What follows belongs to an exercise in optimizing a design on an open flow for small area, a short achievable clock period and few clock cycles; a production flow would make more cautious choices.
The RTL was checked by simulation tests, not by an equivalence proof against the original design.
Not every run is shown, and edits may drop behaviour that the tests do not exercise.

==> flow/config.mk <==
export PLATFORM = sky130hd
export DESIGN_NAME = muldiv_unit
export DESIGN_NICKNAME = muldiv_unit
export VERILOG_FILES = /design/flow/design.v
export SDC_FILE = /design/flow/constraint.sdc
export NUM_CORES = 4
export LEC_CHECK = 0
export ABC_AREA = 1
export CAP_MARGIN = 20
export CORE_MARGIN = 2
export CORE_UTILIZATION = 55
export SLEW_MARGIN = 20
==> flow/constraint.sdc <==
create_clock -name core_clock -period 150.0 [get_ports {clk_i}]
set_input_delay 30.0000 -clock core_clock [delete_from_list [all_inputs] [get_ports {clk_i}]]
set_output_delay 30.0000 -clock core_clock [all_outputs]
set_load 0.01 [all_outputs]
==> flow/design.v <==
module muldiv_unit (
    input  logic        clk_i,
    input  logic        rst_n_i,
    input  logic        start_i,
    input  logic [31:0] operand_a_i,
    input  logic [31:0] operand_b_i,
    input  logic [2:0]  muldiv_op_i,
    output logic [31:0] result_o,
    output logic        busy_o,
    output logic        done_o
);
    localparam int K  = 4;                  
    localparam int DW = 33 + K - 1;         
    localparam int NC = (32 + K - 1) / K;   
    localparam int CW = 4;                  
    localparam int EW = 3;                  
    function automatic logic [32:0] add33(input logic [32:0] a,
                                          input logic [32:0] b,
                                          input logic        cin);
        logic [32:0] g, p, gg, pp;
        logic [32:0] c;
        g  = a & b;
        p  = a ^ b;
        gg = g;
        pp = p;
        gg[0] = g[0] | (p[0] & cin);
        for (int d = 1; d < 33; d = d * 2)
            for (int i = 2 * d - 1; i < 33; i = i + 2 * d) begin
                gg[i] = gg[i] | (pp[i] & gg[i-d]);
                pp[i] = pp[i] & pp[i-d];
            end
        for (int d = 16; d >= 1; d = d / 2)
            for (int i = 3 * d - 1; i < 33; i = i + 2 * d) begin
                gg[i] = gg[i] | (pp[i] & gg[i-d]);
                pp[i] = pp[i] & pp[i-d];
            end
        c[0] = cin;
        for (int i = 1; i < 33; i++) c[i] = gg[i-1];
        add33 = p ^ c;
    endfunction
    logic          busy_q, done_q, first_q, fix_q, negc_q;
    logic          mul_q, sgn_q, rem_q;
    logic          neg_q, prev_q, rs_q;
    logic [CW-1:0] cnt_q;
    logic [31:0]   x_q;       
    logic [DW-1:0] y_q;       
    logic [31:0]   z_q;       
    logic        sa, sb, bz, az, nz;
    logic [31:0] nx, abs_a, bm;
    logic [4:0]  la, lb;
    logic signed [6:0] nq;
    logic [CW-1:0] c0;
    logic [EW-1:0] e0;
    logic [DW-1:0] d0;
    assign sa    = sgn_q & x_q[31];
    assign sb    = sgn_q & y_q[31];
    assign nx    = ~x_q + 32'd1;
    assign abs_a = (sa | negc_q) ? nx : x_q;
    assign bm    = sb ? ~y_q[31:0] : y_q[31:0];
    assign bz    = (y_q[31:0] == 32'd0);
    assign az    = (abs_a == 32'd0);
    always_comb begin
        la = 5'd0;
        lb = 5'd0;
        for (int i = 0; i < 32; i++) begin
            if (abs_a[i]) la = 5'(i);
            if (bm[i])    lb = 5'(i);
        end
    end
    assign nq = $signed({2'b00, la}) - $signed({2'b00, lb}) + 7'sd1;
    assign nz = az || (nq <= 0);
    always_comb begin
        c0 = CW'(1);
        e0 = EW'(K);
        if (bz) begin
            e0 = EW'(K - 1);
        end else if (!nz) begin
            c0 = CW'((nq + K - 1) / K);
            e0 = EW'(((nq + K - 1) / K) * K - nq);
        end
    end
    always_comb begin
        d0 = '0;
        for (int c = 1; c <= NC; c++)
            if (c0 == CW'(c))
                d0 = DW'($signed({sb, y_q[31:0]})) << (c * K - 1);
    end
    logic [32:0]   s   [0:K];
    logic [DW-1:0] dv;
    logic [K-1:0]  qb;
    logic [2*K:0]  ybits;
    assign dv    = first_q ? d0 : y_q;
    assign ybits = {y_q[2*K-1:0], prev_q};
    always_comb begin
        logic [31:0] xs;
        logic [32:0] dj, ab;
        logic        one, two, inv, skip;
        if (first_q) s[0] = mul_q ? 33'd0 : {1'b0, abs_a};
        else         s[0] = mul_q ? {1'b0, z_q} : {rs_q, x_q};
        for (int j = 0; j < K; j++) begin
            xs   = x_q << (2 * j);
            dj   = 33'($signed(dv) >>> j);
            skip = (first_q && (EW'(j) < e0)) || (fix_q && j > 0);
            one  = 1'b0;
            two  = 1'b0;
            if (mul_q) begin
                one = ybits[2*j+1] ^ ybits[2*j];
                two = (ybits[2*j+2] & ~ybits[2*j+1] & ~ybits[2*j]) |
                      (~ybits[2*j+2] & ybits[2*j+1] & ybits[2*j]);
                inv = ybits[2*j+2];
                ab  = {1'b0, ({32{one}} & xs) | ({32{two}} & (xs << 1))};
            end else begin
                inv = ~skip & ~(s[j][32] ^ sb);
                ab  = {33{~skip}} & dj;
            end
            s[j+1]    = add33(s[j], ab ^ {33{inv}}, inv);
            qb[K-1-j] = ~skip & ~s[j+1][32];
        end
    end
    logic [31:0] qn, sel;
    logic        last, fin, mterm, negn, rfix;
    logic [31:0] ynext;
    assign qn    = (z_q << K) | 32'(qb);
    assign sel   = rem_q ? s[K][31:0] : qn;
    assign negn  = first_q ? (sgn_q & (rem_q ? sa : (sa ^ sb))) | (bz & ~rem_q)
                           : neg_q;
    assign last  = first_q ? (c0 == CW'(1)) : (cnt_q == CW'(1));
    assign fin   = fix_q | last;
    assign rfix  = rem_q & ~fix_q & s[K][32];
    assign ynext = $signed(y_q[31:0]) >>> (2 * K);
    assign mterm = (ynext == {32{y_q[2*K-1]}});
    logic idle_q;
    always_ff @(posedge clk_i or negedge rst_n_i) begin
        if (!rst_n_i) begin
            idle_q  <= 1'b1;
            busy_q  <= 1'b0;
            done_q  <= 1'b0;
            first_q <= 1'b0;
            fix_q   <= 1'b0;
            negc_q  <= 1'b0;
        end else begin
            if (idle_q) begin
                if (start_i) begin
                    idle_q  <= 1'b0;
                    busy_q  <= (muldiv_op_i <= 3'd4);
                    done_q  <= (muldiv_op_i >  3'd4);
                    first_q <= 1'b1;
                end
            end else if (busy_q) begin
                first_q <= 1'b0;
                if (negc_q) begin
                    negc_q <= 1'b0;
                    busy_q <= 1'b0;
                    done_q <= 1'b1;
                end else if (mul_q) begin
                    if (mterm) begin
                        busy_q <= 1'b0;
                        done_q <= 1'b1;
                    end
                end else if (fin) begin
                    fix_q <= rfix;
                    if (!rfix) begin
                        if (negn) negc_q <= 1'b1;
                        else begin
                            busy_q <= 1'b0;
                            done_q <= 1'b1;
                        end
                    end
                end
            end else begin
                done_q <= 1'b0;
                idle_q <= 1'b1;
            end
        end
    end
    always_ff @(posedge clk_i) begin
        if (!busy_q) begin
            x_q    <= operand_a_i;
            y_q    <= DW'(operand_b_i);
            z_q    <= 32'd0;
            prev_q <= 1'b0;
            rs_q   <= 1'b0;
            mul_q  <= (muldiv_op_i == 3'd0);
            sgn_q  <= (muldiv_op_i == 3'd1) || (muldiv_op_i == 3'd3);
            rem_q  <= (muldiv_op_i == 3'd3) || (muldiv_op_i == 3'd4);
        end else if (negc_q) begin
            z_q    <= abs_a;
        end else if (mul_q) begin
            x_q    <= x_q << (2 * K);
            y_q    <= DW'(ynext);
            prev_q <= y_q[2*K-1];
            z_q    <= s[K][31:0];
        end else begin
            neg_q  <= negn;
            cnt_q  <= first_q ? (c0 - CW'(1)) : (cnt_q - CW'(1));
            if (!fin) begin
                x_q  <= s[K][31:0];
                rs_q <= s[K][32];
                y_q  <= $signed(dv) >>> K;
                z_q  <= qn;
            end else if (rfix) begin
                x_q  <= s[K][31:0];
                rs_q <= 1'b1;
                y_q  <= $signed(dv) >>> (K - 1);
            end else if (negn) begin
                x_q  <= sel;
            end else begin
                z_q  <= sel;
            end
        end
    end
    assign busy_o   = busy_q;
    assign done_o   = done_q;
    assign result_o = z_q;
endmodule
==> flow/run.sh <==
#!/bin/bash
# synth_recipe.tcl (not shown) runs the flow's synth.tcl, then flattens the netlist and writes it again
# the make line also repeats each setting of config.mk as NAME=value (left out here)
make -C /OpenROAD-flow-scripts/flow DESIGN_CONFIG=/design/flow/config.mk WORK_HOME=/design/flow/orfs CLKGATE_MAP_FILE= SYNTH_SCRIPT=/design/flow/synth_recipe.tcl finish
run_1/final_congestion.png
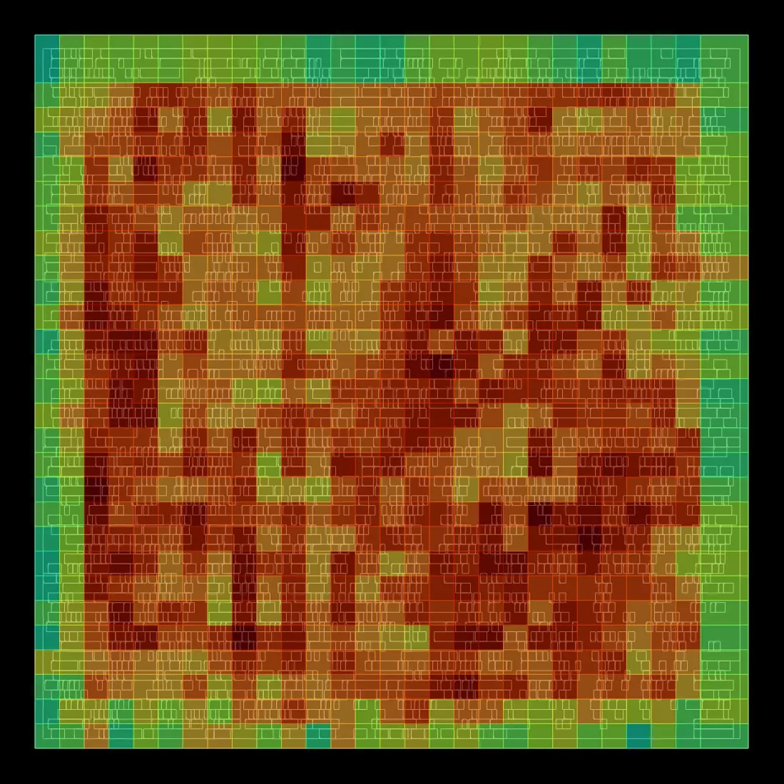
met1 Use GR: 59.1%
GRT met3 Usage: 13.8%
overall routing resource usage: 45.3%
Most Crowded Layer GR: met2
global routing usage on met2: 65.7%

run_1/metal_stack.png
Bar = 50 um. Two of the layers only.
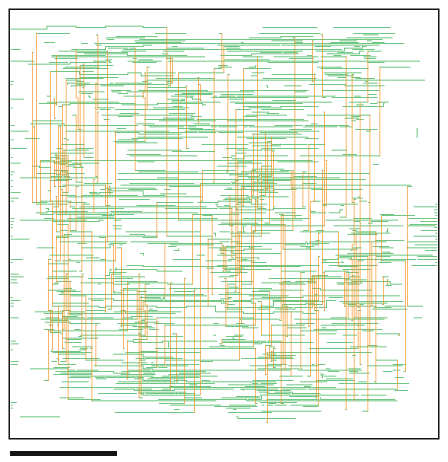
green -> met3  # wire length 13600 um
orange -> met4  # wire length 5950 um

run_1/port_nets.png
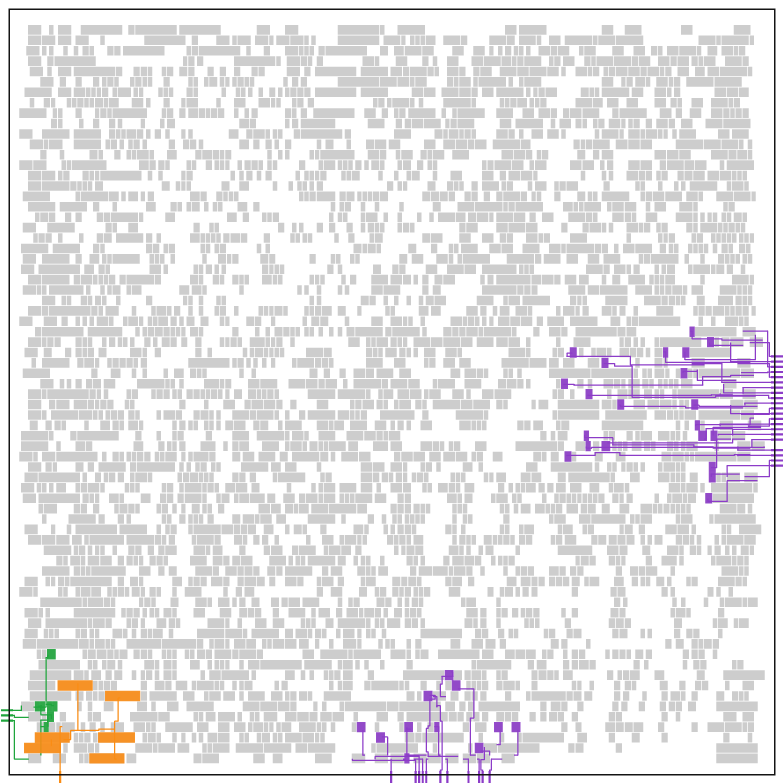
green -> `muldiv_op_i`  # bits 3, direction input, end cells 7, wire 64.7 um
orange -> `rst_n_i`  # bits 1, direction input, end cells 6, wire 60.4 um
purple -> `operand_b_i`  # bits 32, direction input, end cells 32, wire 1060 um

run_1/pins.png
Bar = 50 um. Pins as bars across the die edge, other pins in gray.
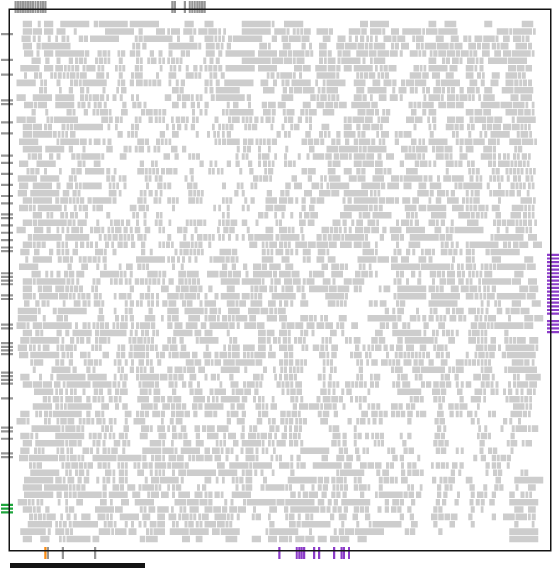
purple -> `operand_b_i`  # pins 32, direction input, edge 21 east, 11 south
orange -> `rst_n_i`  # pins 1, direction input, edge south
green -> `muldiv_op_i`  # pins 3, direction input, edge west

==> results.txt, run 1 <==
total gr overflow 0; number of flops mapped to enable cells by yosys 72; final net count 3524; Worst R2R Path Depth 145; Yosys reg bits 113; hpwl dp 67800 um; CP delay by family, top compound AO/OA/AOI/OAI gates; worst hold path class reg -> reg; Final min period 32.33 ns; Adder-Cell Fraction of Synth Area 14.4%; CTS Buf Count 17; fmax 30.9 MHz; Cells after Synth 3273; first-pass GRT wire length 135000 um; largest family of logic cells by synthesized area compound AO/OA/AOI/OAI gates; Via Count 25000; Final GP Congestion 1.05; Cell Area, Synth 21100 um^2; Routed Antenna Nets 0; fin area 22900 um^2; commonest cells after routing, fill and taps aside nand2_1 (747), inv_1 (347), o21ai_0 (322); IO buf count 103; Final Hold Viols 0; Starting Density 55.9%; Vias/cell 6.61; core area 37700 um^2; Placed Instance Area 22300 um^2; beginning of the worst hold path y_q[34]; clk_skew 0.0195 ns; Simple-Gate Fraction of Synth Area 24.0%; post-CTS setup buffer count 0; final number of max-transition violations 0; TNS Setup 0 ns; Worst path slowest cell dfrtp_1; status timing/DRC/antenna clean; # rows 71; Slew HR 22.7%; root buffer cell clkbuf_16; Finish-stage setup viols 0; RSZ-0062 raised after global routing no; pin count of the biggest net entering global routing 116; Longest Clk Path Bufs 2; Synth async-reset ratio 5.31%; DR DRC count 0; Avg WL per Cell 24.1 um; drt first pass iters 6; synth unique cells 58; FF-to-FF End z_q[11]; Final WS setup 117.67 ns; CP Max Fanout 53; Die Y 200 um; area share of xor/xnor cells in the synthesized design 9.07%
Testbench counts for the RTL of run 1, summed over its fixed seeds: cycles 74,658.
==> run 1: logic make-up after synthesis <==
logic type	count (synthesis)
XOR/XNOR	218
flip-flops	113
AND/OR/NAND/NOR	1204
adder cells (fa/ha/maj)	203
AO/OA/AOI/OAI	943
buffers and inverters	588
multiplexers	4
==> run 1: stage by stage <==
| stage | std cells | hold slack (ns) |
|---|---|---|
| 3_5_place_dp | 3743 | 0.472 |
| 3_3_place_gp | 3742 | 0.469 |
| 2_1_floorplan | 3273 | 0.449 |
| 6_report | 3776 | 0.485 |
| 4_1_cts | 3775 | 0.480 |
| 5_1_grt | 3775 | 0.503 |
==> run 1: worst min-delay path: stages (launching register included) <==
cell and delay [ns]:
dfxtp_1 0.29, inv_1 0.06, o21ai_0 0.08
==> run 1: worst max path at each step <==
| stage | startpoint | endpoint | depth (start not counted) | slack, ns |
|---|---|---|---|---|
| final | negc_q | z_q[11] | 145 | 117.67 |
| after detailed placement | busy_q | busy_o | 1 | 118.23 |
| after global routing | negc_q | z_q[27] | 144 | 115.86 |
| after floorplan | muldiv_op_i[2] | busy_q | 5 | 119.49 |
| after global placement | busy_q | busy_o | 1 | 118.26 |
| after CTS | busy_q | busy_o | 1 | 117.73 |
==> run 1: Yosys cell counts, types with 19 or more instances <==
cell type  count  area (um^2)
nand2_1      747         2800
a22oi_1       47          353
inv_1        347         1300
inv_2         27          101
o221ai_1      21          184
fa_1          65         1300
dfxtp_1       35          701
nand3_1      134          671
nor2_1       191          717
o21ai_1       40          200
xnor2_1       45          394
a21oi_1      212         1060
nand4_1       23          144
buf_2         34          170
clkbuf_1     139          522
edfxtp_1      72         2160
a31oi_1       29          181
a21o_1        19          143
a221oi_1      76          666
o22ai_1       92          576
ha_1         138         1730
o21ai_0      323         1620
xor2_1       173         1520
nor3_1        28          140
o211ai_1      27          203
nand2_2       22          138
==> run 1: cell type report <==
type | instances | area share (%)
antenna | 1 | 0.0109
clock buffer | 22 | 2.08
clock inverter | 10 | 0.366
inverter | 384 | 6.33
multi-input combinational | 2572 | 68.7
sequential | 113 | 13.2
tap | 511 | 2.79
timing repair buffer | 163 | 6.56
==> run 1: sequential cells by signal, summed over array words and instances (netlist names), 4 cells and up <==
name	flops
y_q	33
z_q	32
x_q	32
cnt_q	4
==> run 1: metal layers <==
metal,vias up,share of wire (%)
met4,0,6.6
met2,1866,41
met3,408,15
met5,-,0
li1,11100,-
met1,11600,38
run_1/met4.png
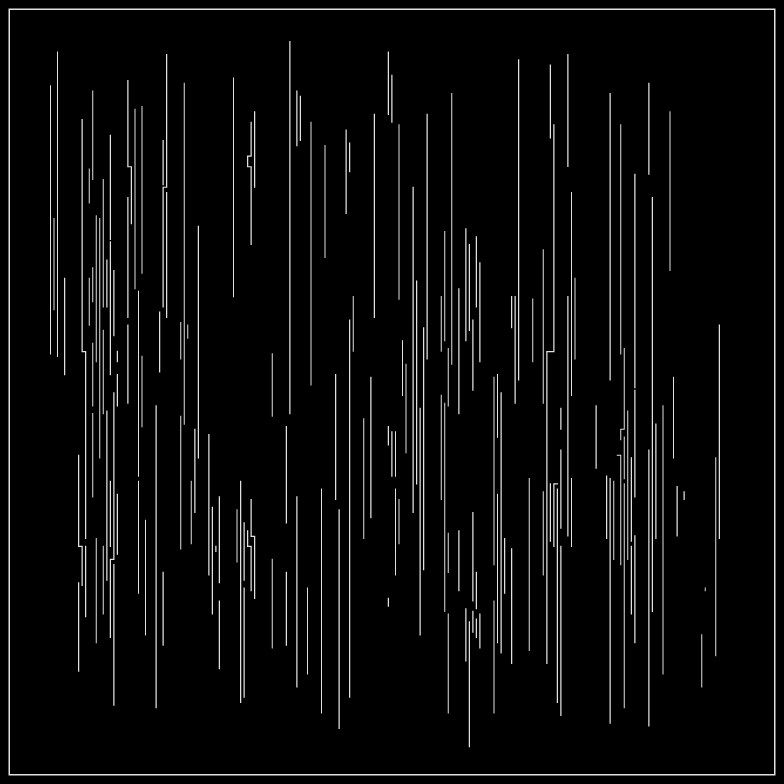

==> run 2: a larger rewrite; changed files in full <==
==> flow/design.v <==
module muldiv_unit (
    input  logic        clk_i,
    input  logic        rst_n_i,
    input  logic        start_i,
    input  logic [31:0] operand_a_i,
    input  logic [31:0] operand_b_i,
    input  logic [2:0]  muldiv_op_i,
    output logic [31:0] result_o,
    output logic        busy_o,
    output logic        done_o
);
    localparam int K  = 4;                  
    localparam int DW = 33 + K - 1;         
    localparam int NC = (32 + K - 1) / K;   
    localparam int CW = 4;                  
    localparam int EW = 3;                  
    function automatic logic [32:0] add33(input logic [32:0] a,
                                          input logic [32:0] b,
                                          input logic        cin);
        logic [32:0] g, p, gg, pp;
        logic [32:0] c;
        g  = a & b;
        p  = a ^ b;
        gg = g;
        pp = p;
        gg[0] = g[0] | (p[0] & cin);
        for (int d = 1; d < 33; d = d * 2)
            for (int i = 2 * d - 1; i < 33; i = i + 2 * d) begin
                gg[i] = gg[i] | (pp[i] & gg[i-d]);
                pp[i] = pp[i] & pp[i-d];
            end
        for (int d = 16; d >= 1; d = d / 2)
            for (int i = 3 * d - 1; i < 33; i = i + 2 * d) begin
                gg[i] = gg[i] | (pp[i] & gg[i-d]);
                pp[i] = pp[i] & pp[i-d];
            end
        c[0] = cin;
        for (int i = 1; i < 33; i++) c[i] = gg[i-1];
        add33 = p ^ c;
    endfunction
    logic          busy_q, done_q, first_q, fix_q, negc_q;
    logic          mul_q, sgn_q, rem_q;
    logic          neg_q, prev_q, rs_q;
    logic [CW-1:0] cnt_q;
    logic [31:0]   x_q;       
    logic [DW-1:0] y_q;       
    logic [31:0]   z_q;       
    logic        sa, sb, bz, az, nz, pa, pb;
    logic [31:0] nx, abs_a, am, bm;
    logic [4:0]  ma, mb, la, lb;
    logic signed [5:0] df;
    logic [4:0]  du;
    logic [CW-1:0] c0;
    logic [EW-1:0] e0;
    logic [DW-1:0] d0;
    assign sa    = sgn_q & x_q[31];
    assign sb    = sgn_q & y_q[31];
    assign nx    = ~x_q + 32'd1;
    assign abs_a = (sa | negc_q) ? nx : x_q;
    assign bz    = (y_q[31:0] == 32'd0);
    assign az    = (x_q == 32'd0);
    assign am = sa ? ~x_q : x_q;
    assign bm = sb ? ~y_q[31:0] : y_q[31:0];
    assign pa = sa && (am != 32'd0) && (((am >> 1) & ~am) == 32'd0);
    assign pb = sb && (bm != 32'd0) && (((bm >> 1) & ~bm) == 32'd0);
    always_comb begin
        ma = 5'd0;
        mb = 5'd0;
        for (int i = 0; i < 32; i++) begin
            if (am[i]) ma = 5'(i);
            if (bm[i]) mb = 5'(i);
        end
    end
    assign la = ma + 5'(pa);
    assign lb = mb + 5'(pb);
    assign df = $signed({1'b0, la}) - $signed({1'b0, lb});
    assign du = df[4:0];
    assign nz = az || df[5];
    always_comb begin
        c0 = CW'(1);
        e0 = EW'(K);
        if (bz) begin
            e0 = EW'(K - 1);
        end else if (!nz) begin
            c0 = CW'(du / K) + CW'(1);
            e0 = EW'(K - 1) - EW'(du % K);
        end
    end
    always_comb begin
        d0 = '0;
        for (int c = 1; c <= NC; c++)
            if (c0 == CW'(c))
                d0 = DW'($signed({sb, y_q[31:0]})) << (c * K - 1);
    end
    logic [32:0]   s   [0:K];
    logic [DW-1:0] dv;
    logic [K-1:0]  qb;
    logic [2*K:0]  ybits;
    assign dv    = first_q ? d0 : y_q;
    assign ybits = {y_q[2*K-1:0], prev_q};
    always_comb begin
        logic [31:0] xs;
        logic [32:0] dj, ab;
        logic        one, two, inv, skip;
        if (first_q) s[0] = mul_q ? 33'd0 : {1'b0, abs_a};
        else         s[0] = mul_q ? {1'b0, z_q} : {rs_q, x_q};
        for (int j = 0; j < K; j++) begin
            xs   = x_q << (2 * j);
            dj   = 33'($signed(dv) >>> j);
            skip = (first_q && (EW'(j) < e0)) || (fix_q && j > 0);
            one  = 1'b0;
            two  = 1'b0;
            if (mul_q) begin
                one = ybits[2*j+1] ^ ybits[2*j];
                two = (ybits[2*j+2] & ~ybits[2*j+1] & ~ybits[2*j]) |
                      (~ybits[2*j+2] & ybits[2*j+1] & ybits[2*j]);
                inv = ybits[2*j+2];
                ab  = {1'b0, ({32{one}} & xs) | ({32{two}} & (xs << 1))};
            end else begin
                inv = ~skip & ~(s[j][32] ^ sb);
                ab  = {33{~skip}} & dj;
            end
            s[j+1]    = add33(s[j], ab ^ {33{inv}}, inv);
            qb[K-1-j] = ~skip & ~s[j+1][32];
        end
    end
    logic [31:0] qn, sel;
    logic        last, fin, mterm, negn, rfix;
    logic [31:0] ynext;
    assign qn    = (z_q << K) | 32'(qb);
    assign sel   = rem_q ? s[K][31:0] : qn;
    assign negn  = first_q ? (sgn_q & (rem_q ? sa : (sa ^ sb))) | (bz & ~rem_q)
                           : neg_q;
    assign last  = first_q ? (c0 == CW'(1)) : (cnt_q == CW'(1));
    assign fin   = fix_q | last;
    assign rfix  = rem_q & ~fix_q & s[K][32];
    assign ynext = $signed(y_q[31:0]) >>> (2 * K);
    assign mterm = (ynext == {32{y_q[2*K-1]}});
    logic idle_q, ld_q;
    logic idle_d, busy_d, done_d, first_d, fix_d, negc_d;
    always_comb begin
        idle_d  = idle_q;
        busy_d  = busy_q;
        done_d  = done_q;
        first_d = first_q;
        fix_d   = fix_q;
        negc_d  = negc_q;
        if (idle_q) begin
            if (start_i) begin
                idle_d  = 1'b0;
                busy_d  = (muldiv_op_i <= 3'd4);
                done_d  = (muldiv_op_i >  3'd4);
                first_d = 1'b1;
            end
        end else if (!ld_q) begin
            first_d = 1'b0;
            if (negc_q) begin
                negc_d = 1'b0;
                busy_d = 1'b0;
                done_d = 1'b1;
            end else if (mul_q) begin
                if (mterm) begin
                    busy_d = 1'b0;
                    done_d = 1'b1;
                end
            end else if (fin) begin
                fix_d = rfix;
                if (!rfix) begin
                    if (negn) negc_d = 1'b1;
                    else begin
                        busy_d = 1'b0;
                        done_d = 1'b1;
                    end
                end
            end
        end else begin
            done_d = 1'b0;
            idle_d = 1'b1;
        end
    end
    always_ff @(posedge clk_i or negedge rst_n_i) begin
        if (!rst_n_i) begin
            idle_q  <= 1'b1;
            ld_q    <= 1'b1;
            busy_q  <= 1'b0;
            done_q  <= 1'b0;
            first_q <= 1'b0;
            fix_q   <= 1'b0;
            negc_q  <= 1'b0;
        end else begin
            idle_q  <= idle_d;
            ld_q    <= !busy_d;
            busy_q  <= busy_d;
            done_q  <= done_d;
            first_q <= first_d;
            fix_q   <= fix_d;
            negc_q  <= negc_d;
        end
    end
    always_ff @(posedge clk_i) begin
        if (ld_q) begin
            x_q <= operand_a_i;
            y_q <= DW'(operand_b_i);
            z_q <= 32'd0;
        end else if (mul_q) begin
            x_q <= x_q << (2 * K);
            y_q <= DW'(ynext);
            z_q <= s[K][31:0];
        end else begin
            x_q <= (fin && !rfix && negn && !rem_q) ? qn : s[K][31:0];
            y_q <= (fin && rfix) ? DW'($signed(dv) >>> (K - 1)) : DW'($signed(dv) >>> K);
            if (negc_q)
                z_q <= abs_a;
            else if (fin && !rfix && !negn && rem_q)
                z_q <= s[K][31:0];
            else
                z_q <= qn;
        end
    end
    always_ff @(posedge clk_i) begin
        if (ld_q) begin
            prev_q <= 1'b0;
            rs_q   <= 1'b0;
            mul_q  <= (muldiv_op_i == 3'd0);
            sgn_q  <= (muldiv_op_i == 3'd1) || (muldiv_op_i == 3'd3);
            rem_q  <= (muldiv_op_i == 3'd3) || (muldiv_op_i == 3'd4);
        end else begin
            prev_q <= y_q[2*K-1];
            rs_q   <= s[K][32] | (fin & rfix);
            neg_q  <= negn;
            cnt_q  <= first_q ? (c0 - CW'(1)) : (cnt_q - CW'(1));
        end
    end
    assign busy_o   = busy_q;
    assign done_o   = done_q;
    assign result_o = z_q;
endmodule
==> flow/config.mk <==
export PLATFORM = sky130hd
export DESIGN_NAME = muldiv_unit
export DESIGN_NICKNAME = muldiv_unit
export VERILOG_FILES = /design/flow/design.v
export SDC_FILE = /design/flow/constraint.sdc
export NUM_CORES = 4
export LEC_CHECK = 0
export ABC_AREA = 1
export CAP_MARGIN = 10
export CORE_MARGIN = 2
export CORE_UTILIZATION = 55
export CTS_BUF_LIST = sky130_fd_sc_hd__clkbuf_4 sky130_fd_sc_hd__clkbuf_8
export SLEW_MARGIN = 10
run_2/met4.png
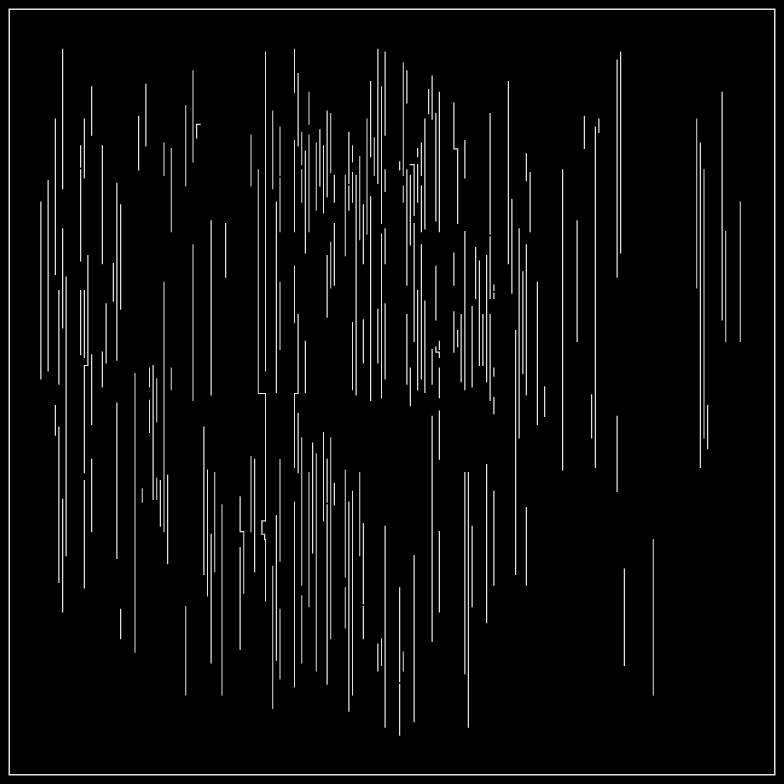
share of all routed wire = 6.1%
wire length on this layer = 5500 um

run_2/final_congestion.png
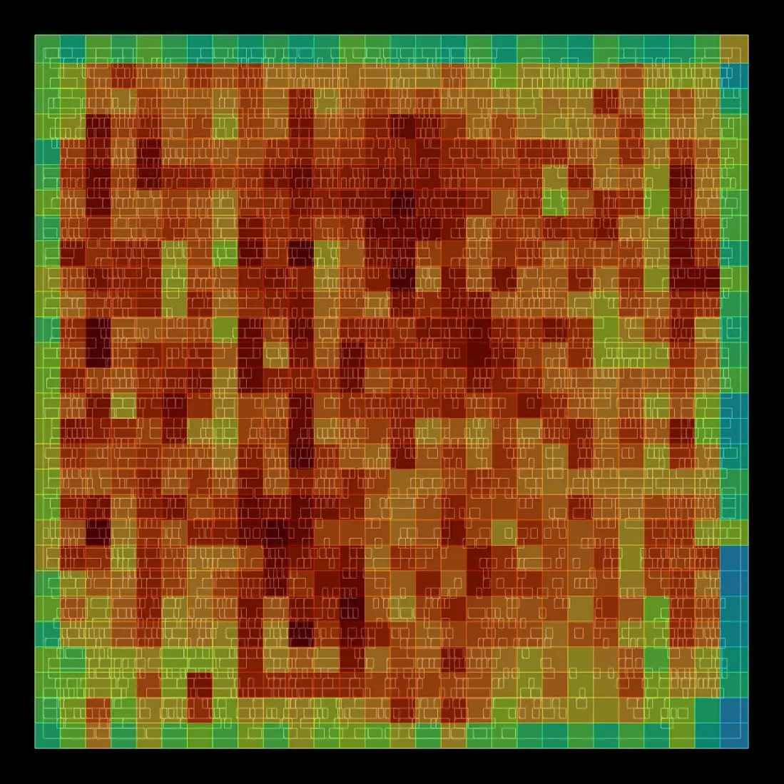
final core occ: 60.4%
met1 Use GR: 60.2%

==> run 2 against run 1 <==
Effect of this change:
- still clean
- setup slack better by 0.78 ns
- hold slack better by 0.036 ns
- non-clock buffer count down 12
- global-route usage up 1.2 points
- synthesized cell count down 7.2%
- sequential share of layout area down 2.0 points
- flip-flop and latch count up 1
- critical path type is now reg -> out
==> results.txt, run 2 <==
Final GP Congestion 1.06; Slew HR 14.6%; final net count 3289; CP endpoint result_o[31]; DR DRC count 0; Placed Instance Area 21000 um^2; Finish-stage setup viols 0; Avg WL per Cell 25.8 um; first-pass GRT wire length 134000 um; Yosys reg bits 114; most frequent cell after synthesis nand2_1; post-CTS setup buffer count 0; commonest cells in the netlist nand2_1 (582), inv_1 (343), o21ai_0 (280); Cell Area, Synth 19800 um^2; synth unique cells 60; largest register by flop count y_q; hpwl dp 67000 um; worst hold path class reg -> reg; fin area 21500 um^2; CP delay by family, top buffers and inverters; Vias/cell 6.75; Synth area leader nand2_1; Starting Density 55.8%; Via Count 23600; fmax 31.7 MHz; Worst Setup SP z_q[31]; Final min period 31.55 ns; Synth async-reset ratio 6.14%; largest registers y_q (33), x_q (32), z_q (32); root buffer cell clkbuf_8; Die Y 194 um; # rows 69; Routed Antenna Nets 0; Crit. path cell count 1; CTS Buf Count 17; overall routing resource usage 46.5%; Synth area leaders nand2_1 (11%), xor2_1 (10%), dfxtp_1 (9.9%), ha_1 (8.7%), o21ai_0 (7.1%); max reg flops 33; Worst R2R Path Depth 130; FF-to-FF End y_q[8]; Worst path slowest cell clkdlybuf4s50_1; status timing/DRC/antenna clean; Cells after Synth 3037; ant diodes 0; number of flops mapped to enable cells by yosys 9; drt first pass iters 13
Testbench counts for the RTL of run 2, summed over its fixed seeds: cycles 74,649.
run_2/pins.png
Bar = 50 um. Pins as bars across the die edge, other pins in gray.
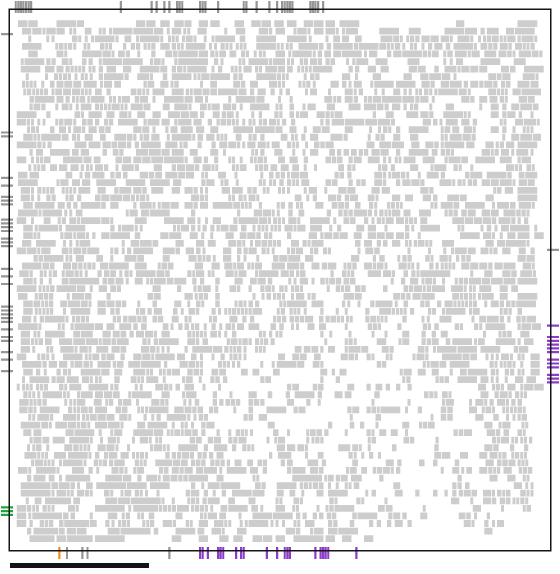
green -> `muldiv_op_i`  # pins 3, direction input, edge west
purple -> `operand_b_i`  # pins 32, direction input, edge 20 south, 12 east
orange -> `rst_n_i`  # pins 1, direction input, edge south

[run 2: worst min path at each step]
stage,endpoint,slack [ns],cells past startpoint,from
final,done_q,0.52,2,done_q
after global routing,done_q,0.55,2,done_q
after CTS,done_q,0.52,2,done_q
after detailed placement,done_q,0.50,2,done_q
after global placement,done_q,0.48,2,done_q
after floorplan,idle_q,0.51,1,idle_q
[run 2: final cells by class]
type	instances	area, um^2
inverters	377	1420
clock inverters	12	181
flip-flops and latches	114	2410
repair buffers	151	1390
fillers	3412	14100
multi-input cells	2355	15300
well taps	461	577
clock buffers	20	263
[run 2: cells by family after synthesis]
kind of cell | Yosys count | synth area share, %
buffers and inverters | 568 | 11.2
DFF | 114 | 12.1
muxes | 1 | 0.0504
xor gates and xnor gates | 288 | 12.7
and+or+nand+nor | 969 | 20.9
AOI/OAI and AO/OA | 894 | 27.8
adders and majority gates | 203 | 15.3
[run 2: through the flow]
stage               hold WS, ns  utilization [%]  std cells  worst slack [ns]
floorplan                 0.513                -       3037            119.40
global placement          0.476             59.2       3458            118.87
detailed placement        0.502             59.2       3458            118.79
CTS                       0.522             60.4       3490            118.48
global route              0.547             60.4       3490            118.46
finish                    0.521             60.4       3490            118.45
[run 2: worst reg2reg max path: cells and delay by family, from the launching register on]
family          cells  cell delay [ns]
compound gates     41            13.10
xor+xnor            4             1.13
fa+ha+maj           8             2.49
buf+inv            18             2.83
flops               1             0.70
simple gates       59             8.67
[run 2: metal layers]
metal | vias up | part of all wire (%) | global-route usage [%]
met4 | 0 | 6.1 | 24.3
met5 | - | 0 | 0
met2 | 1918 | 41 | 68.7
met1 | 10900 | 38 | 60.2
met3 | 485 | 15 | 15.2
li1 | 10300 | - | -
run_2/port_nets.png
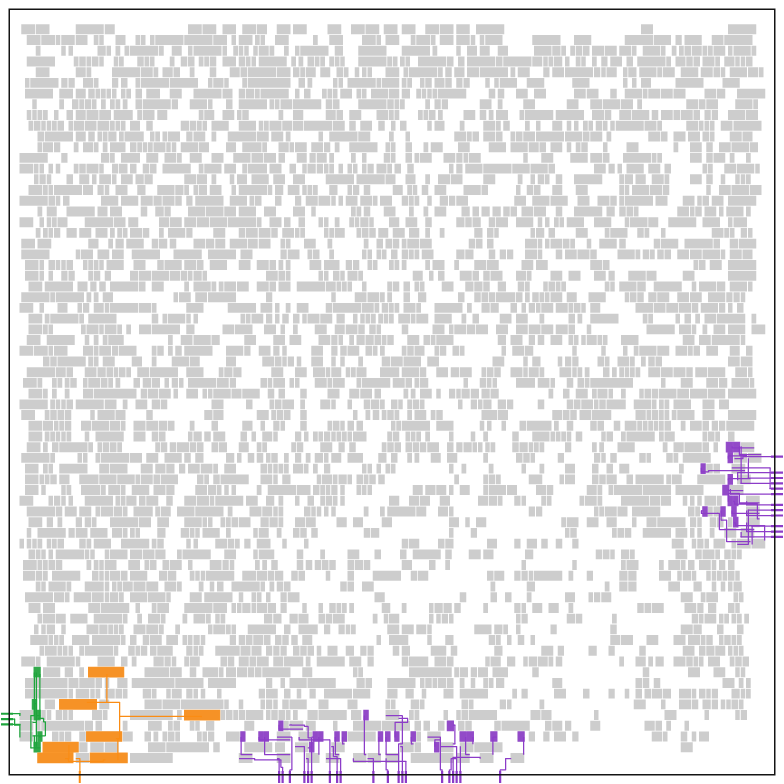

## Run 3: what changed since run 2
==> flow/config.mk (replaced) <==
export PLATFORM = sky130hd
export DESIGN_NAME = muldiv_unit
export DESIGN_NICKNAME = muldiv_unit
export VERILOG_FILES = /design/flow/design.v
export SDC_FILE = /design/flow/constraint.sdc
export NUM_CORES = 4
export LEC_CHECK = 0
export ABC_AREA = 1
export CAP_MARGIN = 20
export CORE_MARGIN = 2
export CORE_UTILIZATION = 55
export SLEW_MARGIN = 20
run_3/port_nets.png
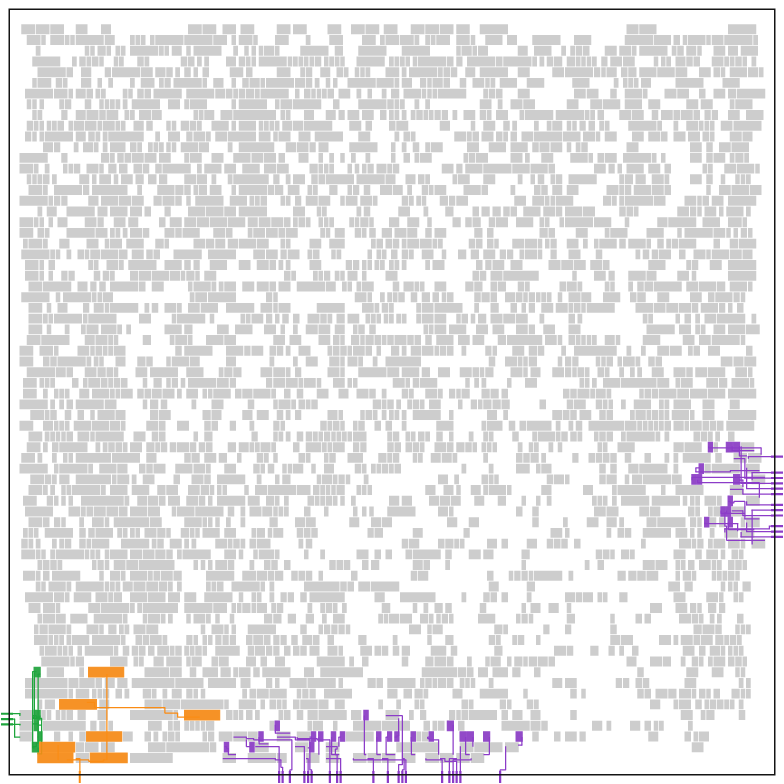
orange -> `rst_n_i`  # bits 1, direction input, end cells 7, wire 72.6 um
purple -> `operand_b_i`  # bits 32, direction input, end cells 32, wire 590 um
green -> `muldiv_op_i`  # bits 3, direction input, end cells 5, wire 83.6 um

run_3/metal_stack.png
Bar = 50 um. Two of the layers only.
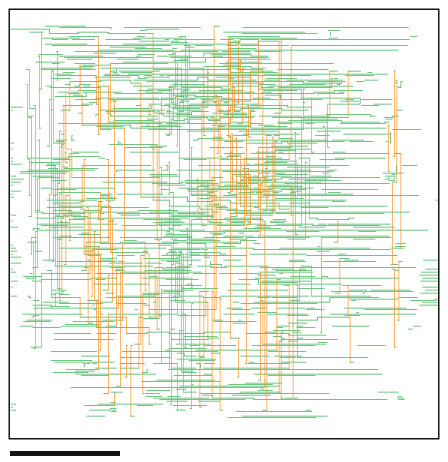
orange -> met4  # wire length 6010 um
green -> met3  # wire length 13500 um

==> run 3 against run 2 <==
Effect of this change:
- clock skew is 0.0098 ns lower
- core utilization grew 0.56 points
- flip-flop and latch count unchanged
- first-iteration DRC count is 3.1% lower
- final cell count is the same
- still clean on timing, DRC and antenna
- setup slack improved by 0.058 ns
- synthesized area stayed put
==> results.txt, run 3 <==
Cell Area, Synth 19800 um^2; largest registers y_q (33), x_q (32), z_q (32); filler-free cell count of the finished design 3490; Avg WL per Cell 25.7 um; Synth async-reset ratio 6.14%; FF-to-FF End z_q[30]; CTS Buf Count 17; max reg flops 33; TNS Setup 0 ns; root buffer cell clkbuf_16; Most Crowded Layer GR met2; hpwl dp 67000 um; Final GP Congestion 1.06; status timing/DRC/antenna clean; # rows 69; final core occ 61.0%; Worst R2R Path Depth 130; worst hold path class reg -> reg; ant diodes 0; GRT met3 Usage 15.0%; DR DRC count 0; RSZ-0062 raised after global routing no; Synth area leader nand2_1; Routed Antenna Nets 0; largest register by flop count y_q; first-pass GRT wire length 133000 um; number of flops mapped to enable cells by yosys 9; final number of max-transition violations 0; final net count 3290; total gr overflow 0; drt first pass iters 7; Worst Hold End done_q; global routing usage on met2 68.1%; CP Max Fanout 2; Hold Path Stages 2; pin count of the biggest net entering global routing 106
run_3/pins.png
Bar = 50 um. Pins as bars across the die edge, other pins in gray.
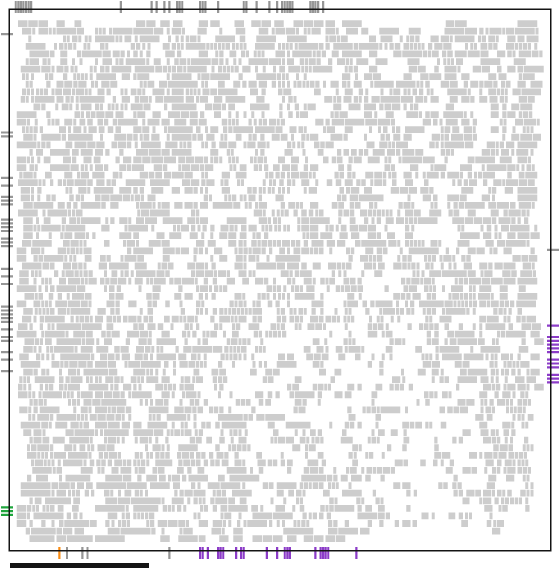
Die Y: 194 um
IO buf count: 103
Die Span X: 194 um

run 3: cell types whose count changed in the layout (fill, tap and decap cells not counted), moves of 2 or more:
cell       before  now
clkbuf_4        2    0
clkbuf_16       0   18
clkbuf_1        0    2
clkbuf_8       18    0
run 3: worst max path at each step:
stage	start	end	slack, ns	cells after the start
after global routing	z_q[31]	result_o[31]	118.52	1
final	z_q[31]	result_o[31]	118.51	1
after CTS	z_q[31]	result_o[31]	118.55	1
after global placement	muldiv_op_i[0]	done_q	118.87	5
after floorplan	start_i	busy_q	119.40	3
after detailed placement	muldiv_op_i[0]	busy_q	118.78	4
run 3: layout make-up:
class	instances	area [um^2]
Multi-Input combinational cell	2355	15300
Fill cell	3358	13900
Sequential cell	114	2410
Inverter	377	1420
Timing Repair Buffer	152	1400
Tap cell	461	577
Clock buffer	20	458
Clock inverter	11	175
run 3: kinds of logic after synthesis:
group,Yosys count,synth area share [%]
mux,1,0.0504
xor+xnor,288,12.7
simple gates,969,20.9
fa+ha+maj,203,15.3
buf+inv,568,11.2
flops,114,12.1
compound gates,894,27.8
run 3: metal layers:
| layer | part of all wire [%] | up-vias |
|---|---|---|
| met5 | 0 | - |
| met1 | 37 | 10900 |
| met3 | 15 | 493 |
| met2 | 41 | 1862 |
| met4 | 6.7 | 0 |
| li1 | - | 10300 |
run 3: worst min-delay path, stage by stage, from the launching register on:
cell	delay [ns]
dfrtp_1	0.36
nand2_1	0.05
o21ai_0	0.07
run 3: through the flow:
step                      setup WS [ns]  instance area [um^2]  hold WS, ns
final                            118.51                 21700        0.520
after global routing             118.52                 21700        0.542
after CTS                        118.55                 21700        0.518
after detailed placement         118.78                 21100        0.502
after global placement           118.87                 21000        0.476
after floorplan                  119.40                 19800        0.513
run_3/met4.png
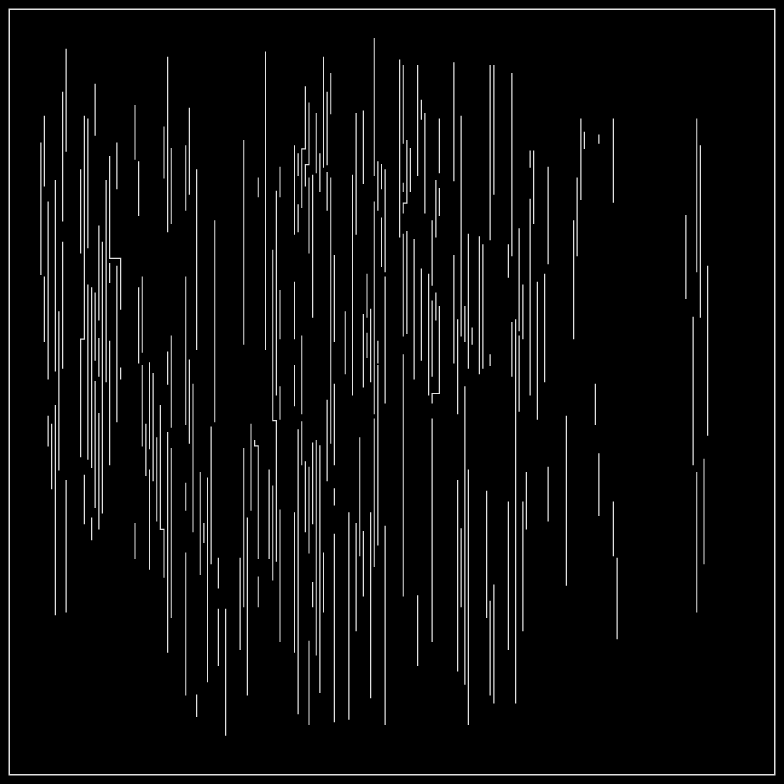

## Run 4: what changed since run 3
--- a/flow/design.v
+++ b/flow/design.v
@@ -10,8 +10,8 @@
     output logic        done_o
 );
     localparam int K  = 4;                  
-    localparam int DW = 33 + K - 1;         
-    localparam int NC = (32 + K - 1) / K;   
+    localparam int DW = 33 + K;             
+    localparam int NC = (32 + K) / K;       
     localparam int CW = 4;                  
     localparam int EW = 3;                  
     function automatic logic [32:0] add33(input logic [32:0] a,
@@ -46,17 +46,15 @@
     logic [DW-1:0] y_q;       
     logic [31:0]   z_q;       
     logic        sa, sb, bz, az, nz, pa, pb;
-    logic [31:0] nx, abs_a, am, bm;
+    logic [31:0] am, bm;
     logic [4:0]  ma, mb, la, lb;
     logic signed [5:0] df;
-    logic [4:0]  du;
+    logic [5:0]  du;
     logic [CW-1:0] c0;
     logic [EW-1:0] e0;
     logic [DW-1:0] d0;
     assign sa    = sgn_q & x_q[31];
-    assign sb    = sgn_q & y_q[31];
-    assign nx    = ~x_q + 32'd1;
-    assign abs_a = (sa | negc_q) ? nx : x_q;
+    assign sb    = sgn_q & (first_q ? y_q[31] : y_q[DW-1]);
     assign bz    = (y_q[31:0] == 32'd0);
     assign az    = (x_q == 32'd0);
     assign am = sa ? ~x_q : x_q;
@@ -74,13 +72,13 @@
     assign la = ma + 5'(pa);
     assign lb = mb + 5'(pb);
     assign df = $signed({1'b0, la}) - $signed({1'b0, lb});
-    assign du = df[4:0];
+    assign du = {1'b0, df[4:0]} + 6'd1;
     assign nz = az || df[5];
     always_comb begin
         c0 = CW'(1);
-        e0 = EW'(K);
+        e0 = EW'(K - 1);
         if (bz) begin
-            e0 = EW'(K - 1);
+            e0 = EW'(K - 2);
         end else if (!nz) begin
             c0 = CW'(du / K) + CW'(1);
             e0 = EW'(K - 1) - EW'(du % K);
@@ -102,15 +100,20 @@
         logic [31:0] xs;
         logic [32:0] dj, ab;
         logic        one, two, inv, skip;
-        if (first_q) s[0] = mul_q ? 33'd0 : {1'b0, abs_a};
-        else         s[0] = mul_q ? {1'b0, z_q} : {rs_q, x_q};
+        if (first_q || negc_q) s[0] = 33'd0;
+        else                   s[0] = mul_q ? {1'b0, z_q} : {rs_q, x_q};
         for (int j = 0; j < K; j++) begin
             xs   = x_q << (2 * j);
             dj   = 33'($signed(dv) >>> j);
-            skip = (first_q && (EW'(j) < e0)) || (fix_q && j > 0);
+            skip = (first_q && j > 0 && (EW'(j) <= e0)) ||
+                   ((fix_q || negc_q) && j > 0);
             one  = 1'b0;
             two  = 1'b0;
-            if (mul_q) begin
+            if (j == 0 && !mul_q && (first_q || negc_q)) begin
+                one = 1'b1;
+                inv = (sa & ~nz) | negc_q;
+                ab  = {sa, x_q};
+            end else if (mul_q) begin
                 one = ybits[2*j+1] ^ ybits[2*j];
                 two = (ybits[2*j+2] & ~ybits[2*j+1] & ~ybits[2*j]) |
                       (~ybits[2*j+2] & ybits[2*j+1] & ybits[2*j]);
@@ -121,7 +124,7 @@
                 ab  = {33{~skip}} & dj;
             end
             s[j+1]    = add33(s[j], ab ^ {33{inv}}, inv);
-            qb[K-1-j] = ~skip & ~s[j+1][32];
+            qb[K-1-j] = ~skip & ~s[j+1][32] & ~(j == 0 && first_q);
         end
     end
     logic [31:0] qn, sel;
@@ -129,11 +132,11 @@
     logic [31:0] ynext;
     assign qn    = (z_q << K) | 32'(qb);
     assign sel   = rem_q ? s[K][31:0] : qn;
-    assign negn  = first_q ? (sgn_q & (rem_q ? sa : (sa ^ sb))) | (bz & ~rem_q)
+    assign negn  = first_q ? (sgn_q & ~nz & (rem_q ? sa : (sa ^ sb))) | (bz & ~rem_q)
                            : neg_q;
     assign last  = first_q ? (c0 == CW'(1)) : (cnt_q == CW'(1));
     assign fin   = fix_q | last;
-    assign rfix  = rem_q & ~fix_q & s[K][32];
+    assign rfix  = rem_q & ~fix_q & s[K][32] & ~(first_q & nz);
     assign ynext = $signed(y_q[31:0]) >>> (2 * K);
     assign mterm = (ynext == {32{y_q[2*K-1]}});
     logic idle_q, ld_q;
@@ -209,9 +212,7 @@
         end else begin
             x_q <= (fin && !rfix && negn && !rem_q) ? qn : s[K][31:0];
             y_q <= (fin && rfix) ? DW'($signed(dv) >>> (K - 1)) : DW'($signed(dv) >>> K);
-            if (negc_q)
-                z_q <= abs_a;
-            else if (fin && !rfix && !negn && rem_q)
+            if (negc_q || (fin && !rfix && !negn && rem_q))
                 z_q <= s[K][31:0];
             else
                 z_q <= qn;
==> flow/flow/run.sh (new file) <==
#!/bin/bash
set -euo pipefail
bash standard.sh finish "BUFFER_PORTS_ARGS=-buffer_cell sky130_fd_sc_hd__buf_1" > standard.log 2>&1
==> flow/standard.sh (new file) <==
#!/bin/bash
# synth_recipe.tcl (not shown) runs the flow's synth.tcl, then flattens the netlist and writes it again
# the make line also repeats each setting of config.mk as NAME=value (left out here)
make -C /OpenROAD-flow-scripts/flow DESIGN_CONFIG=/design/flow/config.mk WORK_HOME=/design/flow/orfs CLKGATE_MAP_FILE= SYNTH_SCRIPT=/design/flow/synth_recipe.tcl "${@:-finish}"
--- a/flow/config.mk
+++ b/flow/config.mk
@@ -8,5 +8,5 @@
 export ABC_AREA = 1
 export CAP_MARGIN = 20
 export CORE_MARGIN = 2
-export CORE_UTILIZATION = 55
+export CORE_UTILIZATION = 50
 export SLEW_MARGIN = 20
removed: flow/run.sh
run_4/met4.png
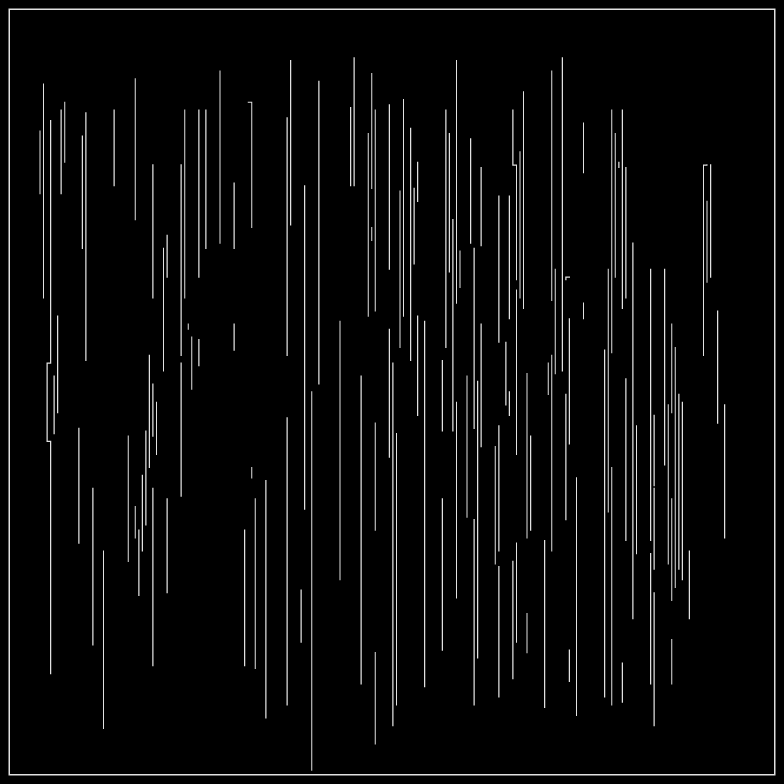
share of all routed wire = 6.7%
wire length on this layer = 5550 um

run_4/final_congestion.png
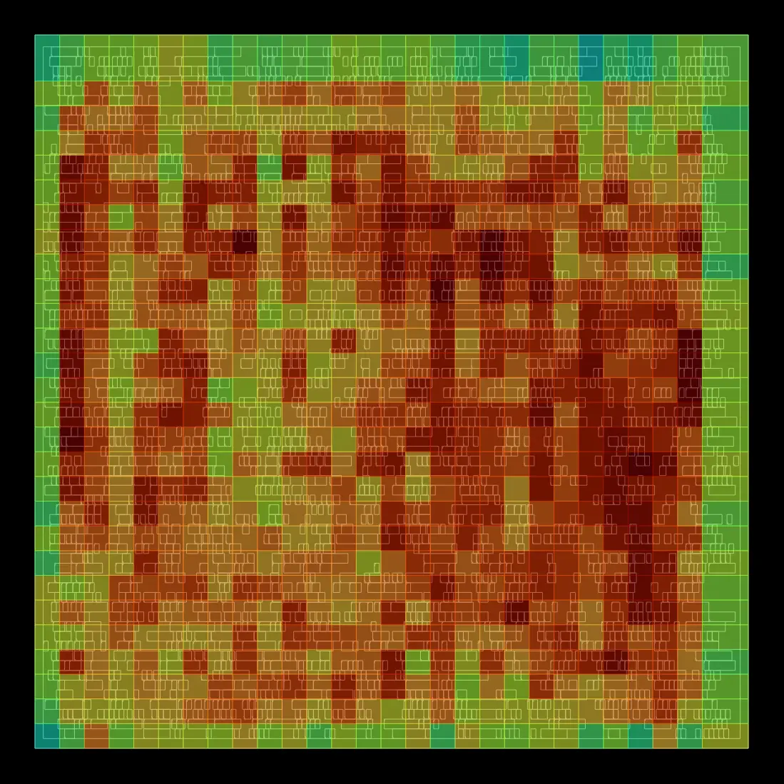
overall routing resource usage: 42.0%
met1 Use GR: 51.4%

run_4/pins.png
Bar = 50 um. Pins as bars across the die edge, other pins in gray.
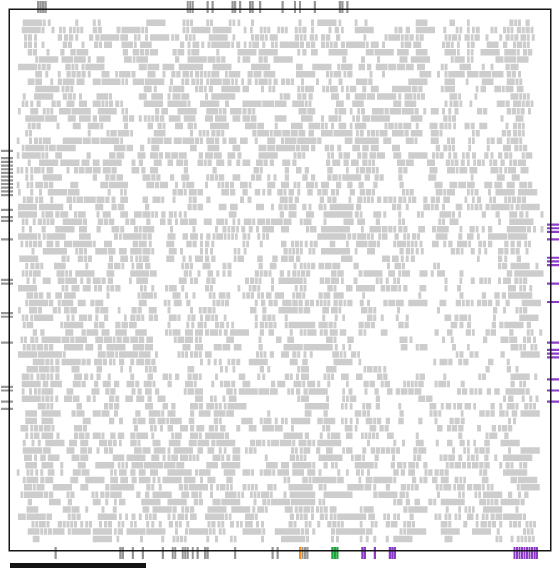
Die Span X: 199 um
Die Y: 199 um

==> run 4 against run 3 <==
Effect of this change:
- still clean on timing, DRC and antenna
- routed wire length shrank 8.2%
- first-iteration DRC count shrank 28%
- core utilization shrank 6.8 points
- cell area shrank 6.1%
- sequential share of layout area grew 0.82 points
- flip-flop and latch count grew 1
- setup slack gained 0.45 ns
- hold slack lost 0.031 ns
- synthesized cell count shrank 3.4%
- final cell count shrank 0.72%
- fmax grew 1.4%
==> results.txt, run 4 <==
Synth area leader dfxtp_1; Longest Clk Path Bufs 2; FF-to-FF End y_q[28]; worst hold path class reg -> reg; first-pass GRT wire length 123000 um; fmax 32.2 MHz; clk_skew 0.0157 ns; status timing/DRC/antenna clean; Cells after Synth 2933; Finish-stage setup viols 0; ant diodes 0; TNS Setup 0 ns; commonest cells in the netlist nand2_1 (497), inv_1 (338), o21ai_0 (302); pin count of the biggest net entering global routing 93; CTS Buf Count 17; drt first pass iters 7; core area 37600 um^2; largest registers y_q (34), x_q (32), z_q (32); CP delay by family, top flip-flops; commonest cells after routing, fill and taps aside nand2_1 (494), inv_1 (337), o21ai_0 (301); beginning of the worst hold path done_q; Synth area leaders dfxtp_1 (10%), nand2_1 (9.8%), ha_1 (9.1%), o21ai_0 (7.9%), fa_1 (6.8%); max reg flops 34; final core occ 54.2%; Synth async-reset ratio 6.09%; total gr overflow 0; Hold Worst Slack 0.488 ns; Avg WL per Cell 23.8 um; Final Hold Viols 0; Starting Density 50.7%; Yosys top cell area share 10.4%; largest register by flop count y_q; Vias/cell 6.32; Cell Area, Synth 19000 um^2; Final GP Congestion 0.995; Slew HR 24.9%; hpwl dp 61900 um; Hold Path Stages 2; most frequent cell after synthesis nand2_1; final number of max-transition violations 0; synth unique cells 68
Testbench counts for the RTL of run 4, summed over its fixed seeds: cycles 74,670.
==> run 4: per-stage QoR <==
stage | area (um^2) | setup WS [ns] | instances
2_1_floorplan | 19000 | 119.42 | 2933
3_3_place_gp | 19800 | 119.18 | 3433
3_5_place_dp | 19800 | 119.22 | 3433
4_1_cts | 20400 | 118.93 | 3465
5_1_grt | 20400 | 118.04 | 3465
6_report | 20400 | 118.95 | 3465
==> run 4: cells by family (layout without fill, tap and decap cells) <==
kind of cell,after synthesis,count (layout),share of synthesized area (%)
multiplexers,3,3,0.164
flip-flops,115,115,12.8
buffers and inverters,538,559,10.9
AO/OA/AOI/OAI,803,803,25.4
XOR/XNOR,261,261,12.1
AND/OR/NAND/NOR,1010,1010,22.8
adder cells (fa/ha/maj),203,203,15.9
==> run 4: layout make-up <==
cell class              instances  area, um^2
inverters                     382        1440
repair buffers                145         702
multi-input cells            2280       14600
clock inverters                15         146
clock buffers                  17         425
flip-flops and latches        115        2430
well taps                     511         639
fillers                      3908       17200
==> run 4: routing by layer <==
metal	vias to the layer above	global-route usage, %	share of wire (%)
li1	10000	-	-
met1	10300	51.4	39
met2	1262	66.4	44
met3	319	9.18	10
met4	4	27.3	6.7
met5	-	0	0.032
==> run 4: worst max-delay path by stage <==
stage / start / endpoint / slack [ns] / cells past startpoint
6_report: z_q[0] / result_o[0] / 118.95 / 1
5_1_grt: first_q / y_q[29] / 118.04 / 121
2_1_floorplan: muldiv_op_i[0] / busy_q / 119.42 / 7
3_3_place_gp: muldiv_op_i[0] / busy_q / 119.18 / 8
4_1_cts: z_q[0] / result_o[0] / 118.93 / 1
3_5_place_dp: muldiv_op_i[0] / busy_q / 119.22 / 8
==> run 4: worst register-to-register path, delay by kind of cell, from the launching register on <==
family	cells	cell delay, ns
AND/OR/NAND/NOR	46	8.40
buffers and inverters	19	3.82
adder cells (fa/ha/maj)	8	2.32
flip-flops	1	0.32
XOR/XNOR	6	1.79
AO/OA/AOI/OAI	43	13.02
run_4/port_nets.png
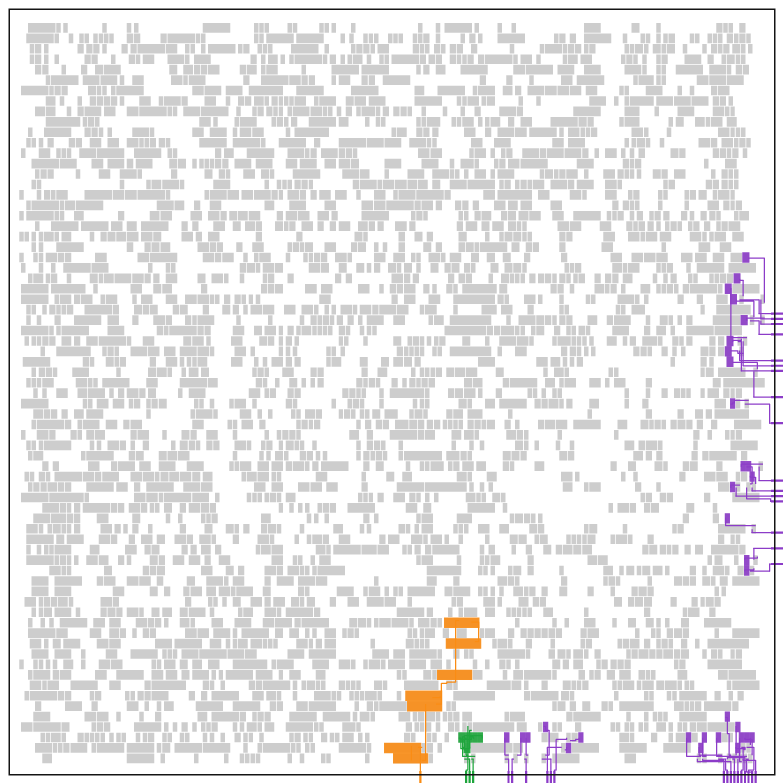

## Run 5: what changed since run 4
==> flow/run.sh (new file) <==
#!/bin/bash
# synth_recipe.tcl (not shown) runs the flow's synth.tcl, then flattens the netlist and writes it again
# the make line also repeats each setting of config.mk as NAME=value (left out here)
make -C /OpenROAD-flow-scripts/flow DESIGN_CONFIG=/design/flow/config.mk WORK_HOME=/design/flow/orfs CLKGATE_MAP_FILE= SYNTH_SCRIPT=/design/flow/synth_recipe.tcl finish
removed: flow/flow/run.sh
removed: flow/standard.sh
run_5/port_nets.png
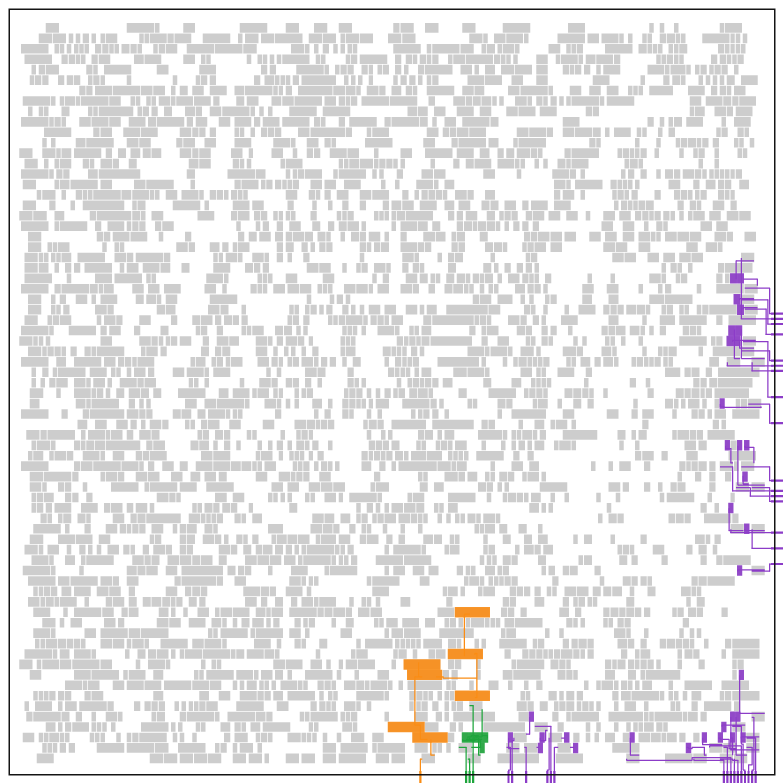
orange -> `rst_n_i`  # bits 1, direction input, end cells 7, wire 70.2 um
green -> `muldiv_op_i`  # bits 3, direction input, end cells 5, wire 64.2 um
purple -> `operand_b_i`  # bits 32, direction input, end cells 32, wire 630 um

run_5/pins.png
Bar = 50 um. Pins as bars across the die edge, other pins in gray.
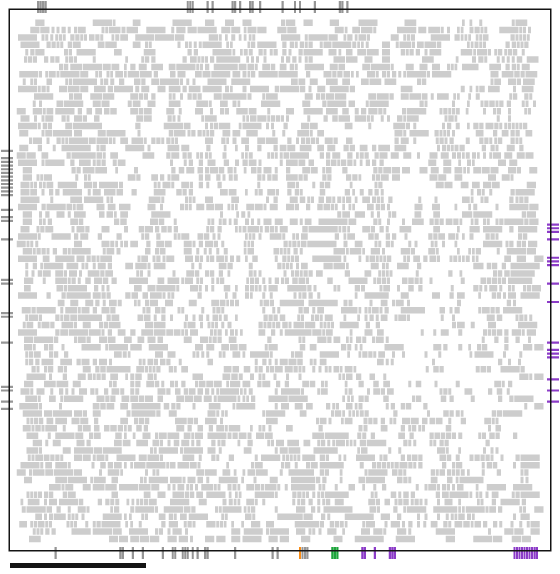
green -> `muldiv_op_i`  # pins 3, direction input, edge south
orange -> `rst_n_i`  # pins 1, direction input, edge south
purple -> `operand_b_i`  # pins 32, direction input, edge 16 south, 16 east
all pins by edge = 41 south, 25 west, 22 north, 16 east

run_5/met4.png
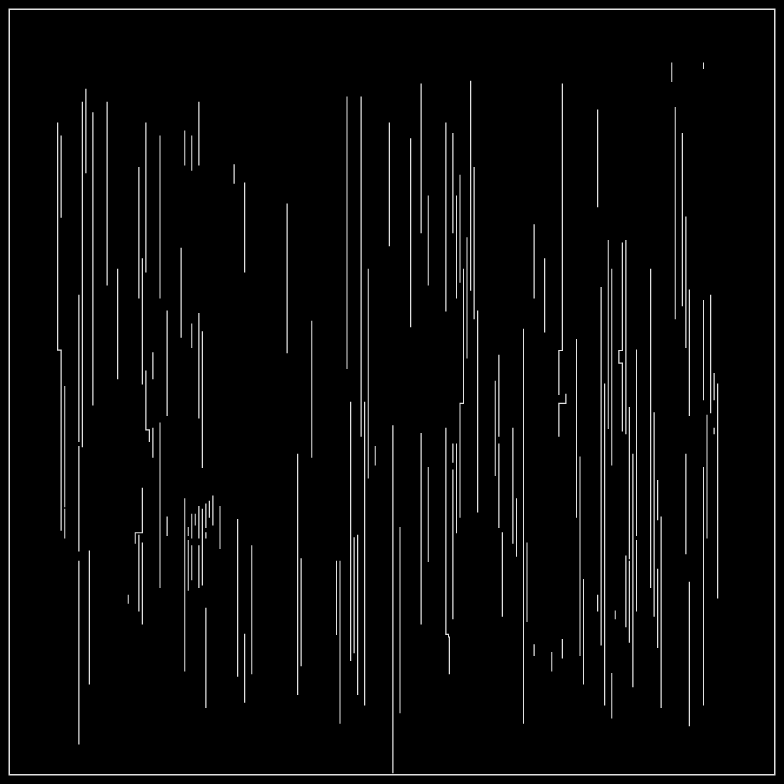
nets with wire on the layer = 115
share of all routed wire = 5.7%
wire length on this layer = 4650 um
longest straight run = 103 um
main direction = vertical

==> run 5 against run 4 <==
Effect of this change:
- still clean on timing, DRC and antenna
- via count fell by 0.18%
- setup slack worse by 0.38 ns
- count of clock-buffer cells in the layout increased by 2
- non-clock buffer count decreased by 5
- register-to-register slack improved by 0.19 ns
- first-iteration DRC count fell by 3.8%
- routed wire length shrank 0.50%
- clock skew is 0.0037 ns higher
- final cell count barely moved
- highest routed layer unchanged
==> results.txt, run 5 <==
status timing/DRC/antenna clean; overall routing resource usage 41.3%; Synth area leader dfxtp_1; CP Max Fanout 4; hpwl dp 61900 um; # rows 71; Final min period 31.43 ns; Via Count 21900; Starting Density 50.7%; initial DRC count 2437; multi-input logic area 14600 um^2; root buffer cell clkbuf_16; RSZ-0062 raised after global routing no; core area 37600 um^2; number of flops mapped to enable cells by yosys 9; Slew HR 21.2%; synth unique cells 68; Die Span X 199 um; Synth async-reset ratio 6.09%; Yosys top cell area share 10.4%; Final GP Congestion 0.997; fmax 31.8 MHz; largest registers y_q (34), x_q (32), z_q (32); Cells after Synth 2933; worst hold path class reg -> reg; IO buf count 103; drt first pass iters 8; largest register by flop count y_q; commonest cells in the netlist nand2_1 (497), inv_1 (338), o21ai_0 (302); fill cell count 3865; max reg flops 34; TNS Setup 0 ns; most frequent cell after synthesis nand2_1; Sequential Area 2430 um^2; Die Y 199 um; clk_skew 0.0194 ns; first-pass GRT wire length 123000 um; CP delay by family, top buffers and inverters; DR DRC count 0; Routed Antenna Nets 0; Finish-stage setup viols 0; Longest Clk Path Bufs 2; Worst path slowest cell clkdlybuf4s50_1; final number of max-transition violations 0; Synth area leaders dfxtp_1 (10%), nand2_1 (9.8%), ha_1 (9.1%), o21ai_0 (7.9%), fa_1 (6.8%); post-CTS setup buffer count 0; Cell Area, Synth 19000 um^2; total gr overflow 0; final net count 3209
## run 5: cell count changes in the layout (fill, tap and decap cells not counted), sizes merged
cell,delta
buf,-108
diode,+3
clkdlybuf4s50,+103
clkbuf,+2
clkinv,+2
inv,-6
bufinv,+2
## run 5: final timing paths
check,startpoint,endpoint,slack [ns],depth (start not counted)
max in group asynchronous,rst_n_i,idle_q,119.90,1
hold reg to reg,done_q,done_q,0.48,2
min in group asynchronous,rst_n_i,busy_q,29.79,1
setup reg to reg,first_q,z_q[1],120.40,125
setup / recovery,z_q[6],result_o[6],118.57,1
hold / removal,done_q,done_q,0.48,2
## run 5: logic make-up after synthesis
| family | count (synthesis) | synth area share (%) |
|---|---|---|
| XOR/XNOR | 261 | 12.1 |
| AND/OR/NAND/NOR | 1010 | 22.8 |
| AO/OA/AOI/OAI | 803 | 25.4 |
| adder cells (fa/ha/maj) | 203 | 15.9 |
| flip-flops | 115 | 12.8 |
| buffers and inverters | 538 | 10.9 |
| multiplexers | 3 | 0.164 |
## run 5: layout make-up
| type | count | area share, % |
|---|---|---|
| multi-input cells | 2280 | 69.3 |
| flip-flops and latches | 115 | 11.6 |
| inverters | 382 | 6.84 |
| repair buffers | 140 | 6.22 |
| well taps | 511 | 3.04 |
| clock buffers | 19 | 2.21 |
| clock inverters | 13 | 0.815 |
| diodes | 3 | 0.0357 |
## run 5: stage by stage
| step | area [um^2] | cells | util [%] | setup WS, ns |
|---|---|---|---|---|
| finish | 21000 | 3463 | 56.0 | 118.57 |
| global placement | 20400 | 3428 | 54.3 | 118.80 |
| CTS | 21000 | 3460 | 56.0 | 118.57 |
| global route | 21000 | 3460 | 56.0 | 118.32 |
| detailed placement | 20400 | 3428 | 54.3 | 118.79 |
| floorplan | 19000 | 2933 | - | 119.42 |
## run 5: layer usage
metal | up-vias | GRT usage (%) | wire [um]
li1 | 9996 | - | -
met1 | 10200 | 50.2 | 31200
met2 | 1363 | 66.7 | 36800
met3 | 312 | 10.8 | 9390
met4 | 2 | 22.6 | 4650
met5 | - | 0 | 8
run_5/metal_stack.png
Bar = 50 um. Two of the layers only.
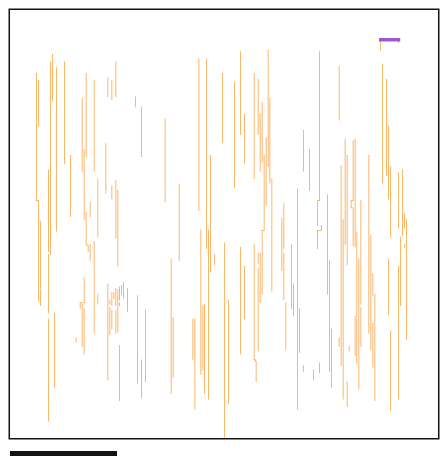

## Run 6: what changed since run 5
--- a/flow/design.v
+++ b/flow/design.v
@@ -11,6 +11,7 @@
 );
     localparam int K  = 4;                  
     localparam int DW = 33 + K;             
+    localparam int YW = 33;                 
     localparam int NC = (32 + K) / K;       
     localparam int CW = 4;                  
     localparam int EW = 3;                  
@@ -43,7 +44,7 @@
     logic          neg_q, prev_q, rs_q;
     logic [CW-1:0] cnt_q;
     logic [31:0]   x_q;       
-    logic [DW-1:0] y_q;       
+    logic [YW-1:0] y_q;       
     logic [31:0]   z_q;       
     logic        sa, sb, bz, az, nz, pa, pb;
     logic [31:0] am, bm;
@@ -54,7 +55,7 @@
     logic [EW-1:0] e0;
     logic [DW-1:0] d0;
     assign sa    = sgn_q & x_q[31];
-    assign sb    = sgn_q & (first_q ? y_q[31] : y_q[DW-1]);
+    assign sb    = sgn_q & (first_q ? y_q[31] : y_q[YW-1]);
     assign bz    = (y_q[31:0] == 32'd0);
     assign az    = (x_q == 32'd0);
     assign am = sa ? ~x_q : x_q;
@@ -94,7 +95,7 @@
     logic [DW-1:0] dv;
     logic [K-1:0]  qb;
     logic [2*K:0]  ybits;
-    assign dv    = first_q ? d0 : y_q;
+    assign dv    = first_q ? d0 : DW'($signed(y_q));
     assign ybits = {y_q[2*K-1:0], prev_q};
     always_comb begin
         logic [31:0] xs;
@@ -203,15 +204,15 @@
     always_ff @(posedge clk_i) begin
         if (ld_q) begin
             x_q <= operand_a_i;
-            y_q <= DW'(operand_b_i);
+            y_q <= YW'(operand_b_i);
             z_q <= 32'd0;
         end else if (mul_q) begin
             x_q <= x_q << (2 * K);
-            y_q <= DW'(ynext);
+            y_q <= YW'(ynext);
             z_q <= s[K][31:0];
         end else begin
             x_q <= (fin && !rfix && negn && !rem_q) ? qn : s[K][31:0];
-            y_q <= (fin && rfix) ? DW'($signed(dv) >>> (K - 1)) : DW'($signed(dv) >>> K);
+            y_q <= (fin && rfix) ? YW'($signed(dv) >>> (K - 1)) : YW'($signed(dv) >>> K);
             if (negc_q || (fin && !rfix && !negn && rem_q))
                 z_q <= s[K][31:0];
             else
==> flow/flow/run.sh (new file) <==
#!/bin/bash
set -euo pipefail
bash standard.sh finish "BUFFER_PORTS_ARGS=-buffer_cell sky130_fd_sc_hd__buf_1" > standard.log 2>&1
==> flow/standard.sh (new file) <==
#!/bin/bash
# synth_recipe.tcl (not shown) runs the flow's synth.tcl, then flattens the netlist and writes it again
# the make line also repeats each setting of config.mk as NAME=value (left out here)
make -C /OpenROAD-flow-scripts/flow DESIGN_CONFIG=/design/flow/config.mk WORK_HOME=/design/flow/orfs CLKGATE_MAP_FILE= SYNTH_SCRIPT=/design/flow/synth_recipe.tcl "${@:-finish}"
--- a/flow/config.mk
+++ b/flow/config.mk
@@ -9,4 +9,5 @@
 export CAP_MARGIN = 20
 export CORE_MARGIN = 2
 export CORE_UTILIZATION = 50
+export CTS_BUF_LIST = sky130_fd_sc_hd__clkbuf_4 sky130_fd_sc_hd__clkbuf_8
 export SLEW_MARGIN = 20
removed: flow/run.sh
run_6/metal_stack.png
Bar = 50 um. Two of the layers only.
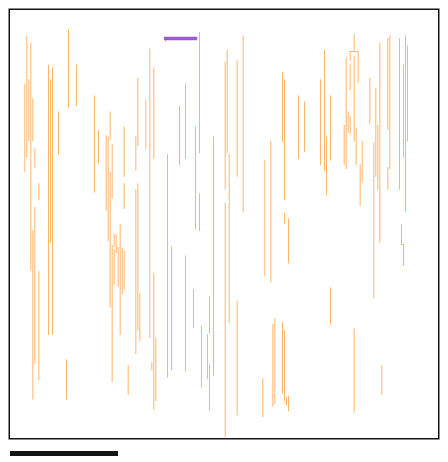
Avg WL per Cell: 23.3 um
overall routing resource usage: 41.0%
WL final: 80600 um
Via Count: 21700

run_6/pins.png
Bar = 50 um. Pins as bars across the die edge, other pins in gray.
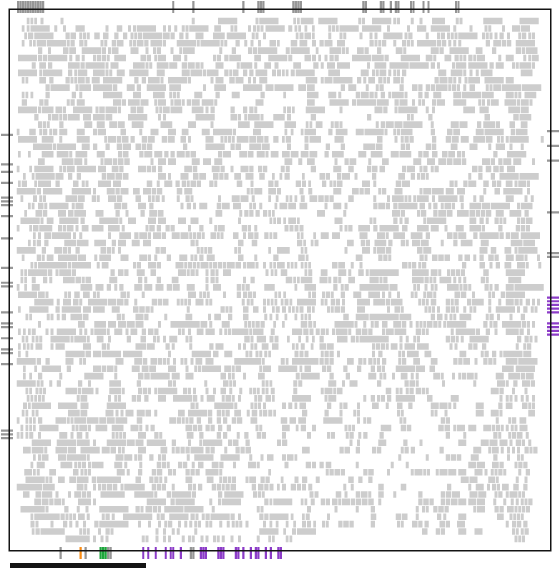
orange -> `rst_n_i`  # pins 1, direction input, edge south
green -> `muldiv_op_i`  # pins 3, direction input, edge south
purple -> `operand_b_i`  # pins 32, direction input, edge 23 south, 9 east
all pins by edge = 34 north, 33 south, 22 west, 15 east

run_6/port_nets.png
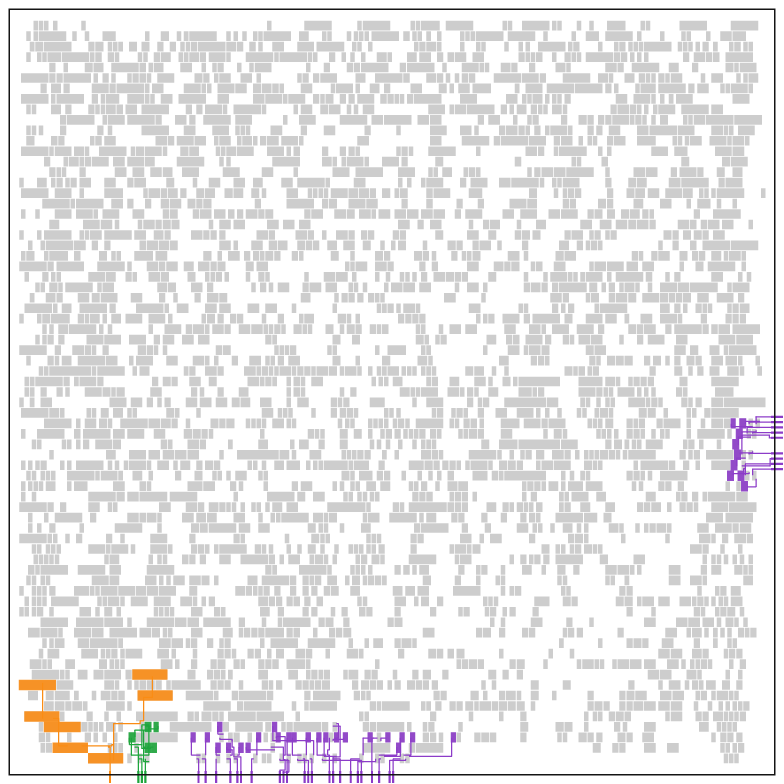
I/O pins: 104

==> run 6 against run 5 <==
Effect of this change:
- still clean
- non-clock buffer count up 10
- flip-flop and latch count down 1
- synthesized area decreased by 0.62%
- global-route usage decreased by 0.35 points
- via count is 0.73% lower
- sequential share of layout area up 0.44 points
- clock skew fell by 0.0046 ns
- critical path depth did not move
- critical path type unchanged
- critical endpoint is now result_o[15]
==> results.txt, run 6 <==
status timing/DRC/antenna clean; RSZ-0062 raised after global routing no; Final min period 31.18 ns; first-pass GRT wire length 121000 um; Routed Antenna Nets 0; max reg flops 33; Yosys reg bits 114; Top Layer Used met5; hpwl dp 61400 um; Longest Clk Path Bufs 2; Slew HR 22.4%; drt first pass iters 8; final number of max-transition violations 0; number of flops mapped to enable cells by yosys 9; Worst path slowest cell dfxtp_1; Cells after Synth 2922; Die Span X 199 um; DR DRC count 0; Hold Path Stages 2; Worst R2R Path Depth 127; # rows 71; Final WS setup 118.82 ns; Met1 Routed Length 32900 um; Final Hold Viols 0; largest register by flop count y_q; Detail Route met3 WL 9010 um; initial DRC count 2700; Synth area leader dfxtp_1; largest registers y_q (33), x_q (32), z_q (32); Starting Density 50.5%; commonest cells after routing, fill and taps aside nand2_1 (518), inv_1 (321), o21ai_0 (293); final core occ 53.6%; most frequent cell after synthesis nand2_1; synth unique cells 68; core area 37500 um^2; IO buf count 103; Crit. path cell count 1; Cell Area, Synth 18900 um^2; TNS Setup 0 ns; clk_skew 0.0148 ns; post-CTS setup buffer count 0
Testbench counts for the RTL of run 6, summed over its fixed seeds: cycles 74,670.
run 6: final cells by class:
class | instances | area, um^2
repair buffers | 150 | 779
multi-input cells | 2295 | 14600
well taps | 511 | 639
clock inverters | 15 | 146
diodes | 1 | 2.50
inverters | 352 | 1330
fillers | 3972 | 17400
flip-flops and latches | 114 | 2410
clock buffers | 17 | 234
run 6: path summary, 6_finish.rpt:
kind	start	endpoint	slack, ns
setup / recovery	z_q[15]	result_o[15]	118.82
hold / removal	done_q	done_q	0.50
setup reg to reg	first_q	z_q[31]	121.29
hold reg to reg	done_q	done_q	0.50
max in group asynchronous	rst_n_i	idle_q	120.34
min in group asynchronous	rst_n_i	negc_q	29.34
run 6: cell families after synthesis:
family	synth area share [%]
muxes	0.112
buffers and inverters	10.5
AOI/OAI and AO/OA	24.5
and+or+nand+nor	24.2
xor gates and xnor gates	11.9
adders and majority gates	16.0
DFF	12.7
run 6: per-layer routing:
metal	vias to the layer above	track usage [%]
li1	9957	-
met1	10200	54.6
met2	1302	62.1
met3	251	8.63
met4	2	21.7
met5	-	0
run 6: worst min-delay path: cells and delay by family (launching register included):
| family | cells | cell delay [ns] |
|---|---|---|
| and+or+nand+nor | 2 | 0.12 |
| DFF | 1 | 0.35 |
run 6: per-stage QoR:
stage                     cell area, um^2  cells
after floorplan                     18900   2922
after global placement              19700   3420
after detailed placement            19700   3422
after CTS                           20100   3454
after global routing                20100   3454
final                               20100   3455
run_6/final_congestion.png
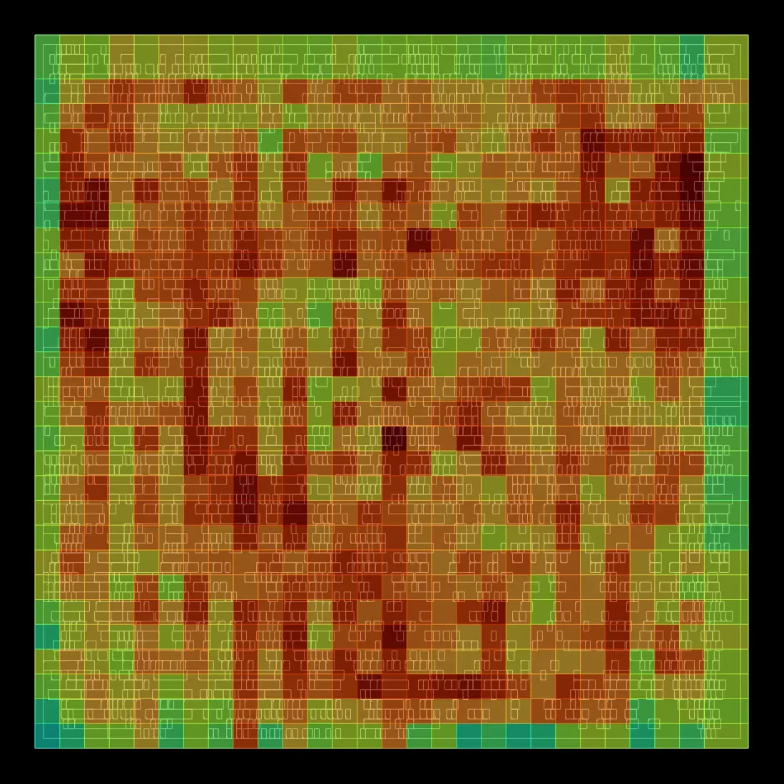

## Run 7: what changed since run 6
--- a/flow/design.v
+++ b/flow/design.v
@@ -11,7 +11,6 @@
 );
     localparam int K  = 4;                  
     localparam int DW = 33 + K;             
-    localparam int YW = 33;                 
     localparam int NC = (32 + K) / K;       
     localparam int CW = 4;                  
     localparam int EW = 3;                  
@@ -44,7 +43,7 @@
     logic          neg_q, prev_q, rs_q;
     logic [CW-1:0] cnt_q;
     logic [31:0]   x_q;       
-    logic [YW-1:0] y_q;       
+    logic [31:0]   y_q;       
     logic [31:0]   z_q;       
     logic        sa, sb, bz, az, nz, pa, pb;
     logic [31:0] am, bm;
@@ -53,9 +52,8 @@
     logic [5:0]  du;
     logic [CW-1:0] c0;
     logic [EW-1:0] e0;
-    logic [DW-1:0] d0;
     assign sa    = sgn_q & x_q[31];
-    assign sb    = sgn_q & (first_q ? y_q[31] : y_q[YW-1]);
+    assign sb    = sgn_q & y_q[31];
     assign bz    = (y_q[31:0] == 32'd0);
     assign az    = (x_q == 32'd0);
     assign am = sa ? ~x_q : x_q;
@@ -85,17 +83,18 @@
             e0 = EW'(K - 1) - EW'(du % K);
         end
     end
-    always_comb begin
-        d0 = '0;
+    logic [CW-1:0] rc;
+    logic [DW-1:0] dv;
+    assign rc = first_q ? c0 : cnt_q;
+    always_comb begin
+        dv = '0;
         for (int c = 1; c <= NC; c++)
-            if (c0 == CW'(c))
-                d0 = DW'($signed({sb, y_q[31:0]})) << (c * K - 1);
+            if (rc == CW'(c))
+                dv = DW'($signed({sb, y_q})) << (c * K - 1);
     end
     logic [32:0]   s   [0:K];
-    logic [DW-1:0] dv;
     logic [K-1:0]  qb;
     logic [2*K:0]  ybits;
-    assign dv    = first_q ? d0 : DW'($signed(y_q));
     assign ybits = {y_q[2*K-1:0], prev_q};
     always_comb begin
         logic [31:0] xs;
@@ -107,7 +106,7 @@
             xs   = x_q << (2 * j);
             dj   = 33'($signed(dv) >>> j);
             skip = (first_q && j > 0 && (EW'(j) <= e0)) ||
-                   ((fix_q || negc_q) && j > 0);
+                   (negc_q && j > 0) || (fix_q && j < K - 1);
             one  = 1'b0;
             two  = 1'b0;
             if (j == 0 && !mul_q && (first_q || negc_q)) begin
@@ -135,7 +134,7 @@
     assign sel   = rem_q ? s[K][31:0] : qn;
     assign negn  = first_q ? (sgn_q & ~nz & (rem_q ? sa : (sa ^ sb))) | (bz & ~rem_q)
                            : neg_q;
-    assign last  = first_q ? (c0 == CW'(1)) : (cnt_q == CW'(1));
+    assign last  = (rc == CW'(1));
     assign fin   = fix_q | last;
     assign rfix  = rem_q & ~fix_q & s[K][32] & ~(first_q & nz);
     assign ynext = $signed(y_q[31:0]) >>> (2 * K);
@@ -204,15 +203,14 @@
     always_ff @(posedge clk_i) begin
         if (ld_q) begin
             x_q <= operand_a_i;
-            y_q <= YW'(operand_b_i);
+            y_q <= operand_b_i;
             z_q <= 32'd0;
         end else if (mul_q) begin
             x_q <= x_q << (2 * K);
-            y_q <= YW'(ynext);
+            y_q <= ynext;
             z_q <= s[K][31:0];
         end else begin
             x_q <= (fin && !rfix && negn && !rem_q) ? qn : s[K][31:0];
-            y_q <= (fin && rfix) ? YW'($signed(dv) >>> (K - 1)) : YW'($signed(dv) >>> K);
             if (negc_q || (fin && !rfix && !negn && rem_q))
                 z_q <= s[K][31:0];
             else
@@ -230,7 +228,7 @@
             prev_q <= y_q[2*K-1];
             rs_q   <= s[K][32] | (fin & rfix);
             neg_q  <= negn;
-            cnt_q  <= first_q ? (c0 - CW'(1)) : (cnt_q - CW'(1));
+            cnt_q  <= (fin && rfix) ? CW'(1) : (rc - CW'(1));
         end
     end
     assign busy_o   = busy_q;
run_7/final_congestion.png
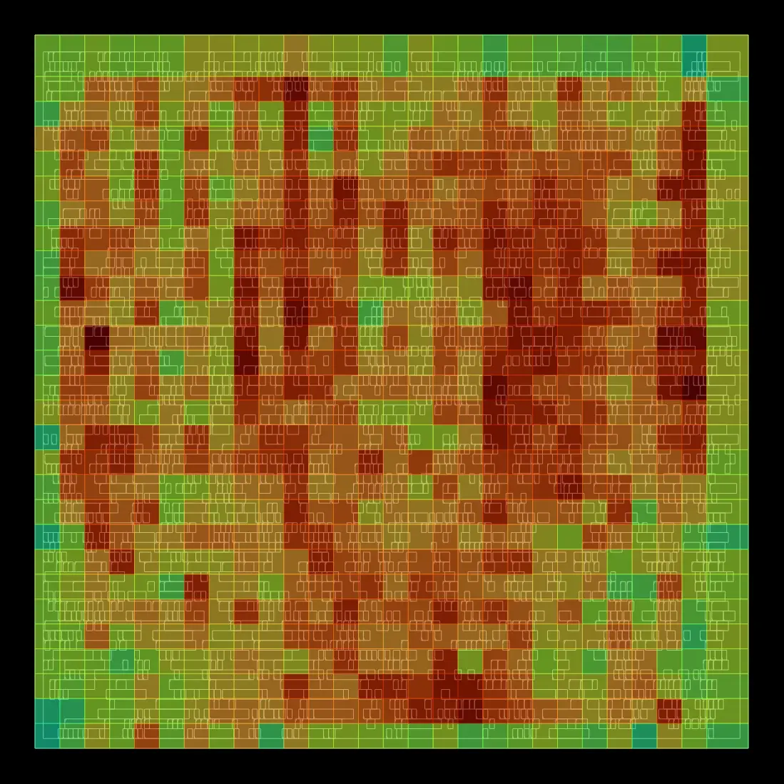
final core occ: 53.6%
overall routing resource usage: 38.9%
met1 Use GR: 53.8%
GRT met3 Usage: 8.48%
global routing usage on met2: 59.0%

run_7/port_nets.png
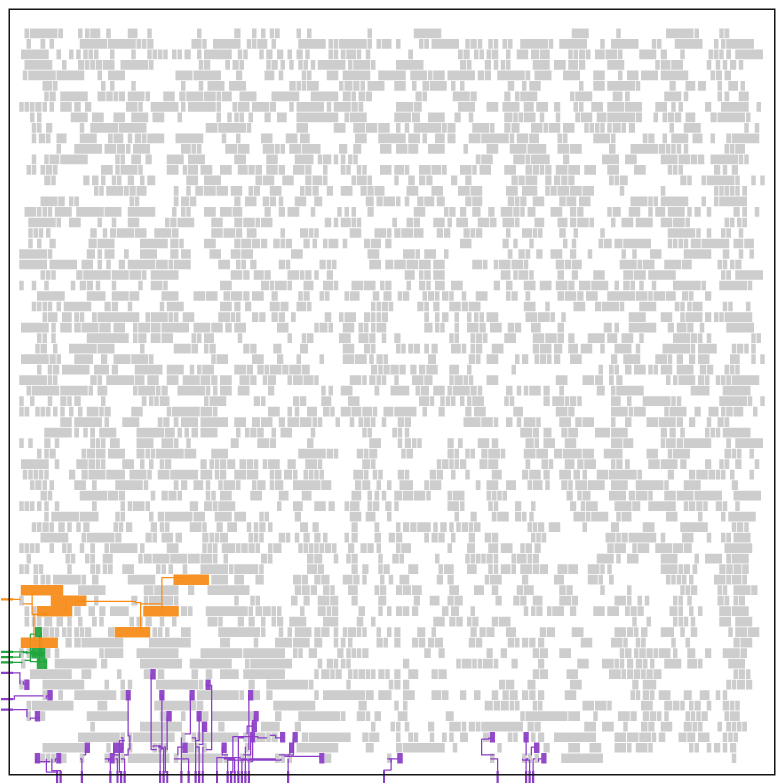
orange -> `rst_n_i`  # bits 1, direction input, end cells 7, wire 74.8 um
green -> `muldiv_op_i`  # bits 3, direction input, end cells 5, wire 49.6 um
purple -> `operand_b_i`  # bits 32, direction input, end cells 32, wire 454 um

run_7/met4.png
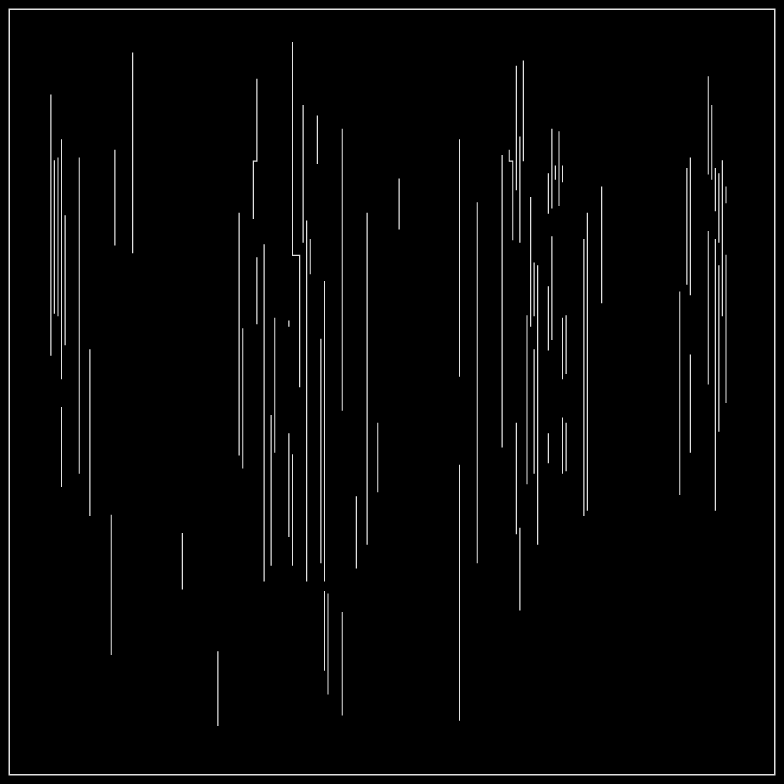
wire length on this layer = 3000 um
longest straight run = 93.2 um
share of all routed wire = 4.0%
main direction = vertical
nets with wire on the layer = 58

==> run 7 against run 6 <==
Effect of this change:
- die area down 0.73%
- first-iteration DRC count down 17%
- non-clock buffer count down 19
- flip-flop and latch count down 1
- setup slack better by 0.050 ns
- still clean
- clock skew up 0.027 ns
- routed wire length down 6.4%
- synthesized area down 0.75%
- synthesized cell count down 1.7%
- core utilization about the same
- count of clock-buffer cells in the layout unchanged
- global-route usage down 2.1 points
==> results.txt, run 7 <==
IO buf count 103; Critical R2R Launch sgn_q; Cell Area, Synth 18800 um^2; I/O pins 104; Crit. path cell count 1; Via Count 20400; CP Max Fanout 4; root buffer cell clkbuf_8; DR DRC count 0; Finish-stage setup viols 0; Synth area leader nand2_1; Yosys top cell area share 9.91%; WL final 75400 um; Die Span X 198 um; Die Y 198 um; final net count 3121; hpwl dp 56300 um; CP delay by family, top flip-flops; Starting Density 51.1%; CTS Buf Count 17; Avg WL per Cell 22.6 um; pre-CTS WS 119.25 ns; Yosys reg bits 113; FF-to-FF End z_q[20]; RSZ-0062 raised after global routing no; total gr overflow 0; filler-free cell count of the finished design 3335; Final min period 31.13 ns; status timing/DRC/antenna clean; post-CTS setup buffer count 0; final number of max-transition violations 0; fin area 19700 um^2; Placed Instance Area 19300 um^2
Testbench counts for the RTL of run 7, summed over its fixed seeds: cycles 74,670.
[run 7: cells by family (layout without fill, tap and decap cells)]
group / after synthesis / after routing / synth area share, %
xor+xnor: 260 / 260 / 12.1
other cells: 0 / 2 / 0
buf+inv: 605 / 599 / 12.5
simple gates: 1001 / 1001 / 22.6
fa+ha+maj: 198 / 198 / 15.7
flops: 113 / 113 / 14.4
compound gates: 694 / 694 / 22.8
[run 7: how the worst min path moves through the flow]
stage          startpoint  endpoint  slack (ns)  cells after the start
3_5_place_dp       done_q    done_q        0.49                      2
5_1_grt            done_q    done_q        0.53                      2
3_3_place_gp       done_q    done_q        0.50                      2
4_1_cts            done_q    done_q        0.51                      2
2_1_floorplan      done_q    done_q        0.50                      2
6_report           done_q    done_q        0.52                      2
[run 7: cell type report]
class	instances	area, um^2	area share (%)
Antenna cell	2	5.00	0.0254
Clock inverter	14	181	0.920
Timing Repair Buffer	131	597	3.03
Clock buffer	17	234	1.19
Inverter	437	1640	8.33
Multi-Input combinational cell	2153	13800	69.8
Sequential cell	113	2700	13.7
Tap cell	468	586	2.97
[run 7: stage by stage]
step	hold WS (ns)
floorplan	0.504
global placement	0.496
detailed placement	0.487
CTS	0.511
global route	0.532
finish	0.516
[run 7: metal layers]
metal  global-route usage [%]  vias to the layer above  wire length [um]
met2                     59.0                     1171             31500
met4                     14.9                        2              3000
met3                     8.48                      188              8760
met1                     53.8                     9475             32100
met5                        0                        -                10
li1                         -                     9532                 -
run_7/metal_stack.png
Bar = 50 um. Two of the layers only.
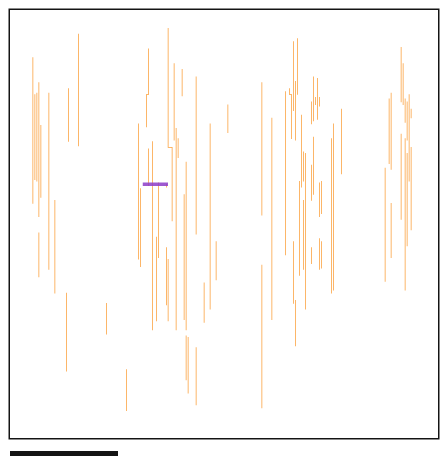

## Run 8: what changed since run 7
--- a/flow/design.v
+++ b/flow/design.v
@@ -71,13 +71,13 @@
     assign la = ma + 5'(pa);
     assign lb = mb + 5'(pb);
     assign df = $signed({1'b0, la}) - $signed({1'b0, lb});
-    assign du = {1'b0, df[4:0]} + 6'd1;
+    assign du = {1'b0, df[4:0]} + 6'(sa);
     assign nz = az || df[5];
     always_comb begin
         c0 = CW'(1);
-        e0 = EW'(K - 1);
+        e0 = EW'(K) - EW'(sa);
         if (bz) begin
-            e0 = EW'(K - 2);
+            e0 = EW'(K - 1) - EW'(sa);
         end else if (!nz) begin
             c0 = CW'(du / K) + CW'(1);
             e0 = EW'(K - 1) - EW'(du % K);
@@ -100,16 +100,17 @@
         logic [31:0] xs;
         logic [32:0] dj, ab;
         logic        one, two, inv, skip;
-        if (first_q || negc_q) s[0] = 33'd0;
-        else                   s[0] = mul_q ? {1'b0, z_q} : {rs_q, x_q};
+        if ((first_q && (mul_q || sa)) || negc_q) s[0] = 33'd0;
+        else if (mul_q)                           s[0] = {1'b0, z_q};
+        else                                      s[0] = {rs_q & ~first_q, x_q};
         for (int j = 0; j < K; j++) begin
             xs   = x_q << (2 * j);
             dj   = 33'($signed(dv) >>> j);
-            skip = (first_q && j > 0 && (EW'(j) <= e0)) ||
+            skip = (first_q && EW'(j) >= EW'(sa) && EW'(j) < e0 + EW'(sa)) ||
                    (negc_q && j > 0) || (fix_q && j < K - 1);
             one  = 1'b0;
             two  = 1'b0;
-            if (j == 0 && !mul_q && (first_q || negc_q)) begin
+            if (j == 0 && !mul_q && ((first_q && sa) || negc_q)) begin
                 one = 1'b1;
                 inv = (sa & ~nz) | negc_q;
                 ab  = {sa, x_q};
@@ -124,7 +125,7 @@
                 ab  = {33{~skip}} & dj;
             end
             s[j+1]    = add33(s[j], ab ^ {33{inv}}, inv);
-            qb[K-1-j] = ~skip & ~s[j+1][32] & ~(j == 0 && first_q);
+            qb[K-1-j] = ~skip & ~s[j+1][32] & ~(j == 0 && first_q && sa);
         end
     end
     logic [31:0] qn, sel;
run_8/metal_stack.png
Bar = 50 um. Two of the layers only.
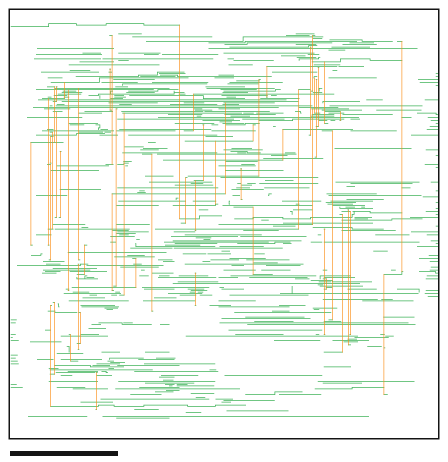
green -> met3  # wire length 9620 um
orange -> met4  # wire length 2240 um

run_8/pins.png
Bar = 50 um. Pins as bars across the die edge, other pins in gray.
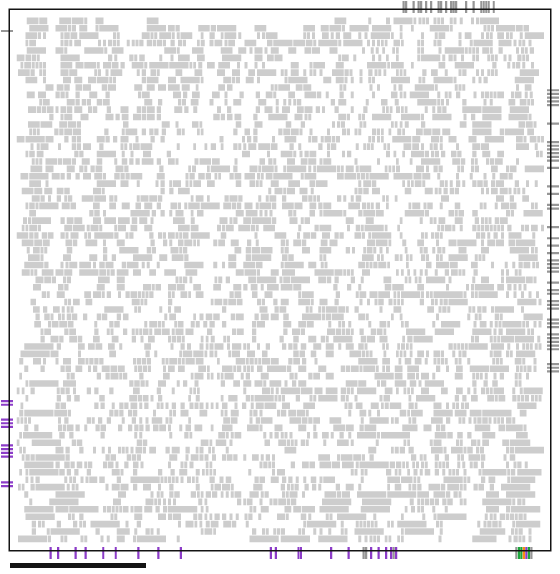
green -> `muldiv_op_i`  # pins 3, direction input, edge south
orange -> `rst_n_i`  # pins 1, direction input, edge south
purple -> `operand_b_i`  # pins 32, direction input, edge 21 south, 11 west

==> run 8 against run 7 <==
Effect of this change:
- routed wire length is 1.6% higher
- cell area is 1.4% higher
- final cell count is 1.8% higher
- non-clock buffer count is 2 higher
- hold slack worse by 0.024 ns
- core utilization is 0.25 points lower
- clock skew is 0.025 ns lower
- count of clock-buffer cells in the layout is 2 higher
- critical path depth stayed put
==> results.txt, run 8 <==
status timing/DRC/antenna clean; synth unique cells 60; Finish-stage setup viols 0; Final min period 31.15 ns; CP Max Fanout 4; most frequent cell after synthesis nand2_1; Via Count 20600; Synth async-reset ratio 6.19%; WL final 76600 um; final net count 3142; I/O pins 104; Longest Clk Path Bufs 2; hpwl dp 58100 um; pin count of the biggest net entering global routing 151; Cells after Synth 2869; Detail Route met3 WL 9620 um; Synth area leaders nand2_1 (9.9%), ha_1 (9.1%), inv_1 (8.0%), o21ai_0 (7.7%), dfxtp_1 (7.0%); root buffer cell clkbuf_8; Cell Area, Synth 18900 um^2; filler-free cell count of the finished design 3396; Routed Antenna Nets 0; core area 37500 um^2; fmax 32.1 MHz; initial DRC count 2566; Worst path slowest cell dfxtp_1; commonest cells in the netlist nand2_1 (498), inv_1 (401), o21ai_0 (291); Avg WL per Cell 22.6 um
Testbench counts for the RTL of run 8, summed over its fixed seeds: cycles 73,970.
run_8/final_congestion.png
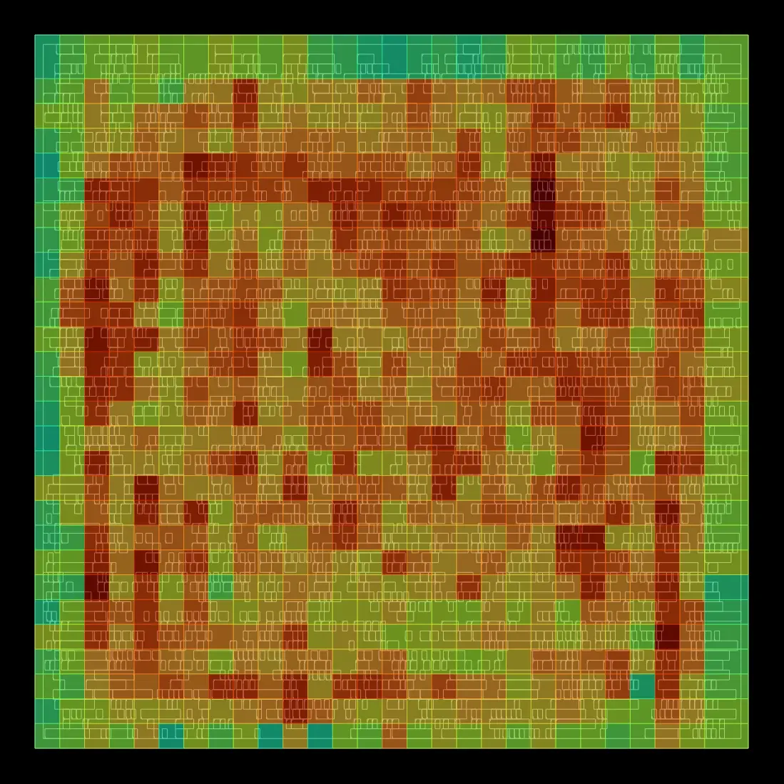
final core occ: 53.4%
global routing usage on met2: 56.3%
met1 Use GR: 56.5%
overall routing resource usage: 39.0%

-- run 8: changes by cell type after synthesis, moves of 13 or more --
cell / delta
a221oi_1: -28
buf_2: -15
clkinv_1: +14
inv_1: -14
nand3_1: -41
nor3_1: -14
o21ai_0: +20
o21bai_1: +15
o221ai_1: +13
o22ai_1: +17
xnor2_1: +15
xor2_1: -15
-- run 8: cells by family (layout without fill, tap and decap cells) --
family,count (synthesis),after routing,share of synthesized area [%]
DFF,113,113,14.3
adders and majority gates,200,200,15.7
AOI/OAI and AO/OA,755,755,24.4
xor gates and xnor gates,261,261,12.1
buffers and inverters,575,591,11.8
and+or+nand+nor,965,965,21.7
-- run 8: worst paths after layout --
path	end	cells after the start	start	slack, ns
setup / recovery	result_o[9]	1	z_q[9]	118.85
hold / removal	done_q	2	done_q	0.49
setup reg to reg	x_q[31]	123	sgn_q	125.27
hold reg to reg	done_q	2	done_q	0.49
max in group asynchronous	idle_q	1	rst_n_i	120.32
min in group asynchronous	fix_q	1	rst_n_i	29.35
-- run 8: per-layer routing --
layer / vias up / GRT usage [%]
li1: 9596 / -
met1: 9746 / 56.5
met2: 1161 / 56.3
met3: 125 / 9.83
met4: 0 / 12.1
met5: - / 0
-- run 8: area by class of cell --
class | instances | area, um^2 | area share (%)
tap | 511 | 639 | 3.20
sequential | 113 | 2700 | 13.5
clock buffer | 19 | 255 | 1.28
timing repair buffer | 133 | 624 | 3.12
clock inverter | 13 | 184 | 0.919
inverter | 426 | 1600 | 8.01
multi-input combinational | 2181 | 14000 | 70.0
-- run 8: through the flow --
| step | cell area (um^2) | hold slack, ns | setup WS, ns |
|---|---|---|---|
| finish | 20000 | 0.492 | 118.85 |
| floorplan | 18900 | 0.495 | 119.37 |
| global route | 20000 | 0.516 | 118.79 |
| detailed placement | 19600 | 0.475 | 119.19 |
| CTS | 20000 | 0.495 | 118.81 |
| global placement | 19600 | 0.496 | 119.20 |
run_8/met4.png
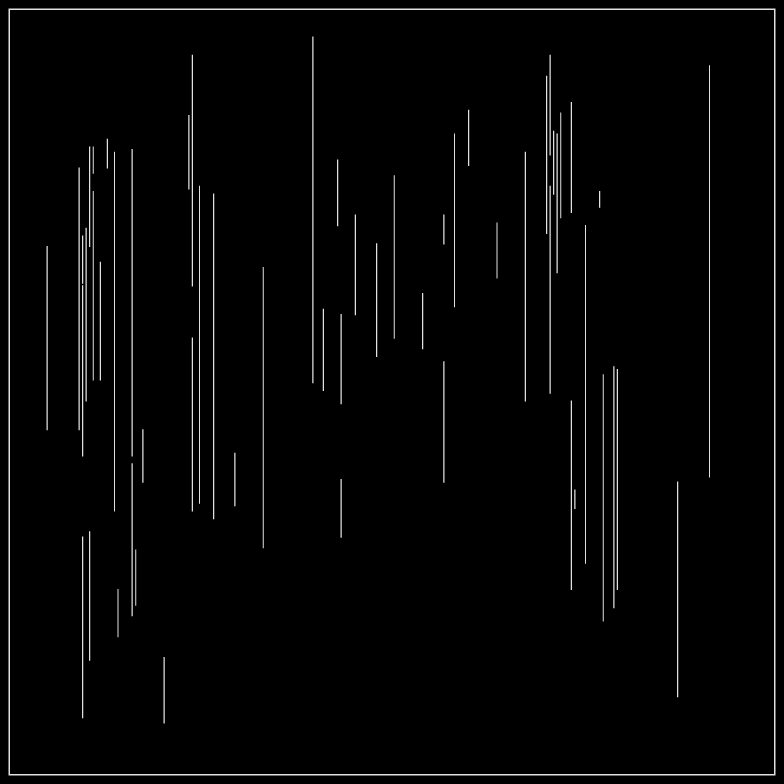

## Run 9: what changed since run 8
--- a/flow/config.mk
+++ b/flow/config.mk
@@ -8,6 +8,6 @@
 export ABC_AREA = 1
 export CAP_MARGIN = 20
 export CORE_MARGIN = 2
-export CORE_UTILIZATION = 50
-export CTS_BUF_LIST = sky130_fd_sc_hd__clkbuf_4 sky130_fd_sc_hd__clkbuf_8
+export CORE_UTILIZATION = 60
+export CTS_BUF_LIST = sky130_fd_sc_hd__clkbuf_8
 export SLEW_MARGIN = 20
run_9/met4.png
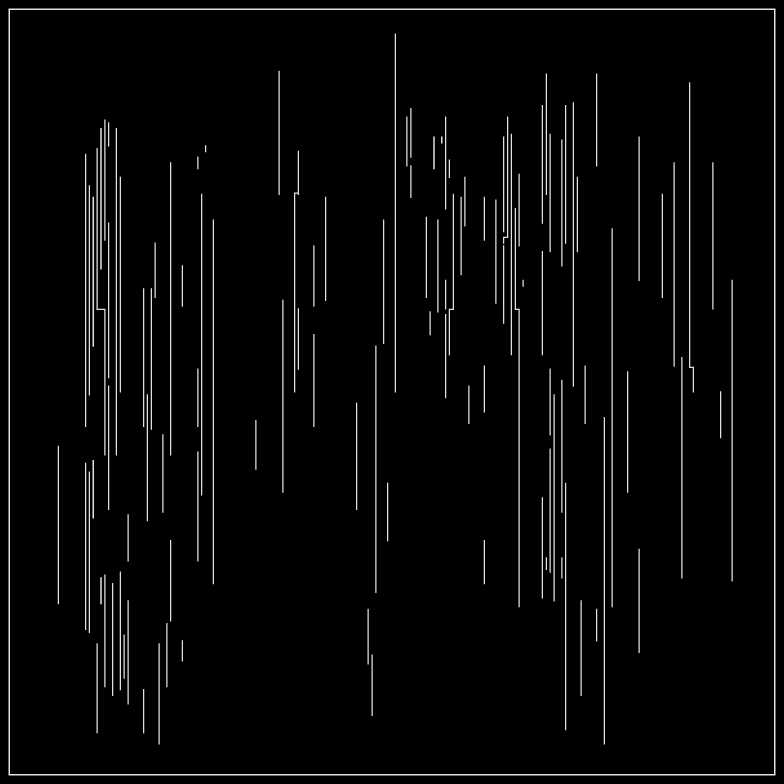
Via Count: 21100
WL final: 72500 um

run_9/final_congestion.png
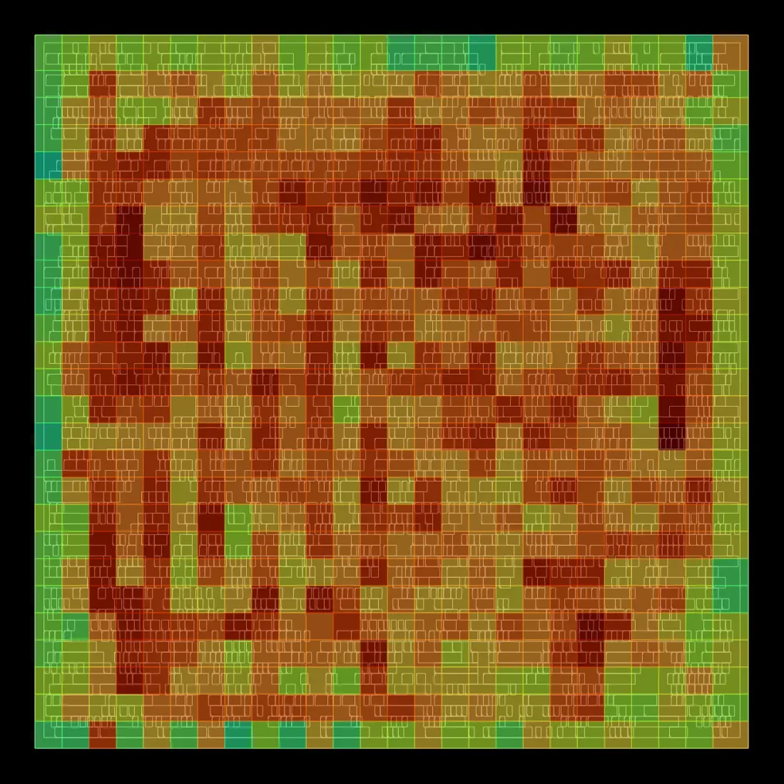
global routing usage on met2: 63.4%
Avg WL per Cell: 22.1 um
GRT met3 Usage: 13.7%
met1 Use GR: 59.8%

run_9/metal_stack.png
Bar = 50 um. Two of the layers only.
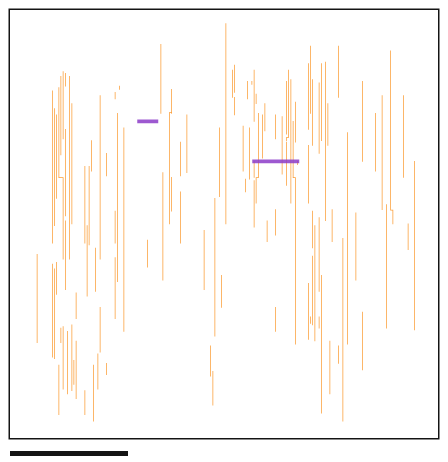
purple -> met5  # wire length 25.8 um
orange -> met4  # wire length 3320 um

==> run 9 against run 8 <==
Effect of this change:
- still clean on timing, DRC and antenna
- synthesized area stayed put
- first-iteration DRC count is 12% higher
- global-route usage is 4.7 points higher
- non-clock buffer count is 4 lower
- final cell count is 3.3% lower
- flip-flop and latch count stayed put
- critical path type unchanged
==> results.txt, run 9 <==
status timing/DRC/antenna clean; hpwl dp 54800 um; overall routing resource usage 43.7%; Final GP Congestion 1.03; first-pass GRT wire length 111000 um; Final Hold Viols 0; Synth async-reset ratio 6.19%; core area 31300 um^2; Cell Area, Synth 18900 um^2; Yosys reg bits 113; DR DRC count 0; Crit. path cell count 1; synth unique cells 60; TNS Setup 0 ns; FF-to-FF End x_q[31]; fmax 32.1 MHz; Critical R2R Launch sgn_q; Starting Density 60.4%; final net count 3138; Synth area leader nand2_1; final number of max-transition violations 0; worst hold path class reg -> reg; Sequential Area 2700 um^2; Worst R2R Setup Slack 124.66 ns; pin count of the biggest net entering global routing 101; largest registers x_q (32), y_q (32), z_q (32); total gr overflow 0; Longest Clk Path Bufs 2; drt first pass iters 7; Finish-stage setup viols 0; commonest cells in the netlist nand2_1 (498), inv_1 (401), o21ai_0 (291); multi-input logic area 14000 um^2; Hold Path Stages 2; beginning of the worst hold path z_q[2]; I/O pins 104; most frequent cell after synthesis nand2_1; final core occ 63.2%; CTS Buf Count 17; Worst path slowest cell dfxtp_1; Worst R2R Path Depth 116; Slew HR 11.4%; Hold Worst Slack 0.518 ns; Final min period 31.13 ns; CP delay by family, top flip-flops; Cells after Synth 2869; commonest cells after routing, fill and taps aside nand2_1 (497), inv_1 (401), o21ai_0 (288); post-CTS setup buffer count 0; clk_skew 0.0223 ns; number of flops mapped to enable cells by yosys 40; Yosys top cell area share 9.89%; initial DRC count 2865
==> run 9: cell counts after synthesis <==
Identical to the previous run, type by type.
==> run 9: metal layers <==
layer  GRT usage [%]  routed length [um]  vias to the layer above
met5               0                  25                        -
met4            18.3                3320                        4
met3            13.7               10600                      250
met2            63.4               29500                     1491
met1            59.8               29100                     9777
li1                -                   -                     9577
==> run 9: final cells by class <==
class | instances | share of cell area [%]
Timing Repair Buffer | 129 | 2.94
Sequential cell | 113 | 13.7
Clock inverter | 14 | 0.765
Clock buffer | 18 | 1.25
Inverter | 426 | 8.10
Tap cell | 402 | 2.54
Multi-Input combinational cell | 2181 | 70.7
Antenna cell | 1 | 0.0126
==> run 9: logic make-up after synthesis <==
group / count (synthesis) / share of synthesized area (%)
xor gates and xnor gates: 261 / 12.1
buffers and inverters: 575 / 11.8
adders and majority gates: 200 / 15.7
AOI/OAI and AO/OA: 755 / 24.4
DFF: 113 / 14.3
and+or+nand+nor: 965 / 21.7
==> run 9: worst max-delay path by stage <==
stage          slack [ns]    start            to
2_1_floorplan      119.37  start_i        busy_q
3_3_place_gp       119.21  start_i        busy_q
3_5_place_dp       119.20  start_i        busy_q
4_1_cts            118.86  z_q[25]  result_o[25]
5_1_grt            118.84  z_q[13]  result_o[13]
6_report           118.87  z_q[13]  result_o[13]
==> run 9: worst register-to-register path: cells and delay by family, from the launching register on <==
family          cells  cell delay, ns
buf+inv            15            2.60
xor+xnor            6            1.32
flops               1            0.66
simple gates       41            7.32
compound gates     44            9.76
fa+ha+maj          10            3.65
==> run 9: per-stage QoR <==
step           std cells  worst slack, ns  instance area [um^2]
2_1_floorplan       2869           119.37                 18900
3_3_place_gp        3251           119.21                 19400
3_5_place_dp        3251           119.20                 19400
4_1_cts             3283           118.86                 19800
5_1_grt             3283           118.84                 19800
6_report            3284           118.87                 19800
run_9/pins.png
Bar = 50 um. Pins as bars across the die edge, other pins in gray.
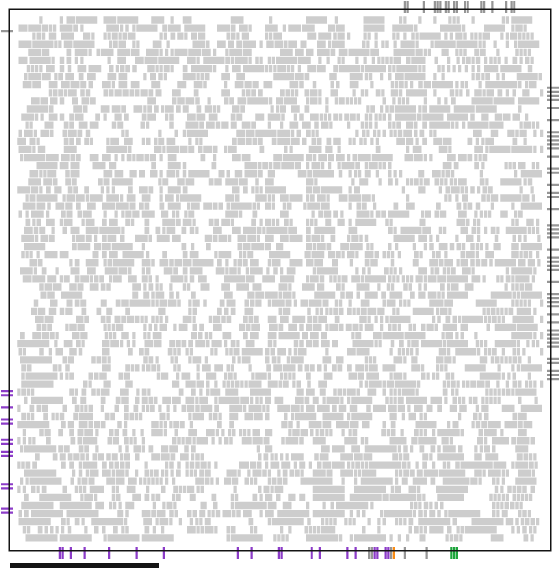

## Run 10: what changed since run 9
--- a/flow/config.mk
+++ b/flow/config.mk
@@ -8,6 +8,6 @@
 export ABC_AREA = 1
 export CAP_MARGIN = 20
 export CORE_MARGIN = 2
-export CORE_UTILIZATION = 60
+export CORE_UTILIZATION = 66
 export CTS_BUF_LIST = sky130_fd_sc_hd__clkbuf_8
 export SLEW_MARGIN = 20
run_10/pins.png
Bar = 50 um. Pins as bars across the die edge, other pins in gray.
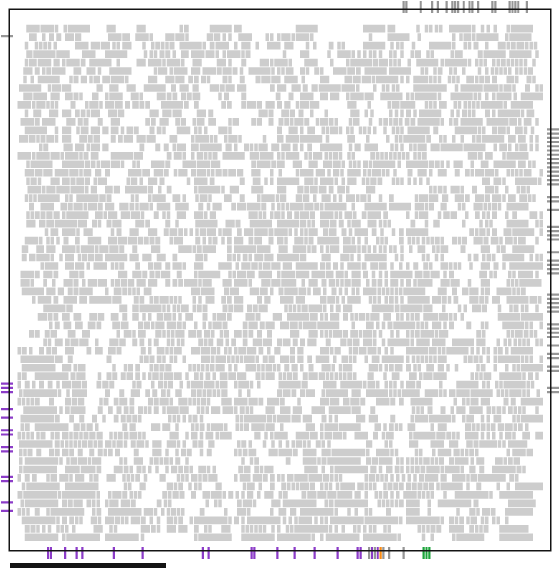
purple -> `operand_b_i`  # pins 32, direction input, edge 19 south, 13 west
green -> `muldiv_op_i`  # pins 3, direction input, edge south
orange -> `rst_n_i`  # pins 1, direction input, edge south

run_10/port_nets.png
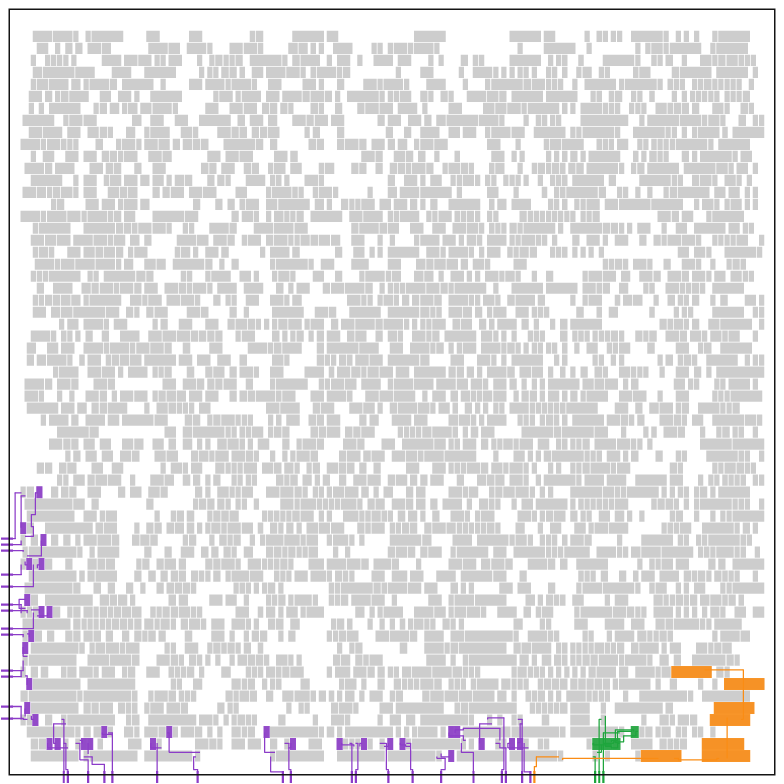
green -> `muldiv_op_i`  # bits 3, direction input, end cells 5, wire 73.4 um
orange -> `rst_n_i`  # bits 1, direction input, end cells 7, wire 71.5 um
purple -> `operand_b_i`  # bits 32, direction input, end cells 32, wire 378 um

==> run 10 against run 9 <==
Effect of this change:
- global-route usage grew 2.6 points
- count of clock-buffer cells in the layout shrank 1
- final cell count shrank 0.79%
- critical path depth unchanged
==> results.txt, run 10 <==
IO buf count 103; Final GP Congestion 1.09; filler-free cell count of the finished design 3258; Worst path slowest cell dfxtp_1; pin count of the biggest net entering global routing 156; Starting Density 67.5%; Worst R2R Setup Slack 125.02 ns; DR DRC count 0; root buffer cell clkbuf_8; Placed Cells 3224; Longest Clk Path Bufs 2; Via Count 21300; most frequent cell after synthesis nand2_1; initial DRC count 3689; drt first pass iters 8; Yosys top cell area share 9.89%; Final Hold Viols 0; Synth async-reset ratio 6.19%; Die Y 173 um; status timing/DRC/antenna clean; Slew HR 23.1%; CTS Buf Count 17; largest registers x_q (32), y_q (32), z_q (32); Hold Worst Slack 0.518 ns; I/O pins 104; commonest cells after routing, fill and taps aside nand2_1 (497), inv_1 (403), o21ai_0 (287); overall routing resource usage 46.3%; Final min period 31.12 ns; Worst R2R Path Depth 117; fill cell count 2482; Finish-stage setup viols 0; Cells after Synth 2869; fmax 32.1 MHz; # rows 61; Hold Path Stages 2; Critical R2R Launch sgn_q; number of flops mapped to enable cells by yosys 40; fin area 19800 um^2; Synth area leaders nand2_1 (9.9%), ha_1 (9.1%), inv_1 (8.0%), o21ai_0 (7.7%), dfxtp_1 (7.0%); RSZ-0062 raised after global routing no; Vias/cell 6.54; final core occ 70.5%; final net count 3135; final number of max-transition violations 0; CP Max Fanout 4; Avg WL per Cell 21.6 um; worst hold path class reg -> reg; Worst Hold End done_q
run_10/met4.png
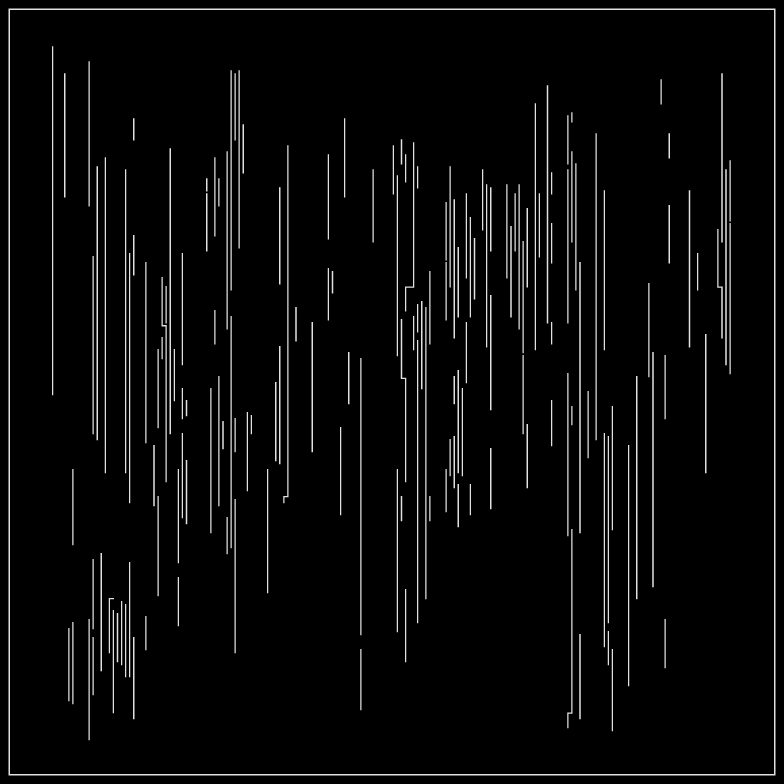
main direction = vertical
share of all routed wire = 5.5%
longest straight run = 79.6 um

[run 10: cell counts after synthesis]
No cell type changed its count.
[run 10: worst max path at each step]
| stage | startpoint | endpoint | slack (ns) | cells after the start |
|---|---|---|---|---|
| after floorplan | start_i | busy_q | 119.37 | 5 |
| after global placement | start_i | busy_q | 119.21 | 6 |
| after detailed placement | start_i | busy_q | 119.19 | 6 |
| after CTS | z_q[13] | result_o[13] | 118.88 | 1 |
| after global routing | busy_q | busy_o | 118.86 | 1 |
| final | z_q[13] | result_o[13] | 118.88 | 1 |
[run 10: stage by stage]
step | worst slack [ns]
2_1_floorplan | 119.37
3_3_place_gp | 119.21
3_5_place_dp | 119.19
4_1_cts | 118.88
5_1_grt | 118.86
6_report | 118.88
[run 10: routing by layer]
metal  track usage, %  share of wire [%]  vias up
met4             21.1                5.5        2
met5                0              0.018        -
met1             61.7                 38     9716
li1                 -                  -     9578
met2             66.8                 40     1677
met3             16.6                 17      349
[run 10: layout make-up]
type | count | area (um^2) | share of cell area, %
diodes | 2 | 5.00 | 0.0253
clock buffers | 17 | 234 | 1.18
clock inverters | 15 | 168 | 0.849
inverters | 426 | 1600 | 8.11
multi-input cells | 2181 | 14000 | 70.8
flip-flops and latches | 113 | 2700 | 13.7
well taps | 378 | 473 | 2.39
repair buffers | 126 | 572 | 2.89
[run 10: logic make-up (layout without fill, tap and decap cells)]
group / after synthesis / in the layout / synth area share [%]
buf+inv: 575 / 584 / 11.8
xor+xnor: 261 / 261 / 12.1
other cells: 0 / 2 / 0
compound gates: 755 / 755 / 24.4
flops: 113 / 113 / 14.3
simple gates: 965 / 965 / 21.7
fa+ha+maj: 200 / 200 / 15.7

[port drivers added, routing unchanged]
Ports are ideal in the flow. The routed layouts listed here were re-timed in OpenROAD. Step 1, drivers: a clkbuf_16 drives clk_i and a buf_2 each remaining input, both assumed. Step 2 moves the port delays by t, midway between the first and last clock arrival at a register: inputs arrive t later, outputs are due t later. That takes back most of the time a late clock gives input paths. Slacks: ideal ports / drivers / drivers and shift; pairs: ideal ports / drivers.
run	shift t [ns]	slack for setup (ns)	latest minus earliest clock arrival (ns)	slew at the worst register clock pin (ns)	worst slew at a driven data input, ns
run 1	0.524	117.666 / 117.638 / 117.666	0.019 / 0.019	0.08 / 0.08	0.04
run 2	0.566	118.448 / 118.394 / 118.786	0.032 / 0.032	0.11 / 0.11	0.05
run 3	0.520	118.506 / 118.447 / 118.768	0.022 / 0.023	0.08 / 0.08	0.05
run 4	0.543	118.952 / 118.900 / 119.205	0.016 / 0.016	0.07 / 0.07	0.04
run 5	0.518	118.569 / 118.519 / 118.770	0.020 / 0.019	0.07 / 0.07	0.05
run 6	0.587	118.818 / 118.767 / 119.126	0.015 / 0.015	0.09 / 0.09	0.04
run 7	0.579	118.868 / 118.812 / 119.224	0.042 / 0.042	0.12 / 0.12	0.04
run 8	0.579	118.850 / 118.794 / 119.174	0.017 / 0.017	0.09 / 0.09	0.05
run 9	0.555	118.870 / 118.818 / 119.190	0.022 / 0.022	0.09 / 0.09	0.04
run 10	0.542	118.881 / 118.828 / 119.182	0.016 / 0.017	0.08 / 0.08	0.04
After both steps setup and hold are still met in every run listed.
